This is an optimization exercise on Yosys and OpenROAD, whose aim is small area, a short achievable clock period and few clock cycles per item, not a production implementation.
Only simulation tests tie the RTL to the original design; equivalence was not proved.
The series may have gaps, and a smaller design here may also do less where the tests do not look.
Power figures rest on the tool's default switching activity, not on a simulated workload.

==> run_1/hierarchy.png <==
Scale bar: 100 um. Other cells in grey.
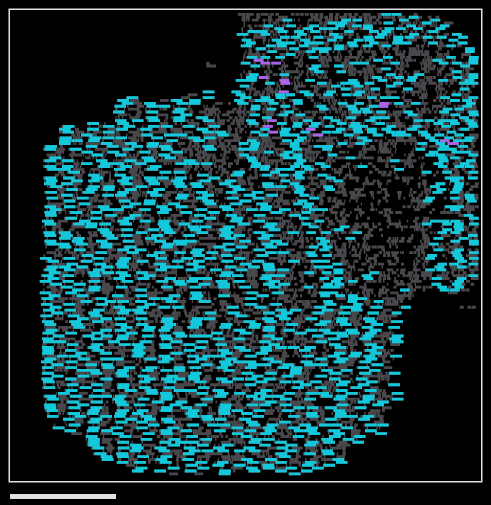
==> run_1/wire_density.png <==
Scale bar: 100 um. The die is cut into 22 by 22 equal tiles; dark blue is low, red is high, scaled to the fullest tile. Values are wire area over tile area, all layers added.
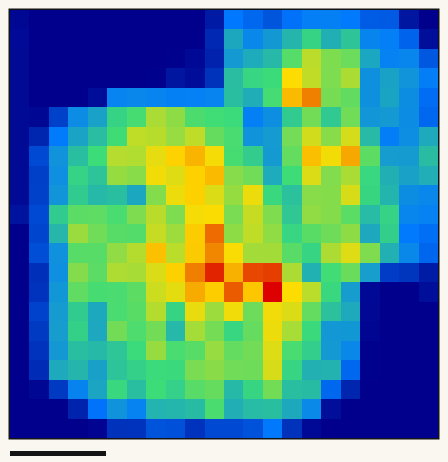
==> run_1/clock_map.png <==
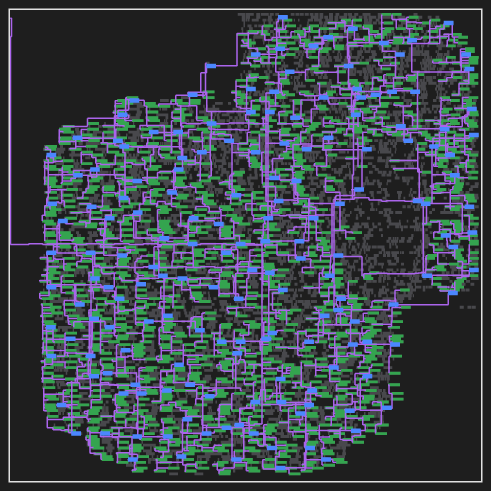
--- config.mk ---
export PLATFORM = sky130hd
export DESIGN_NAME = miniRISCVpipe
export DESIGN_NICKNAME = miniRISCVpipe
export VERILOG_FILES = /design/flow/design.v
export SDC_FILE = /design/flow/constraint.sdc
export NUM_CORES = 4
export LEC_CHECK = 0
export CAP_MARGIN = 20
export CORE_MARGIN = 2
export CORE_UTILIZATION = 40
export SLEW_MARGIN = 20
--- constraint.sdc ---
create_clock -name core_clock -period 10.0 [get_ports {clk}]
set_input_delay 2.0000 -clock core_clock [delete_from_list [all_inputs] [get_ports {clk}]]
set_output_delay 2.0000 -clock core_clock [all_outputs]
set_load 0.01 [all_outputs]
--- design.v ---
`timescale 1ns / 1ps
module Flopr
#(parameter WIDTH = 8)
(	
	input 			  clk,reset,
	input [WIDTH-1:0] d,
	output reg [WIDTH-1:0] q
);
always@(posedge clk or posedge reset)
begin
	if (reset)
		q <= 0;
	else
		q <= d;
end	
endmodule
`timescale 1ns / 1ps
module Floprc 
#(parameter WIDTH = 8)
(
	input                  clk, reset, clear,
	input      [WIDTH-1:0] d, 
	output reg [WIDTH-1:0] q
);
always @(posedge clk, posedge reset)
    if (reset)      q <= 0;
    else if (clear) q <= 0;
    else            q <= d;
endmodule
`timescale 1ns / 1ps
module Flopenr
#(parameter WIDTH = 8)
(	
	input 			  clk,reset,en,
	input 	   [WIDTH-1:0] d,
	output reg [WIDTH-1:0] q
);
always@(posedge clk or posedge reset)
begin
	if (reset)
		q <= 0;
	else if(en)
		q <= d;
end	
endmodule
`timescale 1ns / 1ps
module Flopenrc 
#(parameter WIDTH = 8)
(
	input                  clk, reset,
	input                  en, clear,
	input      [WIDTH-1:0] d, 
	output reg [WIDTH-1:0] q
);
always @(posedge clk, posedge reset)
    if      (reset) q <= 0;
    else if (clear) q <= 0;
    else if (en)    q <= d;
endmodule
`timescale 1ns / 1ps
module Mux2
#(parameter WIDTH = 8)
(
	input [WIDTH-1:0] d0,d1,
	input 			  sel,
	output[WIDTH-1:0] out
);
assign out = sel ? d1 : d0;
endmodule
`timescale 1ns / 1ps
module Mux3
#(parameter WIDTH = 8)
(
	input [WIDTH-1:0] d0,d1,d2,
	input [1:0]		  sel,
	output[WIDTH-1:0] out
);
assign out = sel[1] ? d2 : (sel[0] ? d1 : d0);
endmodule
`timescale 1ns / 1ps
module Adder(
	input [31:0] a,b,
	output[31:0] out
);
assign out = a + b;
endmodule
`timescale 1ns / 1ps
module ALU(
	input [31:0] A,B,
	input [2:0]  ALUControl,
	output		 Zero,
	output reg [31:0] Result
);
wire [31:0] temp1,Sum;
wire		V,slt;  
assign temp1 = ALUControl[0] ? ~B:B;
assign Sum   = A + temp1 + ALUControl[0];
assign V	 = ((~ALUControl[1]) & (A[31]^Sum[31]) & (~ALUControl[0]^A[31]^B[31]));
assign slt	 = V^Sum[31];
always@(*)
  case(ALUControl)
	3'b000: Result = Sum;  
	3'b001: Result = Sum;  
	3'b010: Result = A&B;  
	3'b011: Result = A|B;  
	3'b101: Result = {31'b0,slt};  
	default:Result = Sum;
  endcase
assign Zero = (Result == 32'b0)? 1'b1:1'b0;
endmodule
`timescale 1ns / 1ps
module Extend(
	input [31:7] instr,
	input [2:0]  immsrc,
	output reg [31:0] immext
);
always@(*)
	case(immsrc)		
		3'b000: immext = {{20{instr[31]}},instr[31:20]}; 
		3'b001: immext = {{20{instr[31]}},instr[31:25],instr[11:7]}; 
		3'b010: immext = {{20{instr[31]}},instr[7],instr[30:25],instr[11:8],1'b0}; 
		3'b011: immext = {{12{instr[31]}},instr[19:12],instr[20],instr[30:21],1'b0}; 
		3'b100: immext = {instr[31:12],12'd0};  
		default: immext = 32'd0;  
	endcase
endmodule
`timescale 1ns / 1ps
module Regfile(
	input 		 clk,reset,
	input 		 we3,
	input [4:0]  ra1,ra2,wa3,
	input [31:0] wd3,
	output[31:0] rd1,rd2
);
reg [31:0] rf[31:0];
integer i;
always@(posedge clk)
begin
	if (reset) begin
        for (i = 0; i < 32; i = i + 1) begin
            rf[i] <= 32'b0;
        end
	end
	else if(we3)
		rf[wa3] <= wd3;
end
assign rd1 = (ra1 == 0) ? 32'b0 : (we3 && (wa3 == ra1)) ? wd3 : rf[ra1];
assign rd2 = (ra2 == 0) ? 32'b0 : (we3 && (wa3 == ra2)) ? wd3 : rf[ra2];
endmodule
`timescale 1ns / 1ps
module Maindec(
	input [6:0] op,
	output[1:0] ResultSrc,
	output		MemWrite,
	output		Branch,ALUSrc,
	output		RegWrite,Jump,
	output[2:0] ImmSrc,
	output[1:0] ALUop
);
reg [11:0] controls;
always@(*)
	case(op)
	  7'b0000000: controls = 12'b0_000_0_0_00_0_00_0;
	  7'b0000011: controls = 12'b1_000_1_0_01_0_00_0; 
	  7'b0100011: controls = 12'b0_001_1_1_00_0_00_0; 
	  7'b0110011: controls = 12'b1_000_0_0_00_0_10_0; 
	  7'b1100011: controls = 12'b0_010_0_0_00_1_01_0; 
	  7'b0010011: controls = 12'b1_000_1_0_00_0_10_0; 
	  7'b1101111: controls = 12'b1_011_0_0_10_0_00_1; 
	  7'b0110111: controls = 12'b1_100_1_0_00_0_00_0; 
	  default:    controls = 12'b0_000_0_0_00_0_00_0; 
    endcase
assign {RegWrite,ImmSrc,ALUSrc,MemWrite,
		ResultSrc,Branch,ALUop,Jump} = controls;	
endmodule
`timescale 1ns / 1ps
module ALUdec(
	input 		opb5,
	input [2:0] funct3,
	input 		funct7b5,
	input [1:0] ALUOp,
	output reg [2:0] ALUControl
);
wire RtypeSub;
assign RtypeSub = funct7b5 & opb5;  
always@(*)
begin
	case(ALUOp)
	  2'b00:			  ALUControl = 3'b000;  
	  2'b01:			  ALUControl = 3'b001;  
	  default:case(funct3) 
				3'b000: if(RtypeSub)
						  ALUControl = 3'b001;  
						else
						  ALUControl = 3'b000;  
				3'b010:   ALUControl = 3'b101;  
				3'b110:   ALUControl = 3'b011;  
				3'b111:   ALUControl = 3'b010;  
				default:  ALUControl = 3'b000;  
			endcase
	endcase
end
endmodule
`timescale 1ns / 1ps
module Hazard
(
	input  	   [4:0] Rs1D, Rs2D, Rs1E, Rs2E, RdM, RdW, RdE, 
	input  	         RegwriteM, RegwriteW,PCSrcE,
	input  	   [1:0] ResultSrcE,
	output reg [1:0] forwardAE, forwardBE,
	output       	 stallF, stallD, flushD, flushE
);
  wire lwstallD;
  always @(*)
    begin
      forwardAE = 2'b00; forwardBE = 2'b00;
      if (Rs1E != 0)
        if ((Rs1E == RdM) & RegwriteM) 
			forwardAE = 2'b10;
        else if ((Rs1E == RdW) & RegwriteW) 
			forwardAE = 2'b01;
		else
			forwardAE = 2'b00;
      if (Rs2E != 0)
        if ((Rs2E == RdM) & RegwriteM) 
			forwardBE = 2'b10;
        else if ((Rs2E == RdW) & RegwriteW) 
			forwardBE = 2'b01;
		else
			forwardBE = 2'b00;
    end
  assign lwstallD = ResultSrcE[0] & ((Rs1D == RdE) | (Rs2D == RdE));
  assign stallD = lwstallD;
  assign stallF = lwstallD;  
  assign flushD = PCSrcE;
  assign flushE = lwstallD | PCSrcE;  
endmodule
`timescale 1ns / 1ps
module IFU(
input 		 clk,reset,
input 		 PCSrcE,
input  [31:0] PCtargetE,
input stallF,
output [31:0] PCF,
output [31:0] PCplus4F
);
wire [31:0] PCnextF;
Mux2 #(32) PCmux(
	.d0(PCplus4F),
	.d1(PCtargetE),
	.sel(PCSrcE),
	.out(PCnextF)
);
Flopenr #(32) PCreg(
	.clk(clk),
	.reset(reset),
	.en(~stallF),
	.d(PCnextF),
	.q(PCF)
);
Adder PCadd4(
	.a(PCF),
	.b(32'd4),
	.out(PCplus4F)
);
endmodule
`timescale 1ns / 1ps
module IDU(
input 		 clk,reset,
input [31:0] PCplus4F,PCF,InstrF,
input 		 flushD,stallD,
input [2:0]  ImmSrcD,
input        RegWriteW,
input [31:0] ResultW,
input [4:0]  RdW,
output [31:0] InstrD,PCplus4D,ImmExtD,
output [31:0] PCD,RD1D,RD2D
);
Flopenr #(32) r1D(
	.clk(clk), 
	.reset(reset), 
	.en(~stallD), 
	.d(PCplus4F), 
	.q(PCplus4D)
);
Flopenrc #(32) r2D(
	.clk(clk), 
	.reset(reset), 
	.en(~stallD), 
	.clear(flushD), 
	.d(InstrF),
	.q(InstrD)
);
Flopenrc #(32) r3D(
	.clk(clk), 
	.reset(reset), 
	.en(~stallD), 
	.clear(flushD), 
	.d(PCF),
	.q(PCD)
);
Regfile rf(
	.clk(clk),
	.reset(reset),
	.we3(RegWriteW),
    .ra1((InstrD[6:0] == 7'b0110111) ? 5'd0 : InstrD[19:15]),  
	.ra2(InstrD[24:20]),
	.wa3(RdW),
    .wd3(ResultW),
    .rd1(RD1D),
    .rd2(RD2D)
);
Extend ext(
	.instr(InstrD[31:7]),
	.immsrc(ImmSrcD),
    .immext(ImmExtD)
);
endmodule
`timescale 1ns / 1ps
module EXU(
input 		 clk,reset,
input [4:0]  Rs1D,Rs2D,RdD,
input [31:0] RD1D,RD2D,
input [31:0] PCD,PCplus4D,ImmExtD,
input		 flushE,ALUSrcE,
input [1:0]  forwardAE, forwardBE,
input [2:0]  ALUControlE,
input [31:0] ResultW,ALUResultM,
output 		  ZeroE,
output [4:0] RdE,Rs1E,Rs2E,
output [31:0]PCplus4E,
output [31:0]PCtargetE,ALUResultE,WriteDataE
);
wire [31:0] ImmExtE;
wire [31:0] RD1E,RD2E;
wire [31:0] PCE;
wire [31:0] SrcAE,SrcBE;
Floprc #(32) r1E(
	.clk(clk), 
	.reset(reset),  
	.clear(flushE), 
	.d(RD1D),
	.q(RD1E)
);
Floprc #(32) r2E(
	.clk(clk), 
	.reset(reset),  
	.clear(flushE), 
	.d(RD2D),
	.q(RD2E)
);
Floprc #(32) r3E(
	.clk(clk), 
	.reset(reset),  
	.clear(flushE), 
	.d(PCD),
	.q(PCE)
);
Floprc #(5) r4E(
	.clk(clk), 
	.reset(reset),  
	.clear(flushE), 
	.d(Rs1D),
	.q(Rs1E)
);
Floprc #(5) r5E(
	.clk(clk), 
	.reset(reset),  
	.clear(flushE), 
	.d(Rs2D),
	.q(Rs2E)
);
Floprc #(5) r6E(
	.clk(clk), 
	.reset(reset),  
	.clear(flushE), 
	.d(RdD),
	.q(RdE)
);
Floprc #(32) r7E(
	.clk(clk), 
	.reset(reset),  
	.clear(flushE), 
	.d(ImmExtD),
	.q(ImmExtE)
);
Floprc #(32) r8E(
	.clk(clk), 
	.reset(reset),  
	.clear(flushE), 
	.d(PCplus4D),
	.q(PCplus4E)
);
Mux3 #(32) SrcAmux(
	.d0(RD1E),
	.d1(ResultW),
	.d2(ALUResultM),
    .sel(forwardAE),
    .out(SrcAE)
);
Mux3 #(32) SrcBmux(
	.d0(RD2E),
	.d1(ResultW),
	.d2(ALUResultM),
    .sel(forwardBE),
    .out(WriteDataE)
);
Adder PCaddBranch(
	.a(PCE),
	.b(ImmExtE),
	.out(PCtargetE)
);
Mux2 #(32) Srcmux(
	.d0(WriteDataE),
	.d1(ImmExtE),
	.sel(ALUSrcE),
	.out(SrcBE)
);
ALU alu(
	.A(SrcAE),
	.B(SrcBE),
    .ALUControl(ALUControlE),
    .Zero(ZeroE),
    .Result(ALUResultE)
);
endmodule
`timescale 1ns / 1ps
module MEMS(
input 		 clk,reset,
input [31:0] ALUResultE,WriteDataE,PCplus4E,
input [4:0] RdE,
output [31:0] ALUResultM,WriteDataM,PCplus4M,
output [4:0] RdM
);
Flopr #(32) r1M(
	.clk(clk), 
	.reset(reset), 
	.d(ALUResultE), 
	.q(ALUResultM)
);
Flopr #(32) r2M(
	.clk(clk), 
	.reset(reset), 
	.d(WriteDataE), 
	.q(WriteDataM)
);
Flopr #(5) r3M(
	.clk(clk), 
	.reset(reset), 
	.d(RdE), 
	.q(RdM)
);
Flopr #(32) r4M(
	.clk(clk), 
	.reset(reset), 
	.d(PCplus4E), 
	.q(PCplus4M)
);
endmodule
`timescale 1ns / 1ps
module WBU(
input 		 clk,reset,
input [4:0]  RdM,
input [31:0] ALUResultM,
input [31:0] ReadDataM,PCplus4M,
input [1:0]  ResultSrcW,
output [4:0] RdW,
output [31:0] ResultW
);
wire [31:0] ALUResultW,ReadDataW,PCplus4W;	
Flopr #(32) r1W(
	.clk(clk), 
	.reset(reset), 
	.d(ALUResultM), 
	.q(ALUResultW)
);
Flopr #(32) r2W(
	.clk(clk), 
	.reset(reset), 
	.d(ReadDataM), 
	.q(ReadDataW)
);
Flopr #(5) r3W(
	.clk(clk), 
	.reset(reset), 
	.d(RdM), 
	.q(RdW)
);
Flopr #(32) r4W(
	.clk(clk), 
	.reset(reset), 
	.d(PCplus4M), 
	.q(PCplus4W)
);
Mux3 #(32) resultmux(
	.d0(ALUResultW),
	.d1(ReadDataW),
	.d2(PCplus4W),
    .sel(ResultSrcW),
    .out(ResultW)
);	
endmodule
`timescale 1ns / 1ps
module Datapath(
	input 		 clk,reset,
	input [1:0]  ResultSrcW,
	input 		 PCSrcE,ALUSrcE,
	input 		 RegWriteM,RegWriteW,
	input [2:0]  ImmSrcD,
	input [2:0]  ALUControlE,
	input [31:0] InstrF,
	input [31:0] ReadDataM,
	input [1:0]  ResultSrcE,
	output 		  ZeroE,
	output [31:0] InstrD,
	output		  flushE,
	output [31:0] PCF,
	output [31:0] ALUResultM,WriteDataM
);
wire [1:0]  forwardAE, forwardBE;
wire 		stallD,stallF;
wire [4:0]  Rs1D, Rs2D, Rs1E, Rs2E, RdM, RdW, RdE,RdD;
wire 		flushD;
wire [31:0] PCplus4F,PCplus4D,PCplus4E,PCplus4M,PCplus4W;
wire [31:0] PCD,PCE;
wire [31:0] PCtargetE;
wire [31:0] RD1D,RD2D,RD1E,RD2E;
wire [31:0] ImmExtD,ImmExtE;
wire [31:0] SrcAE,SrcBE;
wire [31:0] ALUResultE,ALUResultW,WriteDataE,ReadDataW;
wire [31:0] ResultW;
IFU u_IFU(
	.clk(clk),
	.reset(reset),
	.PCSrcE(PCSrcE),
	.PCtargetE(PCtargetE),
	.stallF(stallF),
	.PCF(PCF),
	.PCplus4F(PCplus4F)
);
IDU u_IDU(
	.clk(clk),
	.reset(reset),
	.PCF(PCF),
	.PCplus4F(PCplus4F),
	.InstrF(InstrF),
	.flushD(flushD),
	.ImmSrcD(ImmSrcD),
	.RdW(RdW),
	.stallD(stallD),
	.RegWriteW(RegWriteW),
	.ResultW(ResultW),
	.InstrD(InstrD),
	.PCplus4D(PCplus4D),
	.ImmExtD(ImmExtD),
	.PCD(PCD),
	.RD1D(RD1D),
	.RD2D(RD2D)
);
assign Rs1D = (InstrD[6:0] == 7'b0110111) ? 5'd0 : InstrD[19:15];  
assign Rs2D = InstrD[24:20];
assign RdD = InstrD[11:7];
EXU u_EXU(
	.clk(clk),
	.reset(reset),
	.Rs1D(Rs1D),
	.Rs2D(Rs2D),
	.RdD(RdD),
	.RD1D(RD1D),
	.RD2D(RD2D),
	.PCD(PCD),
	.PCplus4D(PCplus4D),
	.ImmExtD(ImmExtD),
	.flushE(flushE),
	.ALUSrcE(ALUSrcE),
	.forwardAE(forwardAE),
	.forwardBE(forwardBE),
	.ALUControlE(ALUControlE),
	.ResultW(ResultW),
	.ALUResultM(ALUResultM),
	.ZeroE(ZeroE),
	.RdE(RdE),
	.Rs1E(Rs1E),
	.Rs2E(Rs2E),
	.PCplus4E(PCplus4E),
	.PCtargetE(PCtargetE),
	.WriteDataE(WriteDataE),
	.ALUResultE(ALUResultE)
);
MEMS u_MEMS(
	.clk(clk),
	.reset(reset),
	.ALUResultE(ALUResultE),
	.WriteDataE(WriteDataE),
	.PCplus4E(PCplus4E),
	.RdE(RdE),
	.ALUResultM(ALUResultM),
	.WriteDataM(WriteDataM),
	.PCplus4M(PCplus4M),
	.RdM(RdM)
);
WBU u_WBU(
	.clk(clk),
	.reset(reset),
	.RdM(RdM),
	.ALUResultM(ALUResultM),
	.ReadDataM(ReadDataM),
	.PCplus4M(PCplus4M),
	.ResultSrcW(ResultSrcW),
	.RdW(RdW),
	.ResultW(ResultW)
);
Hazard H(
	.Rs1D(Rs1D), 
	.Rs2D(Rs2D), 
	.Rs1E(Rs1E), 
	.Rs2E(Rs2E), 
	.RdM(RdM), 
	.RdW(RdW), 
	.RdE(RdE),
	.RegwriteM(RegWriteM), 
	.RegwriteW(RegWriteW),
	.ResultSrcE(ResultSrcE),
	.PCSrcE(PCSrcE),
	.forwardAE(forwardAE), 
	.forwardBE(forwardBE),
	.stallF(stallF), 
	.stallD(stallD), 
	.flushD(flushD), 
	.flushE(flushE)	
);
endmodule
`timescale 1ns / 1ps
module Controller(
	input		clk,reset,
	input [6:0] opD,
	input [2:0] funct3D,
	input  		funct7b5D,
	input  		ZeroE,
	input		flushE,
	output[1:0] ResultSrcE,ResultSrcW,
	output 		MemWriteM,
	output 		PCSrcE,ALUSrcE,
	output 		RegWriteM,RegWriteW,JumpE,
	output[2:0] ImmSrcD,
	output[2:0] ALUControlE
);
  wire [1:0] ALUopD;
  wire		 MemWriteD,BranchD,ALUSrcD,RegWriteD,JumpD;
  wire 		 BranchE;
  wire 		 RegWriteE,MemWriteE;
  wire [1:0] ResultSrcD,ResultSrcM;
  wire [2:0] ALUControlD;
Maindec u_decode(
  	.op(opD),
    .ResultSrc(ResultSrcD),
    .MemWrite(MemWriteD),
    .Branch(BranchD),
  	.ALUSrc(ALUSrcD),
    .RegWrite(RegWriteD),
  	.Jump(JumpD),
    .ImmSrc(ImmSrcD),
    .ALUop(ALUopD)
  );
  ALUdec u_ALUdecode(
  	.opb5(opD[5]),
    .funct3(funct3D),
    .funct7b5(funct7b5D),
    .ALUOp(ALUopD),
    .ALUControl(ALUControlD)
  );
  assign PCSrcE = (BranchE & ZeroE )|JumpE;
Floprc #(10) regE(
	.clk(clk), 
	.reset(reset), 
	.clear(flushE),
	.d({RegWriteD,ResultSrcD,MemWriteD,JumpD,BranchD,ALUControlD,ALUSrcD}), 
	.q({RegWriteE,ResultSrcE,MemWriteE,JumpE,BranchE,ALUControlE,ALUSrcE})
);
Flopr #(4) regM(
	.clk(clk), 
	.reset(reset), 
	.d({RegWriteE,ResultSrcE,MemWriteE}), 
	.q({RegWriteM,ResultSrcM,MemWriteM})
);
Flopr #(3) regW(
	.clk(clk), 
	.reset(reset), 
	.d({RegWriteM,ResultSrcM}), 
	.q({RegWriteW,ResultSrcW})
);
endmodule
`timescale 1ns / 1ps
module miniRISCVpipe(
	input 		 clk,reset,
	input [31:0] InstrF,
	input [31:0] ReadDataM,
	output[31:0] PCF,
	output		 MemWriteM,
	output[31:0] ALUResultM,WriteDataM
);
wire 	   ALUSrcE,RegWriteW,JumpE,ZeroE,PCSrcE;
wire   	   flushE,RegWriteM;
wire [1:0] ResultSrcE,ResultSrcW;
wire [2:0] ALUControlE,ImmSrcD;
wire [31:0]InstrD;
Controller u_control(
	.clk(clk),
	.reset(reset),
	.opD(InstrD[6:0]),
    .funct3D(InstrD[14:12]),
    .funct7b5D(InstrD[30]),
    .ZeroE(ZeroE),
	.flushE(flushE),
    .ResultSrcE(ResultSrcE),
	.ResultSrcW(ResultSrcW),
    .MemWriteM(MemWriteM),
    .PCSrcE(PCSrcE),
	.ALUSrcE(ALUSrcE),
	.RegWriteM(RegWriteM),
    .RegWriteW(RegWriteW),
	.JumpE(JumpE),
    .ImmSrcD(ImmSrcD),
    .ALUControlE(ALUControlE)
);
Datapath u_dp(
	.clk(clk),
	.reset(reset),
    .ResultSrcW(ResultSrcW),
    .PCSrcE(PCSrcE),
	.ALUSrcE(ALUSrcE),
	.RegWriteM(RegWriteM),
    .RegWriteW(RegWriteW),
    .ImmSrcD(ImmSrcD),
    .ALUControlE(ALUControlE),
    .InstrF(InstrF),
    .ReadDataM(ReadDataM),
	.ResultSrcE(ResultSrcE),
	.ZeroE(ZeroE),
	.InstrD(InstrD),
	.flushE(flushE),
	.PCF(PCF),
	.ALUResultM(ALUResultM),
	.WriteDataM(WriteDataM)
);	
endmodule
--- run.sh ---
#!/bin/bash
# synth_recipe.tcl (not shown) runs the flow's synth.tcl, then flattens the netlist and writes it again
# the make line also repeats each setting of config.mk as NAME=value (left out here)
make -C /OpenROAD-flow-scripts/flow DESIGN_CONFIG=/design/flow/config.mk WORK_HOME=/design/flow/orfs CLKGATE_MAP_FILE= SYNTH_SCRIPT=/design/flow/synth_recipe.tcl finish
==> summary.md, run 1 <==
| Metric | Value |
|---|---|
| Crit-path slowest cell | `dfrtp_2` |
| First-pass GRT wire length | `427 mm` |
| Worst hold margin | `344 ps` |
| Area of the multi-input gates | `0.0323 mm2` |
| CTS Buffer Depth | `3` |
| Hold Path End | `u_dp.u_WBU.r4W.q[30]` |
| Hold buffers post-CTS | `0` |
| Commonest non-fill, non-tap cell in the layout | `nor2_1` |
| Worst Slack Setup Final | `1710 ps` |
| CTS buffer count | `170` |
| Clock power frac | `0.342` |
| Sink Count | `1545` |
| CP Max Fanout | `83` |
| Crit path to | `u_dp.u_EXU.r1E.q[3]` |
| Most used DFF post-synth | `edfxtp_1` |
| R2r setup slk | `1710 ps` |
| Unique masters post-synth | `92` |
| WHS Path Cells | `0` |
| CP Capture Type | `flip-flop` |
| Seq/Total Area, Yosys | `0.560` |
| Biggest Area Class | `flip-flops and latches` |
| Post-synthesis simple-gate area fraction | `0.133` |
| Largest net degree at the start of global routing | `171` |
| Cell area power density | `210 mW/mm2` |
| # diodes | `9` |
| Max reg flops | `1024` |
| Core area | `0.195 mm2` |
| CP arrival | `8960 ps` |
| Number of post-CTS setup repair buffers | `0` |
| # setup viols final | `0` |
| Top Usage Layer GRT | `met2` |
| Slew @ Worst Pin | `1400 ps` |
| DP Cell Count | `8928` |
| Worst r2r src | `u_control.regW.q[0]` |
| Ys async rst share | `0.337` |
| Compound-Gate Fraction of Synth Area | `0.107` |
| Sw Ratio | `0.337` |
| Status | `finished clean` |
| # H-tree levels | `4` |
| Routed length on met1 | `113 mm` |
| IO Port Bufs | `162` |
| Largest delay share family, worst path | `compound AO/OA/AOI/OAI gates` |
| Post-Synthesis Cell Area | `0.0782 mm2` |
| Bufs w/o clock | `334` |
| Rows | `162` |
| Int Pwr | `0.0123 W` |
| RSZ-0062 raised after global routing | `no` |
| Met3 Resource Use GR | `0.0826` |
| 1st-pass router iterations | `6` |
Testbench counts for the RTL of run 1, summed over its fixed seeds: cycles 34,966, instret 23,956.
Notes on hierarchy.png above:
[cyan] `u_dp` | sequential cells: 1529 | where: all over the die
[purple] `u_control` | sequential cells: 16
die area: 0.199 mm2
Finished Core Util: 0.454
Post-Layout Cell Count: 9253

Notes on wire_density.png above:
emptiest ninth of the die: upper left
densest ninth of the die: centre
nearly empty tiles: 19%
mean over tiles: 0.27
Routed WL: 304 mm
via count: 58934
Overall Global Routing Usage: 0.301

Notes on clock_map.png above:
[purple] clock wires | length: 20.4 mm
[green] flip-flops | count: 1545
[blue] cells driving clock nets | count: 170
routed clock nets: 171
flops lie: all over the die
clock-net power: 0.00633 W
Setup Skew: 54.7 ps
Clock Latency Late Sink: 850 ps

==> run_1/final_routing.png <==
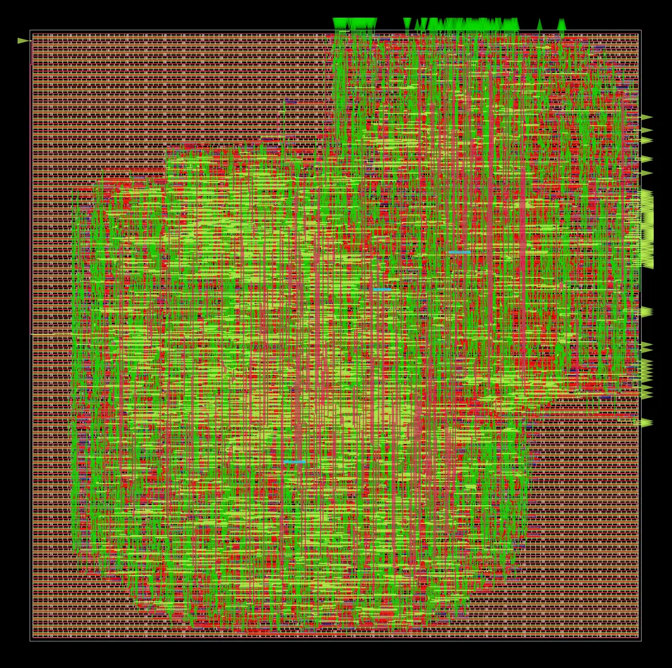

==> run 2, diff against run 1 <==
==> design.v (replaced) <==
`timescale 1ns / 1ps
module miniRISCVpipe(
	input 		 clk,reset,
	input [31:0] InstrF,
	input [31:0] ReadDataM,
	output[31:0] PCF,
	output		 MemWriteM,
	output[31:0] ALUResultM,WriteDataM
);
reg [31:0] pc;
reg [31:0] aluM, wdM;
reg        memwM, regwM, loadM;
reg [4:0]  rdM;
reg [31:0] rf [1:31];
assign PCF        = pc;
assign ALUResultM = aluM;
assign WriteDataM = wdM;
assign MemWriteM  = memwM;
wire [31:0] I  = InstrF;
wire [6:0]  op = I[6:0];
wire [2:0]  f3 = I[14:12];
wire [4:0]  rs1 = I[19:15];
wire [4:0]  rs2 = I[24:20];
wire [4:0]  rd  = I[11:7];
wire isR   = (op == 7'b0110011);
wire isI   = (op == 7'b0010011);
wire isLW  = (op == 7'b0000011);
wire isSW  = (op == 7'b0100011);
wire isBEQ = (op == 7'b1100011);
wire isJAL = (op == 7'b1101111);
wire isLUI = (op == 7'b0110111);
wire isOp   = isR | isI;
wire opLog  = isOp & f3[2];                  
wire opSlt  = isOp & ~f3[2] & f3[1];         
wire opSub  = opSlt | (isR & ~f3[2] & ~f3[1] & I[30]);
wire selSum = ~(opLog | opSlt | isLUI | isJAL);
wire [31:0] immI = {{20{I[31]}}, I[31:20]};
wire [31:0] immS = {{20{I[31]}}, I[31:25], I[11:7]};
wire [31:0] immB = {{20{I[31]}}, I[7], I[30:25], I[11:8], 1'b0};
wire [31:0] immJ = {{12{I[31]}}, I[19:12], I[20], I[30:21], 1'b0};
wire [31:0] immU = {I[31:12], 12'd0};
wire [31:0] resM = loadM ? ReadDataM : aluM;
reg [31:0] rd1, rd2;
integer k;
always @(*) begin
	rd1 = 32'd0;
	rd2 = 32'd0;
	for (k = 1; k < 32; k = k + 1) begin
		rd1 = rd1 | ({32{rs1 == k}} & rf[k]);
		rd2 = rd2 | ({32{rs2 == k}} & rf[k]);
	end
end
wire fwdA = regwM & (rdM == rs1);
wire fwdB = regwM & (rdM == rs2);
wire [31:0] A   = fwdA ? resM : rd1;
wire [31:0] R2  = fwdB ? resM : rd2;
wire [31:0] B    = isR ? R2 : (isSW ? immS : immI);
wire [31:0] sum  = A + (opSub ? ~B : B) + {31'd0, opSub};
wire        slt  = (A[31] ^ B[31]) ? A[31] : sum[31];
wire [31:0] pc4  = pc + 32'd4;
wire [31:0] logv = f3[0] ? (A & B) : (A | B);
wire [31:0] res = ({32{selSum}} & sum)
                | ({32{opLog}}  & logv)
                | ({32{opSlt}}  & {31'd0, slt})
                | ({32{isLUI}}  & immU)
                | ({32{isJAL}}  & pc4);
wire [31:0] target = pc + (op[2] ? immJ : immB);
wire        taken  = isJAL | (isBEQ & (A == R2));
wire [31:0] pcnext = taken ? target : pc4;
wire regw = (isOp | isLW | isJAL | isLUI) & (rd != 5'd0);
always @(posedge clk or posedge reset) begin
	if (reset) begin
		pc    <= 32'd0;
		memwM <= 1'b0;
		regwM <= 1'b0;
	end else begin
		pc    <= pcnext;
		memwM <= isSW;
		regwM <= regw;
	end
end
always @(posedge clk) begin
	aluM  <= res;
	wdM   <= R2;
	rdM   <= rd;
	loadM <= isLW;
end
genvar g;
generate
	for (g = 1; g < 32; g = g + 1) begin : regs
		always @(posedge clk) begin
			if (reset)
				rf[g] <= 32'd0;
			else if (regwM && rdM == g)
				rf[g] <= resM;
		end
	end
endgenerate
endmodule
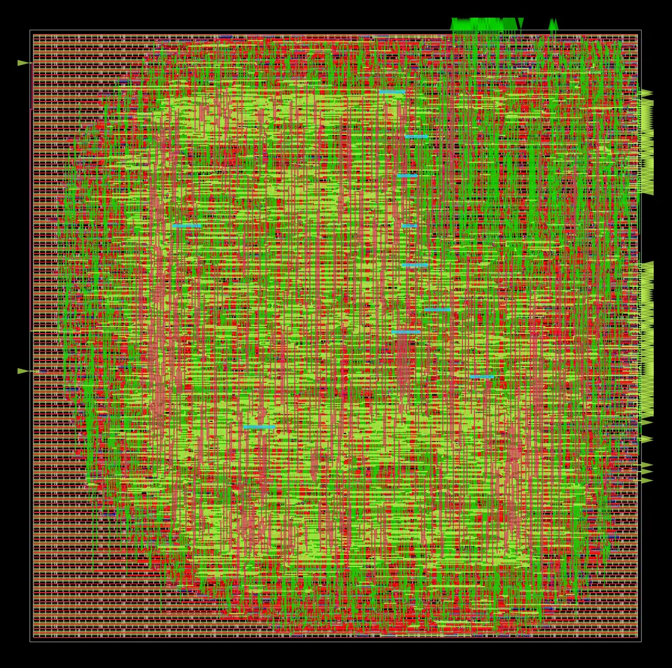
(run_2/final_routing.png)
Routed WL: 304 mm
WL met3: 43.3 mm
via count: 57998
routed length on met1: 116 mm
WL/cell: 37.1 um

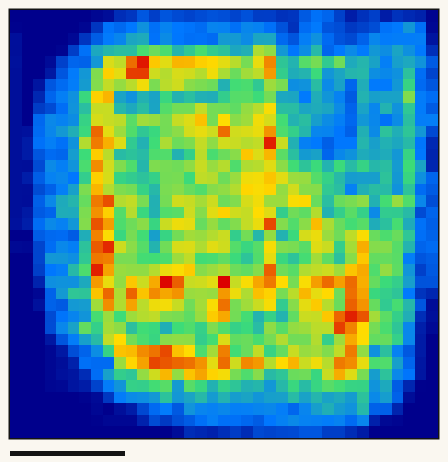
(run_2/wire_density.png)
Scale bar: 100 um. The die is cut into 37 by 37 equal tiles; dark blue is low, red is high, scaled to the fullest tile. Values are wire area over tile area, all layers added.
Overall Global Routing Usage: 0.418

==> summary.md, run 2 <==
| Metric | Value |
|---|---|
| RSZ-0062 raised after global routing | `no (unchanged)` |
| Area of the multi-input gates | `0.0304 mm2 (was 0.0323 mm2)` |
| Slew @ Worst Pin | `1260 ps (was 1400 ps)` |
| Largest delay share family, worst path | `compound AO/OA/AOI/OAI gates (unchanged)` |
| Worst r2r src | `rdM[4] (was u_control.regW.q[0])` |
| Int Pwr | `0.00764 W (was 0.0123 W)` |
| Crit-path slowest cell | `clkdlybuf4s50_1 (was dfrtp_2)` |
| IO Port Bufs | `161 (was 162)` |
| First-pass GRT wire length | `419 mm (was 427 mm)` |
| Worst hold margin | `516 ps (was 344 ps)` |
| Post-Layout Cell Count | `8185 (was 9253)` |
| Worst Slack Setup Final | `1430 ps (was 1710 ps)` |
| Status | `finished clean (unchanged)` |
| Hold buffers post-CTS | `0 (unchanged)` |
| Crit path to | `aluM[28] (was u_dp.u_EXU.r1E.q[3])` |
| Clock-net power | `0.00469 W (was 0.00633 W)` |
| Sw Ratio | `0.286 (was 0.337)` |
| Synth Area in Adders | `0.0206 (was 0.0124)` |
| Number of post-CTS setup repair buffers | `0 (unchanged)` |
| DP Cell Count | `7950 (was 8928)` |
| Clock power frac | `0.439 (was 0.342)` |
| Largest net degree at the start of global routing | `214 (was 171)` |
| Met1 Use GR | `0.539 (was 0.394)` |
| Setup Skew | `38.7 ps (was 54.7 ps)` |
| Clock Root Buffer | `clkbuf_16 (unchanged)` |
| Ys async rst share | `0.0301 (was 0.337)` |
| Hold Path End | `rf[8][22] (was u_dp.u_WBU.r4W.q[30])` |
| Bufs w/o clock | `410 (was 334)` |
| CTS Buffer Depth | `3 (unchanged)` |
| Buf/Inv on CP | `5 (was 1)` |
| Met3 Resource Use GR | `0.143 (was 0.0826)` |
| # setup viols final | `0 (unchanged)` |
| Die area | `0.139 mm2 (was 0.199 mm2)` |
| Biggest Area Class | `multi-input combinational cells (was flip-flops and latches)` |
| Compound-Gate Fraction of Synth Area | `0.310 (was 0.107)` |
| Post-synthesis simple-gate area fraction | `0.160 (was 0.133)` |
| # H-tree levels | `3 (was 4)` |
| Clock Latency Late Sink | `780 ps (was 850 ps)` |
| WHS Path Cells | `2 (was 0)` |
| Sink Count | `1095 (was 1545)` |
| Seq/Total Area, Yosys | `0.406 (was 0.560)` |
| Max reg flops | `992 (was 1024)` |
| Commonest non-fill, non-tap cell in the layout | `nor2_1 (unchanged)` |
| CTS buffer count | `118 (was 170)` |
| R2r setup slk | `3760 ps (was 1710 ps)` |
Testbench counts for the RTL of run 2, summed over its fixed seeds: cycles 23,964, instret 23,956.
==> run_2/clock_map.png <==
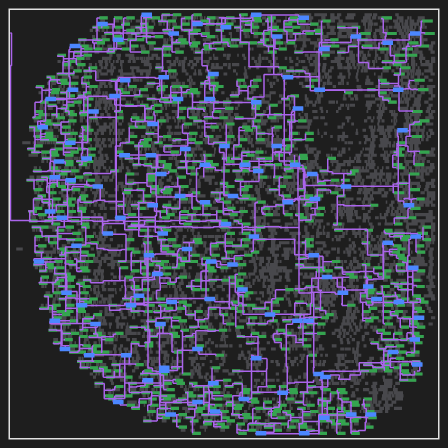

==> run 3, diff against run 2 <==
==> design.v (replaced) <==
`timescale 1ns / 1ps
module miniRISCVpipe(
	input 		 clk,reset,
	input [31:0] InstrF,
	input [31:0] ReadDataM,
	output[31:0] PCF,
	output		 MemWriteM,
	output[31:0] ALUResultM,WriteDataM
);
reg [31:0] pc;
reg [31:0] aE, bE, sE;         
reg        regwE, memwE, loadE, beqE;
reg        subE, sltE, logE, andE;
reg        fAE, fBE, fSE;       
reg [4:0]  rdE;
reg [31:0] aluM, wdM;
reg        memwM, regwM, loadM;
reg [4:0]  rdM;
reg [31:0] rf [1:31];
assign PCF        = pc;
assign ALUResultM = aluM;
assign WriteDataM = wdM;
assign MemWriteM  = memwM;
wire [31:0] I  = InstrF;
wire [6:0]  op = I[6:0];
wire [2:0]  f3 = I[14:12];
wire [4:0]  rs1 = I[19:15];
wire [4:0]  rs2 = I[24:20];
wire [4:0]  rd  = I[11:7];
wire isR   = (op == 7'b0110011);
wire isI   = (op == 7'b0010011);
wire isLW  = (op == 7'b0000011);
wire isSW  = (op == 7'b0100011);
wire isBEQ = (op == 7'b1100011);
wire isJAL = (op == 7'b1101111);
wire isLUI = (op == 7'b0110111);
wire isOp  = isR | isI;
wire opLog = isOp & f3[2];                   
wire opSlt = isOp & ~f3[2] & f3[1];          
wire opSub = opSlt | (isR & ~f3[2] & ~f3[1] & I[30]);
wire useA  = isOp | isLW | isSW | isBEQ;
wire useS  = isR | isSW | isBEQ;
wire [31:0] immI = {{20{I[31]}}, I[31:20]};
wire [31:0] immS = {{20{I[31]}}, I[31:25], I[11:7]};
wire [31:0] immB = {{20{I[31]}}, I[7], I[30:25], I[11:8], 1'b0};
wire [31:0] immJ = {{12{I[31]}}, I[19:12], I[20], I[30:21], 1'b0};
wire [31:0] immU = {I[31:12], 12'd0};
wire [31:0] resM = loadM ? ReadDataM : aluM;
reg [31:0] rd1, rd2;
integer k;
always @(*) begin
	rd1 = 32'd0;
	rd2 = 32'd0;
	for (k = 1; k < 32; k = k + 1) begin
		rd1 = rd1 | ({32{rs1 == k}} & rf[k]);
		rd2 = rd2 | ({32{rs2 == k}} & rf[k]);
	end
end
wire [31:0] r1 = (regwM & (rdM == rs1)) ? resM : rd1;
wire [31:0] r2 = (regwM & (rdM == rs2)) ? resM : rd2;
wire [31:0] pc4    = pc + 32'd4;
wire [31:0] target = pc + (op[2] ? immJ : immB);
wire hitA  = regwE & (rdE == rs1) & useA;
wire hitS  = regwE & (rdE == rs2) & useS;
wire stall = loadE & (hitA | hitS);
wire [31:0] A = fAE ? aluM : aE;
wire [31:0] B = fBE ? aluM : bE;
wire [31:0] S = fSE ? aluM : sE;
wire [31:0] sum  = A + (subE ? ~B : B) + {31'd0, subE};
wire        slt  = (A[31] ^ B[31]) ? A[31] : sum[31];
wire [31:0] logv = andE ? (A & B) : (A | B);
wire [31:0] res  = logE ? logv : sltE ? {31'd0, slt} : sum;
wire taken = beqE & (A == S);      
wire kill = taken | stall;         
always @(posedge clk or posedge reset) begin
	if (reset) begin
		pc    <= 32'd0;
		regwE <= 1'b0;
		memwE <= 1'b0;
		loadE <= 1'b0;
		beqE  <= 1'b0;
		memwM <= 1'b0;
		regwM <= 1'b0;
	end else begin
		pc    <= taken ? bE : stall ? pc : isJAL ? target : pc4;
		regwE <= ~kill & (isOp | isLW | isJAL | isLUI) & (rd != 5'd0);
		memwE <= ~kill & isSW;
		loadE <= ~kill & isLW;
		beqE  <= ~kill & isBEQ;
		memwM <= memwE;
		regwM <= regwE;
	end
end
always @(posedge clk) begin
	aE   <= isJAL ? pc4 : isLUI ? 32'd0 : r1;
	bE   <= isR ? r2 : isSW ? immS : isLUI ? immU : isJAL ? 32'd0 : isBEQ ? target : immI;
	sE   <= r2;
	subE <= opSub;
	sltE <= opSlt;
	logE <= opLog;
	andE <= f3[0];
	fAE  <= hitA;
	fBE  <= hitS & isR;
	fSE  <= hitS;
	rdE  <= rd;
	aluM  <= res;
	wdM   <= S;
	rdM   <= rdE;
	loadM <= loadE;
end
genvar g;
generate
	for (g = 1; g < 32; g = g + 1) begin : regs
		always @(posedge clk) begin
			if (reset | (regwM && rdM == g))
				rf[g] <= reset ? 32'd0 : resM;
		end
	end
endgenerate
endmodule
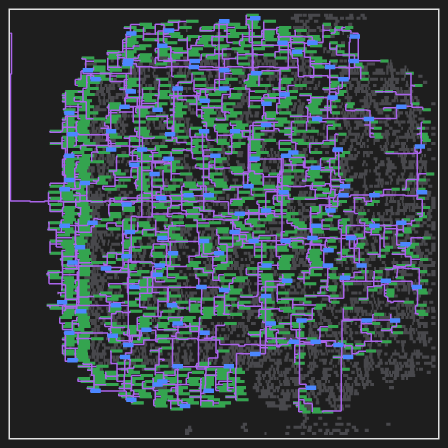
(run_3/clock_map.png)
[green] flip-flops | count: 1208
[blue] cells driving clock nets | count: 132
[purple] clock wires | length: 15000 um
routed clock nets: 133
flops lie: all over the die

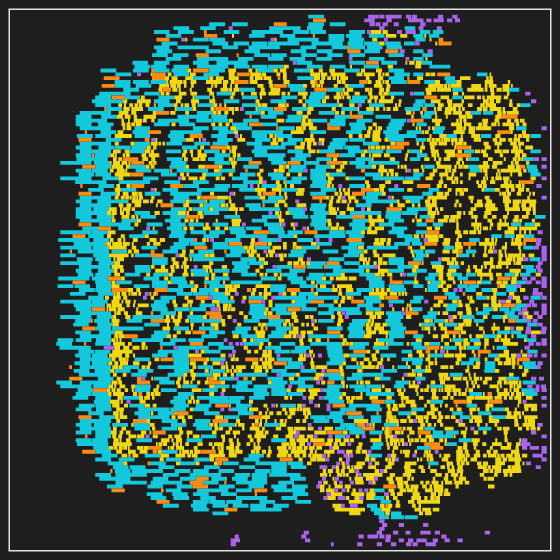
(run_3/cell_classes.png)
[orange] clock drivers and dummy loads | cells: 241 | share of their area: 7.0%
[cyan] flops | cells: 1208 | share of their area: 54%
[purple] other buffers and delay cells | cells: 340 | share of their area: 4.7%
[yellow] all other logic | cells: 3277 | share of their area: 34%
post-route cell area: 0.0660 mm2
Rows: 138

==> summary.md, run 3 <==
| Metric | Value |
|---|---|
| Status | `finished clean (unchanged)` |
| CP Capture Type | `flip-flop (unchanged)` |
| Hold buffers post-CTS | `0 (unchanged)` |
| Worst hold margin | `358 ps (was 516 ps)` |
| Met2 Usage GRT | `0.564 (was 0.599)` |
| DP Cell Count | `6713 (was 7950)` |
| Finished Core Util | `0.467 (was 0.464)` |
| Synth Area in Adders | `0.0175 (was 0.0206)` |
| # diodes | `11 (was 12)` |
| Post-Synthesis Cell Area | `0.0570 mm2 (was 0.0544 mm2)` |
| Unique masters post-synth | `94 (was 93)` |
| Number of post-CTS setup repair buffers | `0 (unchanged)` |
| Area grow syn2layout | `15.9% (was 15.4%)` |
| CTS Buffer Depth | `3 (unchanged)` |
| # setup viols final | `0 (unchanged)` |
| Core area | `0.141 mm2 (was 0.135 mm2)` |
| Sw Ratio | `0.333 (was 0.286)` |
| Hold Path End | `memwM (was rf[8][22])` |
| Top Usage Layer GRT | `met2 (unchanged)` |
| Worst r2r src | `fAE (was rdM[4])` |
| First-pass GRT wire length | `395 mm (was 419 mm)` |
| RSZ-0062 raised after global routing | `no (unchanged)` |
| Commonest non-fill, non-tap cell in the layout | `edfxtp_1 (was nor2_1)` |
| Met1 Use GR | `0.458 (was 0.539)` |
| WL met3 | `51.1 mm (was 43.3 mm)` |
| Clock Root Buffer | `clkbuf_16 (unchanged)` |
| Crit path to | `bE[13] (was aluM[28])` |
| Int Pwr | `0.0108 W (was 0.00764 W)` |
| # H-tree levels | `4 (was 3)` |
| Sink Count | `1208 (was 1095)` |
| 1st-pass router iterations | `17 (was 14)` |
| Max reg flops | `992 (unchanged)` |
| CTS buffer count | `132 (was 118)` |
| Via count | `51356 (was 57998)` |
| Setup Skew | `38.5 ps (was 38.7 ps)` |
| Slew @ Worst Pin | `1310 ps (was 1260 ps)` |
| Buf/Inv on CP | `2 (was 5)` |
| R2r setup slk | `4760 ps (was 3760 ps)` |
| WL/cell | `42.8 um (was 37.1 um)` |
| Ys async rst share | `0.0315 (was 0.0301)` |
| Clock-net power | `0.00509 W (was 0.00469 W)` |
| Worst Slack Setup Final | `3490 ps (was 1430 ps)` |
| Compound-Gate Fraction of Synth Area | `0.196 (was 0.310)` |
| Largest delay share family, worst path | `simple AND/OR/NAND/NOR gates (was compound AO/OA/AOI/OAI gates)` |
| Clock power frac | `0.314 (was 0.439)` |
| IO Port Bufs | `162 (was 161)` |
| Routed WL | `298 mm (was 304 mm)` |
| WHS Path Cells | `0 (was 2)` |
| Seq/Total Area, Yosys | `0.602 (was 0.406)` |
| Overall Global Routing Usage | `0.395 (was 0.418)` |
| Bufs w/o clock | `340 (was 410)` |
| Die area | `0.145 mm2 (was 0.139 mm2)` |
| Post-synthesis simple-gate area fraction | `0.102 (was 0.160)` |
| Largest net degree at the start of global routing | `61 (was 214)` |
| Cell area power density | `245 mW/mm2 (was 171 mW/mm2)` |
| Biggest Area Class | `flip-flops and latches (was multi-input combinational cells)` |
Testbench counts for the RTL of run 3, summed over its fixed seeds: cycles 27,749, instret 23,956.
==> run_3/registers.png <==
Scale bar: 100 um. Other sequential cells in the stronger grey, the rest of the logic in the fainter grey.
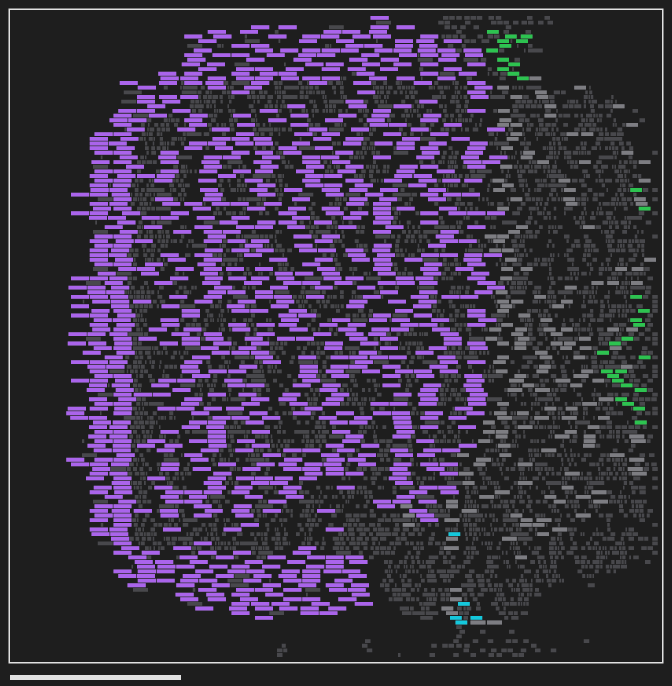

==> run 4, diff against run 3 <==
--- a/design.v
+++ b/design.v
@@ -1,3 +1,34 @@
+`timescale 1ns / 1ps
+module Adder #(parameter W = 32, parameter L = 5)    
+(
+	input  [W-1:0] a, b,
+	input          cin,
+	output [W-1:0] s,
+	output         cout
+);
+wire [W-1:0] p0 = a ^ b;
+wire [W-1:0] g  [0:L];
+wire [W-1:0] p  [0:L];
+assign g[0] = (a & b) | {{(W-1){1'b0}}, p0[0] & cin};
+assign p[0] = p0;
+genvar k, i;
+generate
+	for (k = 0; k < L; k = k + 1) begin : lvl
+		for (i = 0; i < W; i = i + 1) begin : bit_
+			if (i >= (1 << k)) begin : comb
+				assign g[k+1][i] = g[k][i] | (p[k][i] & g[k][i - (1 << k)]);
+				assign p[k+1][i] = p[k][i] & p[k][i - (1 << k)];
+			end else begin : pass
+				assign g[k+1][i] = g[k][i];
+				assign p[k+1][i] = p[k][i];
+			end
+		end
+	end
+endgenerate
+wire [W:0] c = {g[L], cin};
+assign s    = p0 ^ c[W-1:0];
+assign cout = c[W];
+endmodule
 `timescale 1ns / 1ps
 module miniRISCVpipe(
 	input 		 clk,reset,
@@ -58,15 +89,31 @@
 end
 wire [31:0] r1 = (regwM & (rdM == rs1)) ? resM : rd1;
 wire [31:0] r2 = (regwM & (rdM == rs2)) ? resM : rd2;
-wire [31:0] pc4    = pc + 32'd4;
-wire [31:0] target = pc + (op[2] ? immJ : immB);
+wire [19:0] hi  = pc[31:12];
+wire [19:0] hiP = hi + 20'd1;
+wire [19:0] hiM = hi - 20'd1;
+wire [12:0] lo4 = {1'b0, pc[11:0]} + 13'd4;
+wire [31:0] pc4 = {lo4[12] ? hiP : hi, lo4[11:0]};
+wire [12:0] loB = {1'b0, pc[11:0]} + {1'b0, immB[11:0]};
+wire [19:0] hiB = (I[31] == loB[12]) ? hi : (loB[12] ? hiP : hiM);
+wire [31:0] tgtB = {hiB, loB[11:0]};
+wire [12:0] loJ  = {1'b0, pc[11:0]} + {1'b0, immJ[11:0]};
+wire [8:0]  midJ0 = {1'b0, hi[7:0]} + {1'b0, I[19:12]};
+wire [8:0]  midJ1 = {1'b0, hi[7:0]} + {1'b0, I[19:12]} + 9'd1;
+wire [8:0]  midJ  = loJ[12] ? midJ1 : midJ0;
+wire [11:0] top   = hi[19:8];
+wire [11:0] topP  = top + 12'd1;
+wire [11:0] topM  = top - 12'd1;
+wire [11:0] topJ  = (I[31] == midJ[8]) ? top : (midJ[8] ? topP : topM);
+wire [31:0] tgtJ  = {topJ, midJ[7:0], loJ[11:0]};
 wire hitA  = regwE & (rdE == rs1) & useA;
 wire hitS  = regwE & (rdE == rs2) & useS;
 wire stall = loadE & (hitA | hitS);
 wire [31:0] A = fAE ? aluM : aE;
 wire [31:0] B = fBE ? aluM : bE;
 wire [31:0] S = fSE ? aluM : sE;
-wire [31:0] sum  = A + (subE ? ~B : B) + {31'd0, subE};
+wire [31:0] sum;
+Adder #(32, 5) alu_add(.a(A), .b(B ^ {32{subE}}), .cin(subE), .s(sum), .cout());
 wire        slt  = (A[31] ^ B[31]) ? A[31] : sum[31];
 wire [31:0] logv = andE ? (A & B) : (A | B);
 wire [31:0] res  = logE ? logv : sltE ? {31'd0, slt} : sum;
@@ -82,7 +129,7 @@
 		memwM <= 1'b0;
 		regwM <= 1'b0;
 	end else begin
-		pc    <= taken ? bE : stall ? pc : isJAL ? target : pc4;
+		pc    <= taken ? bE : stall ? pc : isJAL ? tgtJ : pc4;
 		regwE <= ~kill & (isOp | isLW | isJAL | isLUI) & (rd != 5'd0);
 		memwE <= ~kill & isSW;
 		loadE <= ~kill & isLW;
@@ -93,7 +140,7 @@
 end
 always @(posedge clk) begin
 	aE   <= isJAL ? pc4 : isLUI ? 32'd0 : r1;
-	bE   <= isR ? r2 : isSW ? immS : isLUI ? immU : isJAL ? 32'd0 : isBEQ ? target : immI;
+	bE   <= isR ? r2 : isSW ? immS : isLUI ? immU : isJAL ? 32'd0 : isBEQ ? tgtB : immI;
 	sE   <= r2;
 	subE <= opSub;
 	sltE <= opSlt;
--- a/config.mk
+++ b/config.mk
@@ -8,4 +8,5 @@
 export CAP_MARGIN = 20
 export CORE_MARGIN = 2
 export CORE_UTILIZATION = 40
+export SETUP_SLACK_MARGIN = 5
 export SLEW_MARGIN = 20
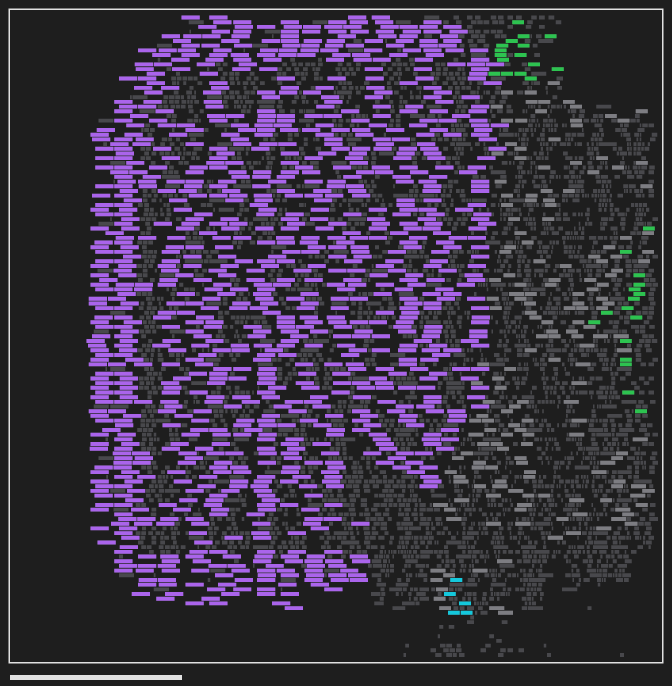
(run_4/registers.png)
Scale bar: 100 um. Other sequential cells in the stronger grey, the rest of the logic in the fainter grey.
[purple] `rf` | sequential cells: 992
[cyan] `rdE` | sequential cells: 5
[green] `wdM` | sequential cells: 32

==> summary.md, run 4 <==
| Metric | Value |
|---|---|
| Status | `finished clean (unchanged)` |
| RSZ-0062 raised after global routing | `yes (was no)` |
| Unique masters post-synth | `79 (was 94)` |
| Post-route cell area | `0.0664 mm2 (was 0.0660 mm2)` |
| DP Cell Count | `6330 (was 6713)` |
| Met1 Use GR | `0.446 (was 0.458)` |
| Clock Root Buffer | `clkbuf_16 (unchanged)` |
| Worst hold margin | `353 ps (was 358 ps)` |
| Die area | `0.143 mm2 (was 0.145 mm2)` |
| CP Capture Type | `flip-flop (unchanged)` |
| Slew @ Worst Pin | `1300 ps (was 1310 ps)` |
| # diodes | `15 (was 11)` |
| Worst r2r src | `fAE (unchanged)` |
| Compound-Gate Fraction of Synth Area | `0.210 (was 0.196)` |
| Seq/Total Area, Yosys | `0.612 (was 0.602)` |
| Cell area power density | `245 mW/mm2 (about the same)` |
| # H-tree levels | `3 (was 4)` |
| Buf/Inv on CP | `3 (was 2)` |
| Most used DFF post-synth | `edfxtp_1 (unchanged)` |
| WL met3 | `48.8 mm (was 51.1 mm)` |
| Top Usage Layer GRT | `met2 (unchanged)` |
| Area of the multi-input gates | `0.0215 mm2 (about the same)` |
| Setup Skew | `49.9 ps (was 38.5 ps)` |
| Met3 Resource Use GR | `0.192 (was 0.181)` |
| Synth Area in Adders | `0.0204 (was 0.0175)` |
| First-pass GRT wire length | `385 mm (was 395 mm)` |
| Hold Path End | `memwM (unchanged)` |
| Biggest Area Class | `flip-flops and latches (unchanged)` |
| CP Max Fanout | `8 (was 20)` |
| Finished Core Util | `0.476 (was 0.467)` |
| IO Port Bufs | `162 (unchanged)` |
| Largest net degree at the start of global routing | `58 (was 61)` |
| Clock-net power | `0.00469 W (was 0.00509 W)` |
| Bufs w/o clock | `445 (was 340)` |
| Clock Latency Late Sink | `790 ps (was 830 ps)` |
| Crit path to | `pc[31] (was bE[13])` |
| Int Pwr | `0.0108 W (about the same)` |
| Sw Ratio | `0.334 (was 0.333)` |
| Rows | `137 (was 138)` |
| Area grow syn2layout | `18.4% (was 15.9%)` |
| Max reg flops | `992 (unchanged)` |
| Worst Slack Setup Final | `4690 ps (was 3490 ps)` |
| Number of post-CTS setup repair buffers | `55 (was 0)` |
| Crit-path slowest cell | `mux2_4 (was clkdlybuf4s50_1)` |
| CTS buffer count | `120 (was 132)` |
| Routed length on met1 | `91.7 mm (was 95.0 mm)` |
| Met2 Usage GRT | `0.554 (was 0.564)` |
| Ys async rst share | `0.0315 (unchanged)` |
Testbench counts for the RTL of run 4, summed over its fixed seeds: cycles 27,749, instret 23,956.
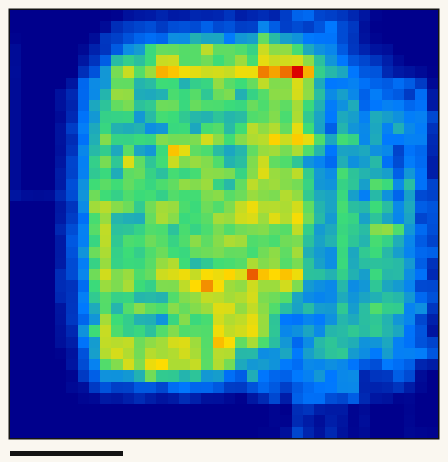
(run_4/wire_density.png)
Scale bar: 100 um. The die is cut into 38 by 38 equal tiles; dark blue is low, red is high, scaled to the fullest tile. Values are wire area over tile area, all layers added.
fullest tile: 1.2
densest ninth of the die: centre
mean over tiles: 0.39
nearly empty tiles: 20%
via count: 50048
Overall Global Routing Usage: 0.392

==> run_4/final_routing.png <==
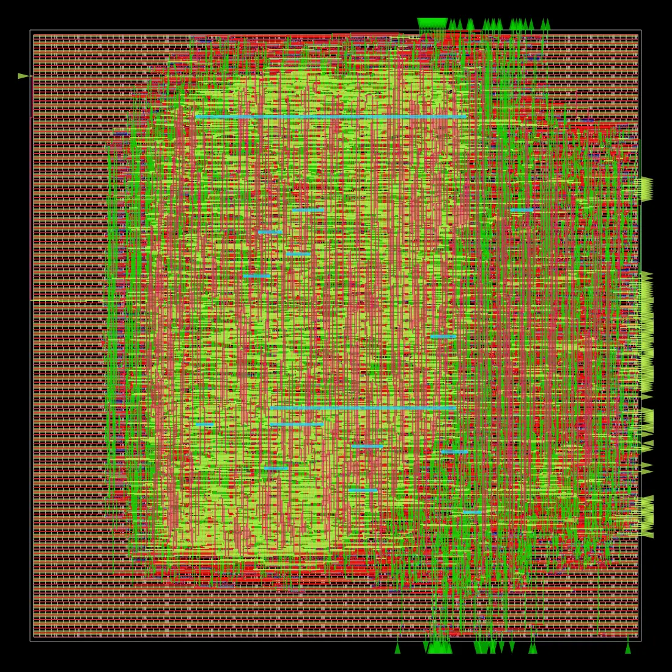

--- run 5 (changed files replaced; the others as in run 4) ---
==> design.v <==
`timescale 1ns / 1ps
module Adder #(parameter W = 32, parameter L = 5)    
(
	input  [W-1:0] a, b,
	input          cin,
	output [W-1:0] s,
	output         cout
);
wire [W-1:0] p0 = a ^ b;
wire [W-1:0] g  [0:L];
wire [W-1:0] p  [0:L];
assign g[0] = (a & b) | {{(W-1){1'b0}}, p0[0] & cin};
assign p[0] = p0;
genvar k, i;
generate
	for (k = 0; k < L; k = k + 1) begin : lvl
		for (i = 0; i < W; i = i + 1) begin : bit_
			if (i >= (1 << k)) begin : comb
				assign g[k+1][i] = g[k][i] | (p[k][i] & g[k][i - (1 << k)]);
				assign p[k+1][i] = p[k][i] & p[k][i - (1 << k)];
			end else begin : pass
				assign g[k+1][i] = g[k][i];
				assign p[k+1][i] = p[k][i];
			end
		end
	end
endgenerate
wire [W:0] c = {g[L], cin};
assign s    = p0 ^ c[W-1:0];
assign cout = c[W];
endmodule
`timescale 1ns / 1ps
module miniRISCVpipe(
	input 		 clk,reset,
	input [31:0] InstrF,
	input [31:0] ReadDataM,
	output[31:0] PCF,
	output		 MemWriteM,
	output[31:0] ALUResultM,WriteDataM
);
reg [31:0] pc;
reg [31:0] aE, bE, sE;         
reg        regwE, memwE, loadE, beqE;
reg        subE, sltE, logE, andE;
reg        fAlE, fAaE, fArE, fBlE, fBaE, fBrE, fSlE, fSaE, fSrE;
reg [4:0]  rdE;
reg [31:0] aluM, wdM;
reg        memwM, regwM, loadM;
reg [4:0]  rdM;
reg [31:0] rf [1:31];
assign PCF        = pc;
assign ALUResultM = aluM;
assign WriteDataM = wdM;
assign MemWriteM  = memwM;
wire [31:0] I  = InstrF;
wire [6:0]  op = I[6:0];
wire [2:0]  f3 = I[14:12];
wire [4:0]  rs1 = I[19:15];
wire [4:0]  rs2 = I[24:20];
wire [4:0]  rd  = I[11:7];
wire isR   = (op == 7'b0110011);
wire isI   = (op == 7'b0010011);
wire isLW  = (op == 7'b0000011);
wire isSW  = (op == 7'b0100011);
wire isBEQ = (op == 7'b1100011);
wire isJAL = (op == 7'b1101111);
wire isLUI = (op == 7'b0110111);
wire isOp  = isR | isI;
wire opLog = isOp & f3[2];                   
wire opSlt = isOp & ~f3[2] & f3[1];          
wire opSub = opSlt | (isR & ~f3[2] & ~f3[1] & I[30]);
wire useA  = isOp | isLW | isSW | isBEQ;
wire useS  = isR | isSW | isBEQ;
wire [31:0] immI = {{20{I[31]}}, I[31:20]};
wire [31:0] immS = {{20{I[31]}}, I[31:25], I[11:7]};
wire [31:0] immB = {{20{I[31]}}, I[7], I[30:25], I[11:8], 1'b0};
wire [31:0] immJ = {{12{I[31]}}, I[19:12], I[20], I[30:21], 1'b0};
wire [31:0] immU = {I[31:12], 12'd0};
wire [31:0] resM = loadM ? ReadDataM : aluM;
reg [31:0] rd1, rd2;
integer k;
always @(*) begin
	rd1 = 32'd0;
	rd2 = 32'd0;
	for (k = 1; k < 32; k = k + 1) begin
		rd1 = rd1 | ({32{rs1 == k}} & rf[k]);
		rd2 = rd2 | ({32{rs2 == k}} & rf[k]);
	end
end
wire [31:0] r1 = (regwM & (rdM == rs1)) ? resM : rd1;
wire [31:0] r2 = (regwM & (rdM == rs2)) ? resM : rd2;
wire [19:0] hi  = pc[31:12];
wire [19:0] hiP = hi + 20'd1;
wire [19:0] hiM = hi - 20'd1;
wire [12:0] lo4;
Adder #(12, 4) add_lo4(.a(pc[11:0]), .b(12'd4), .cin(1'b0), .s(lo4[11:0]), .cout(lo4[12]));
wire [31:0] pc4 = {lo4[12] ? hiP : hi, lo4[11:0]};
wire [12:0] loB;
Adder #(12, 4) add_loB(.a(pc[11:0]), .b(immB[11:0]), .cin(1'b0), .s(loB[11:0]), .cout(loB[12]));
wire [19:0] hiB = (I[31] == loB[12]) ? hi : (loB[12] ? hiP : hiM);
wire [31:0] tgtB = {hiB, loB[11:0]};
wire [12:0] loJ;
Adder #(12, 4) add_loJ(.a(pc[11:0]), .b(immJ[11:0]), .cin(1'b0), .s(loJ[11:0]), .cout(loJ[12]));
wire [8:0]  midJ0, midJ1;
Adder #(8, 3) add_mJ0(.a(hi[7:0]), .b(I[19:12]), .cin(1'b0), .s(midJ0[7:0]), .cout(midJ0[8]));
Adder #(8, 3) add_mJ1(.a(hi[7:0]), .b(I[19:12]), .cin(1'b1), .s(midJ1[7:0]), .cout(midJ1[8]));
wire [11:0] top   = hi[19:8];
wire [11:0] topP  = top + 12'd1;
wire [11:0] topM  = top - 12'd1;
wire [11:0] topJ0 = (I[31] == midJ0[8]) ? top : (midJ0[8] ? topP : topM);
wire [11:0] topJ1 = (I[31] == midJ1[8]) ? top : (midJ1[8] ? topP : topM);
wire [19:0] hiJ0  = {topJ0, midJ0[7:0]};    
wire [19:0] hiJ1  = {topJ1, midJ1[7:0]};
wire [31:0] tgtJ  = {loJ[12] ? hiJ1 : hiJ0, loJ[11:0]};
wire hitA  = regwE & (rdE == rs1) & useA;
wire hitS  = regwE & (rdE == rs2) & useS;
wire [31:0] A = ({32{fAlE}} & ReadDataM) | ({32{fAaE}} & aluM) | ({32{fArE}} & aE);
wire [31:0] B = ({32{fBlE}} & ReadDataM) | ({32{fBaE}} & aluM) | ({32{fBrE}} & bE);
wire [31:0] S = ({32{fSlE}} & ReadDataM) | ({32{fSaE}} & aluM) | ({32{fSrE}} & sE);
wire [31:0] sum;
Adder #(32, 5) alu_add(.a(A), .b(B ^ {32{subE}}), .cin(subE), .s(sum), .cout());
wire        slt  = (A[31] ^ B[31]) ? A[31] : sum[31];
wire [31:0] logv = andE ? (A & B) : (A | B);
wire [31:0] res  = logE ? logv : sltE ? {31'd0, slt} : sum;
wire taken = beqE & (A == S);      
wire kill = taken;                 
always @(posedge clk or posedge reset) begin
	if (reset) begin
		pc    <= 32'd0;
		regwE <= 1'b0;
		memwE <= 1'b0;
		loadE <= 1'b0;
		beqE  <= 1'b0;
		memwM <= 1'b0;
		regwM <= 1'b0;
	end else begin
		pc    <= taken ? bE : isJAL ? tgtJ : pc4;
		regwE <= ~kill & (isOp | isLW | isJAL | isLUI) & (rd != 5'd0);
		memwE <= ~kill & isSW;
		loadE <= ~kill & isLW;
		beqE  <= ~kill & isBEQ;
		memwM <= memwE;
		regwM <= regwE;
	end
end
always @(posedge clk) begin
	aE   <= isJAL ? pc4 : isLUI ? 32'd0 : r1;
	bE   <= isR ? r2 : isSW ? immS : isLUI ? immU : isJAL ? 32'd0 : isBEQ ? tgtB : immI;
	sE   <= r2;
	subE <= opSub;
	sltE <= opSlt;
	logE <= opLog;
	andE <= f3[0];
	fAlE <= hitA & loadE;
	fAaE <= hitA & ~loadE;
	fArE <= ~hitA;
	fBlE <= hitS & isR & loadE;
	fBaE <= hitS & isR & ~loadE;
	fBrE <= ~(hitS & isR);
	fSlE <= hitS & loadE;
	fSaE <= hitS & ~loadE;
	fSrE <= ~hitS;
	rdE  <= rd;
	aluM  <= res;
	wdM   <= S;
	rdM   <= rdE;
	loadM <= loadE;
end
genvar g;
generate
	for (g = 1; g < 32; g = g + 1) begin : regs
		always @(posedge clk) begin
			if (reset | (regwM && rdM == g))
				rf[g] <= reset ? 32'd0 : resM;
		end
	end
endgenerate
endmodule
==> config.mk <==
export PLATFORM = sky130hd
export DESIGN_NAME = miniRISCVpipe
export DESIGN_NICKNAME = miniRISCVpipe
export VERILOG_FILES = /design/flow/design.v
export SDC_FILE = /design/flow/constraint.sdc
export NUM_CORES = 4
export LEC_CHECK = 0
export CAP_MARGIN = 20
export CORE_MARGIN = 2
export CORE_UTILIZATION = 35
export CTS_BUF_LIST = sky130_fd_sc_hd__clkbuf_8
export SETUP_SLACK_MARGIN = 5
export SLEW_MARGIN = 20
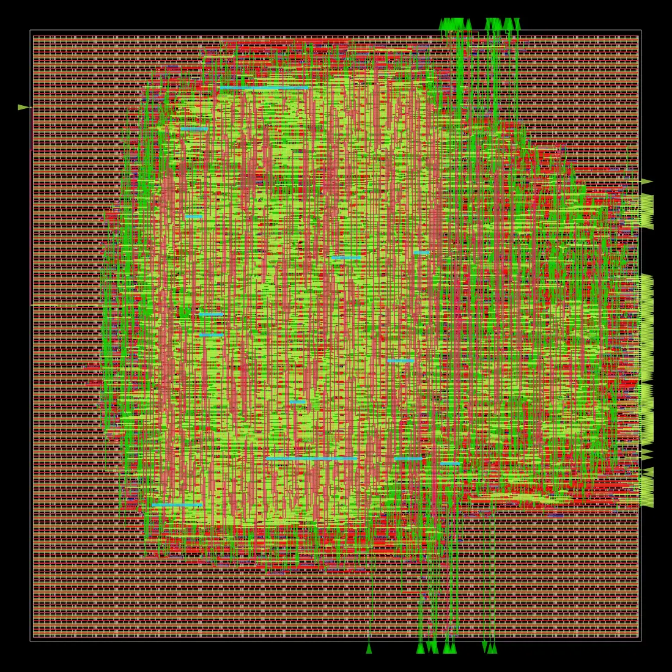
(run_5/final_routing.png)
Routed WL: 295 mm
routed length on met1: 93.8 mm
Overall Global Routing Usage: 0.348
uppermost layer routed: met5

==> summary.md, run 5 <==
| Metric | Value |
|---|---|
| Status | `finished clean (unchanged)` |
| Buf/Inv on CP | `2 (was 3)` |
| Met3 Resource Use GR | `0.195 (was 0.192)` |
| DP Cell Count | `6579 (was 6330)` |
| Setup Skew | `74.2 ps (was 49.9 ps)` |
| Bufs w/o clock | `431 (was 445)` |
| Largest delay share family, worst path | `simple AND/OR/NAND/NOR gates (unchanged)` |
| First-pass GRT wire length | `392 mm (was 385 mm)` |
| Ys async rst share | `0.0313 (was 0.0315)` |
| Unique masters post-synth | `81 (was 79)` |
| # diodes | `11 (was 15)` |
| CP Max Fanout | `16 (was 8)` |
| CTS Buffer Depth | `3 (unchanged)` |
| WHS Path Cells | `0 (unchanged)` |
| IO Port Bufs | `162 (unchanged)` |
| Biggest Area Class | `flip-flops and latches (unchanged)` |
| Hold buffers post-CTS | `0 (unchanged)` |
| Via count | `51653 (was 50048)` |
| Cell area power density | `233 mW/mm2 (was 245 mW/mm2)` |
| Post-route cell area | `0.0657 mm2 (was 0.0664 mm2)` |
| Slew @ Worst Pin | `1240 ps (was 1300 ps)` |
| Clock Latency Late Sink | `990 ps (was 790 ps)` |
| Met1 Use GR | `0.406 (was 0.446)` |
| RSZ-0062 raised after global routing | `yes (unchanged)` |
| 1st-pass router iterations | `15 (was 11)` |
| Compound-Gate Fraction of Synth Area | `0.209 (was 0.210)` |
| Die area | `0.163 mm2 (was 0.143 mm2)` |
| Top Usage Layer GRT | `met2 (unchanged)` |
| Clock power frac | `0.279 (was 0.289)` |
| Hold Path End | `memwM (unchanged)` |
Testbench counts for the RTL of run 5, summed over its fixed seeds: cycles 25,821, instret 23,956.
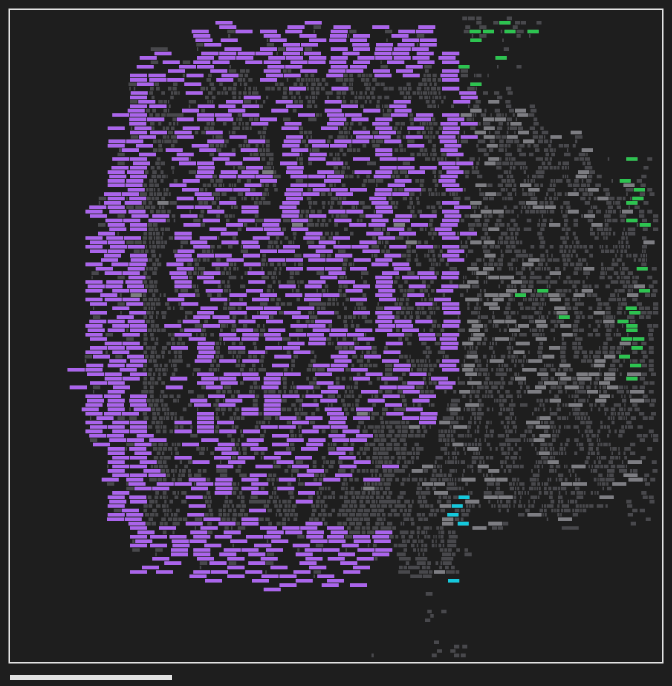
(run_5/registers.png)
Scale bar: 100 um. Other sequential cells in the stronger grey, the rest of the logic in the fainter grey.
Seq. cell area: 0.0344 mm2
Finished Core Util: 0.414
Seq/total area: 0.524

==> run_5/cell_classes.png <==
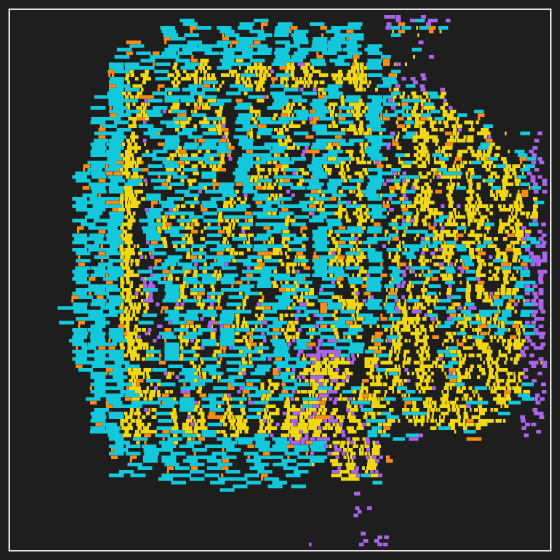

==> run 6, diff against run 5 <==
==> flow/run.sh (new file) <==
#!/bin/bash
# The standard layout (standard.sh: the ORFS flow with its standard synthesis), with
# two changes to how it is made:
#  - timing repair aims for 6 ns of setup slack (a 4 ns target) instead of 0, so the
#    resizer sizes and buffers the critical paths; the clock and constraints are the standard flow's;
#  - the ports are buffered with buf_4 cells.
# make's full output goes to flow_make.log here; ORFS keeps each step's log under orfs/logs.
set -euo pipefail
bash standard.sh SETUP_SLACK_MARGIN=6 "BUFFER_PORTS_ARGS=-buffer_cell sky130_fd_sc_hd__buf_4" finish > flow_make.log 2>&1
==> standard.sh (new file) <==
#!/bin/bash
# synth_recipe.tcl (not shown) runs the flow's synth.tcl, then flattens the netlist and writes it again
# the make line also repeats each setting of config.mk as NAME=value (left out here)
make -C /OpenROAD-flow-scripts/flow DESIGN_CONFIG=/design/flow/config.mk WORK_HOME=/design/flow/orfs CLKGATE_MAP_FILE= SYNTH_SCRIPT=/design/flow/synth_recipe.tcl "${@:-finish}"
--- a/config.mk
+++ b/config.mk
@@ -9,5 +9,4 @@
 export CORE_MARGIN = 2
 export CORE_UTILIZATION = 35
 export CTS_BUF_LIST = sky130_fd_sc_hd__clkbuf_8
-export SETUP_SLACK_MARGIN = 5
 export SLEW_MARGIN = 20
removed: run.sh
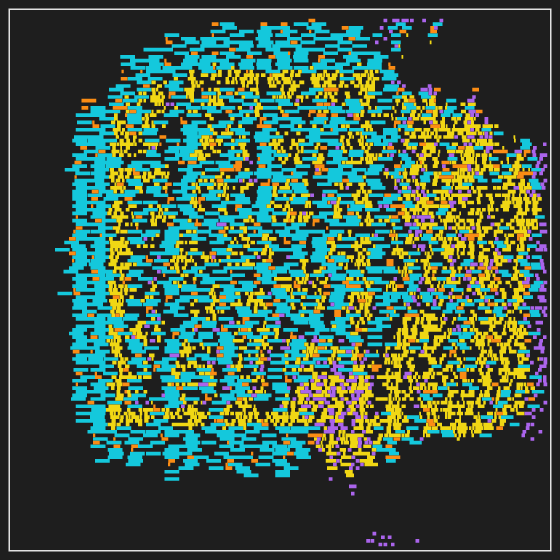
(run_6/cell_classes.png)
[cyan] flops | cells: 1214 | share of their area: 54%
[yellow] all other logic | cells: 2950 | share of their area: 34%
[purple] other buffers and delay cells | cells: 462 | share of their area: 5.9%
[orange] clock drivers and dummy loads | cells: 367 | share of their area: 6.6%

==> summary.md, run 6 <==
| Metric | Value |
|---|---|
| 1st-pass router iterations | `15 (unchanged)` |
| Core area | `0.159 mm2 (unchanged)` |
| Die area | `0.163 mm2 (unchanged)` |
| Hold Path End | `memwM (unchanged)` |
| Biggest Area Class | `flip-flops and latches (unchanged)` |
| Unique masters post-synth | `81 (unchanged)` |
| Status | `finished clean (unchanged)` |
| Routed length on met1 | `93.4 mm (was 93.8 mm)` |
| Hold buffers post-CTS | `0 (unchanged)` |
| Compound-Gate Fraction of Synth Area | `0.209 (unchanged)` |
| Post-synthesis simple-gate area fraction | `0.0854 (unchanged)` |
| Crit path to | `bE[12] (unchanged)` |
| Synth Area in Adders | `0.0201 (unchanged)` |
| Commonest non-fill, non-tap cell in the layout | `edfxtp_1 (unchanged)` |
| Cell area power density | `238 mW/mm2 (was 233 mW/mm2)` |
| Seq/Total Area, Yosys | `0.616 (unchanged)` |
| CP Max Fanout | `32 (was 16)` |
| Crit-path slowest cell | `or3b_2 (was clkdlybuf4s50_1)` |
| Largest delay share family, worst path | `simple AND/OR/NAND/NOR gates (unchanged)` |
| Met2 Usage GRT | `0.476 (was 0.474)` |
| Clock-net power | `0.00469 W (was 0.00428 W)` |
| Area grow syn2layout | `19.3% (was 17.5%)` |
| DP Cell Count | `6555 (was 6579)` |
| Post-Layout Cell Count | `7076 (was 7041)` |
| Top Usage Layer GRT | `met2 (unchanged)` |
| Slew @ Worst Pin | `1320 ps (was 1240 ps)` |
| Number of post-CTS setup repair buffers | `91 (was 57)` |
| WL/cell | `41.4 um (was 41.9 um)` |
| Ys async rst share | `0.0313 (unchanged)` |
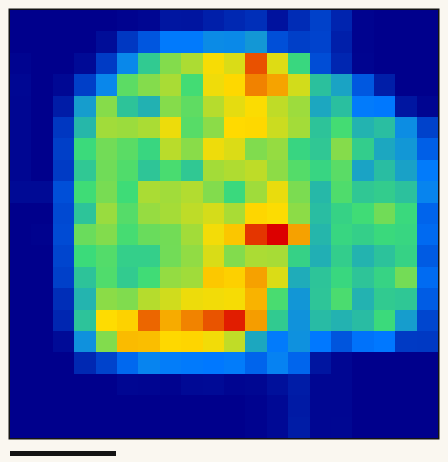
(run_6/wire_density.png)
Scale bar: 100 um. The die is cut into 20 by 20 equal tiles; dark blue is low, red is high, scaled to the fullest tile. Values are wire area over tile area, all layers added.
fullest tile: 1.1
nearly empty tiles: 29%
tiles over half the peak: 32%

==> run_6/clock_map.png <==
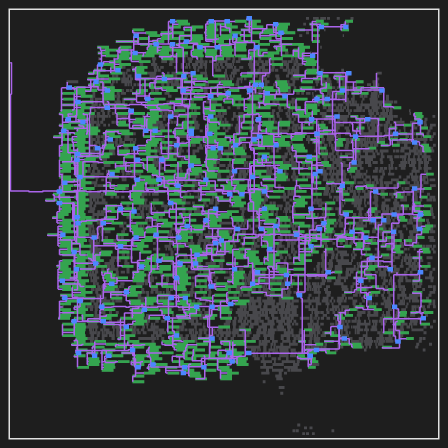

==> run 7, diff against run 6 <==
--- a/design.v
+++ b/design.v
@@ -114,16 +114,17 @@
 wire [31:0] tgtJ  = {loJ[12] ? hiJ1 : hiJ0, loJ[11:0]};
 wire hitA  = regwE & (rdE == rs1) & useA;
 wire hitS  = regwE & (rdE == rs2) & useS;
+wire stall = loadE & hitS & isR & opSub;
 wire [31:0] A = ({32{fAlE}} & ReadDataM) | ({32{fAaE}} & aluM) | ({32{fArE}} & aE);
-wire [31:0] B = ({32{fBlE}} & ReadDataM) | ({32{fBaE}} & aluM) | ({32{fBrE}} & bE);
+wire [31:0] B = ({32{fBlE}} & ReadDataM) | ({32{fBaE}} & (aluM ^ {32{subE}})) | ({32{fBrE}} & bE);
 wire [31:0] S = ({32{fSlE}} & ReadDataM) | ({32{fSaE}} & aluM) | ({32{fSrE}} & sE);
 wire [31:0] sum;
-Adder #(32, 5) alu_add(.a(A), .b(B ^ {32{subE}}), .cin(subE), .s(sum), .cout());
-wire        slt  = (A[31] ^ B[31]) ? A[31] : sum[31];
+Adder #(32, 5) alu_add(.a(A), .b(B), .cin(subE), .s(sum), .cout());
+wire        slt  = (A[31] ^ B[31] ^ subE) ? A[31] : sum[31];
 wire [31:0] logv = andE ? (A & B) : (A | B);
 wire [31:0] res  = logE ? logv : sltE ? {31'd0, slt} : sum;
 wire taken = beqE & (A == S);      
-wire kill = taken;                 
+wire kill = taken | stall;         
 always @(posedge clk or posedge reset) begin
 	if (reset) begin
 		pc    <= 32'd0;
@@ -134,7 +135,7 @@
 		memwM <= 1'b0;
 		regwM <= 1'b0;
 	end else begin
-		pc    <= taken ? bE : isJAL ? tgtJ : pc4;
+		pc    <= taken ? bE : stall ? pc : isJAL ? tgtJ : pc4;
 		regwE <= ~kill & (isOp | isLW | isJAL | isLUI) & (rd != 5'd0);
 		memwE <= ~kill & isSW;
 		loadE <= ~kill & isLW;
@@ -145,7 +146,7 @@
 end
 always @(posedge clk) begin
 	aE   <= isJAL ? pc4 : isLUI ? 32'd0 : r1;
-	bE   <= isR ? r2 : isSW ? immS : isLUI ? immU : isJAL ? 32'd0 : isBEQ ? tgtB : immI;
+	bE   <= (isR ? r2 : isSW ? immS : isLUI ? immU : isJAL ? 32'd0 : isBEQ ? tgtB : immI) ^ {32{opSub}};
 	sE   <= r2;
 	subE <= opSub;
 	sltE <= opSlt;
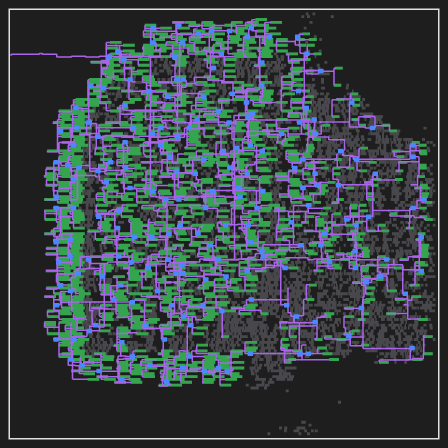
(run_7/clock_map.png)
[green] flip-flops | count: 1214
[purple] clock wires | length: 15800 um
[blue] cells driving clock nets | count: 193
routed clock nets: 194
flops lie: all over the die

==> summary.md, run 7 <==
| Metric | Value |
|---|---|
| Routed length on met1 | `96.3 mm (was 93.4 mm)` |
| Post-route cell area | `0.0686 mm2 (was 0.0667 mm2)` |
| Clock power frac | `0.273 (was 0.295)` |
| Crit path to | `aluM[16] (was bE[12])` |
| Cell area power density | `232 mW/mm2 (was 238 mW/mm2)` |
| Max reg flops | `992 (unchanged)` |
| Worst Slack Setup Final | `5790 ps (about the same)` |
| Synth Area in Adders | `0.0220 (was 0.0201)` |
| Setup Skew | `82.2 ps (was 64.8 ps)` |
| 1st-pass router iterations | `12 (was 15)` |
| Clock Root Buffer | `clkbuf_8 (unchanged)` |
| Biggest Area Class | `flip-flops and latches (unchanged)` |
| Slew @ Worst Pin | `1330 ps (was 1320 ps)` |
| Largest delay share family, worst path | `compound AO/OA/AOI/OAI gates (was simple AND/OR/NAND/NOR gates)` |
| WHS Path Cells | `0 (unchanged)` |
| Crit-path slowest cell | `a222oi_1 (was or3b_2)` |
| # H-tree levels | `4 (unchanged)` |
| CP Capture Type | `flip-flop (unchanged)` |
| Commonest non-fill, non-tap cell in the layout | `edfxtp_1 (unchanged)` |
| CTS buffer count | `193 (was 197)` |
| Int Pwr | `0.0103 W (was 0.0105 W)` |
| CTS Buffer Depth | `3 (unchanged)` |
| Status | `finished clean (unchanged)` |
| Hold buffers post-CTS | `0 (unchanged)` |
| # setup viols final | `0 (unchanged)` |
| Uppermost layer routed | `met5 (unchanged)` |
| Number of post-CTS setup repair buffers | `119 (was 91)` |
| # diodes | `20 (was 11)` |
| IO Port Bufs | `162 (unchanged)` |
| WL/cell | `40.6 um (was 41.4 um)` |
| Clock Latency Late Sink | `990 ps (was 1030 ps)` |
| Via count | `53257 (was 51665)` |
| Most used DFF post-synth | `edfxtp_1 (unchanged)` |
| R2r setup slk | `5920 ps (was 6260 ps)` |
| Sink Count | `1214 (unchanged)` |
| Met3 Resource Use GR | `0.182 (was 0.192)` |
| CP Max Fanout | `3 (was 32)` |
| Bufs w/o clock | `512 (was 462)` |
| Area of the multi-input gates | `0.0227 mm2 (was 0.0213 mm2)` |
| Sw Ratio | `0.353 (was 0.341)` |
| Post-Layout Cell Count | `7395 (was 7076)` |
| Compound-Gate Fraction of Synth Area | `0.210 (was 0.209)` |
| Finished Core Util | `0.423 (was 0.421)` |
Testbench counts for the RTL of run 7, summed over its fixed seeds: cycles 25,821, instret 23,956.
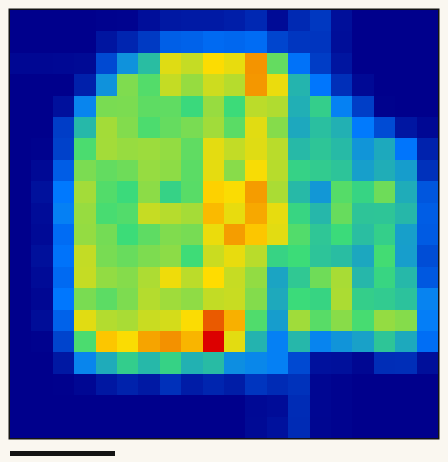
(run_7/wire_density.png)
Scale bar: 100 um. The die is cut into 20 by 20 equal tiles; dark blue is low, red is high, scaled to the fullest tile. Values are wire area over tile area, all layers added.
fullest tile: 1.1
densest ninth of the die: centre
tiles over half the peak: 34%


## Gallery

Placed cells, one colour a class.
Plate I
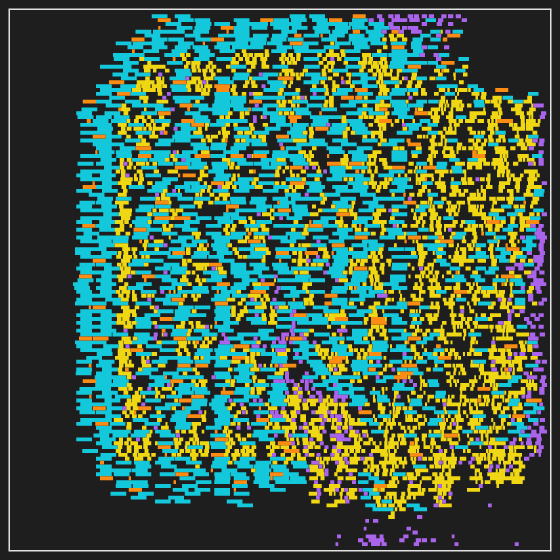
Plate II
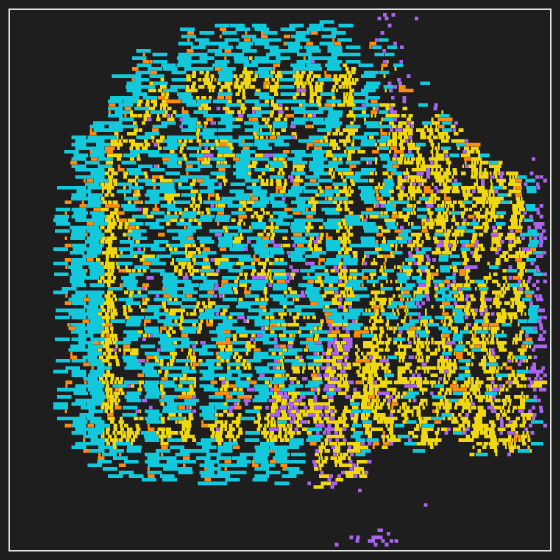
Plate III
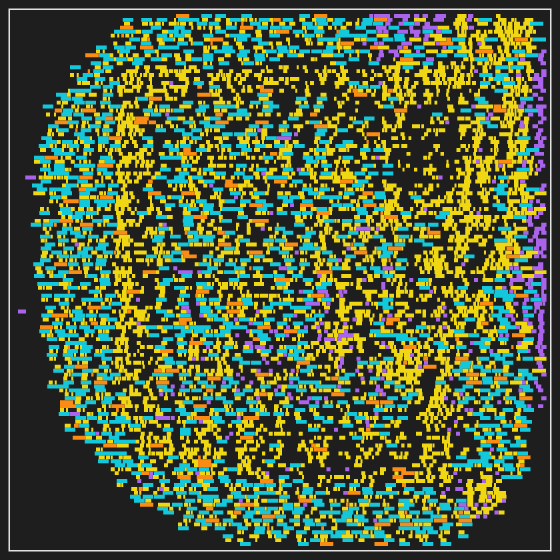
Plate IV
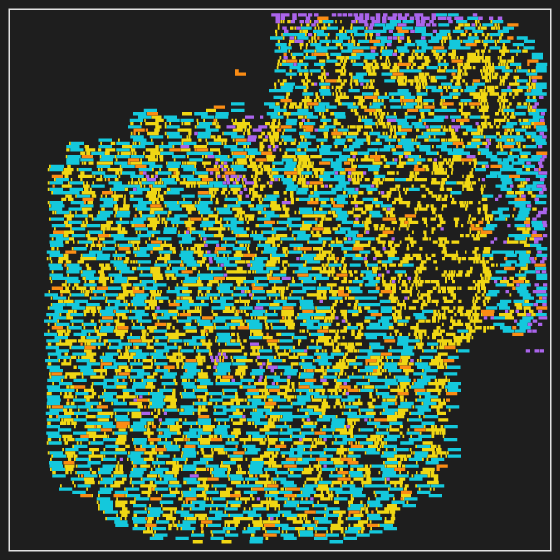
Of these, most sequential cells: Plate IV
Plate I is run 4.
Plate II is run 7.
Plate III is run 2.
Plate IV is run 1.

Key to Plate IV:
[yellow] all other logic | cells: 4509 | share of their area: 38%
[purple] other buffers and delay cells | cells: 334 | share of their area: 3.7%
[cyan] flops | cells: 1545 | share of their area: 52%
[orange] clock drivers and dummy loads | cells: 314 | share of their area: 6.5%

## port drivers added, routing unchanged
Ports are ideal in the flow. The routed layouts listed here were re-timed in OpenROAD.
Step 1 sets driving cells, clkbuf_16 on the clock port and buf_2 on the other inputs (assumed; they add their load-dependent delay and slew).
Step 2 also shifts input and output timing later by t, the mid clock arrival at the registers, as if the neighbouring blocks saw the same clock.
Three values: ideal, step 1, step 2; two values: the first two.
run | t (ns) | slack for setup (ns) | worst setup path at the end | worst slew at a driven data input, ns
run 1 | 0.912 | 1.714 / 1.714 / 1.714 | register to register | 0.13
run 2 | 0.839 | 1.434 / 1.476 / 0.638 | input to register | 0.13
run 3 | 0.883 | 3.491 / 3.462 / 2.578 | input to register | 0.10
run 4 | 0.847 | 4.690 / 4.740 / 3.893 | input to register | 0.07
run 5 | 1.010 | 4.744 / 4.785 / 3.775 | input to register | 0.10
run 6 | 1.075 | 5.789 / 5.815 / 4.740 | input to register | 0.16
run 7 | 1.029 | 5.785 / 5.800 / 4.771 | input to register | 0.26
After both steps setup and hold are still met in every run listed. The setup slack of run 6, which loses most, moves by +0.026 ns with the drivers and by -1.049 ns with both steps.
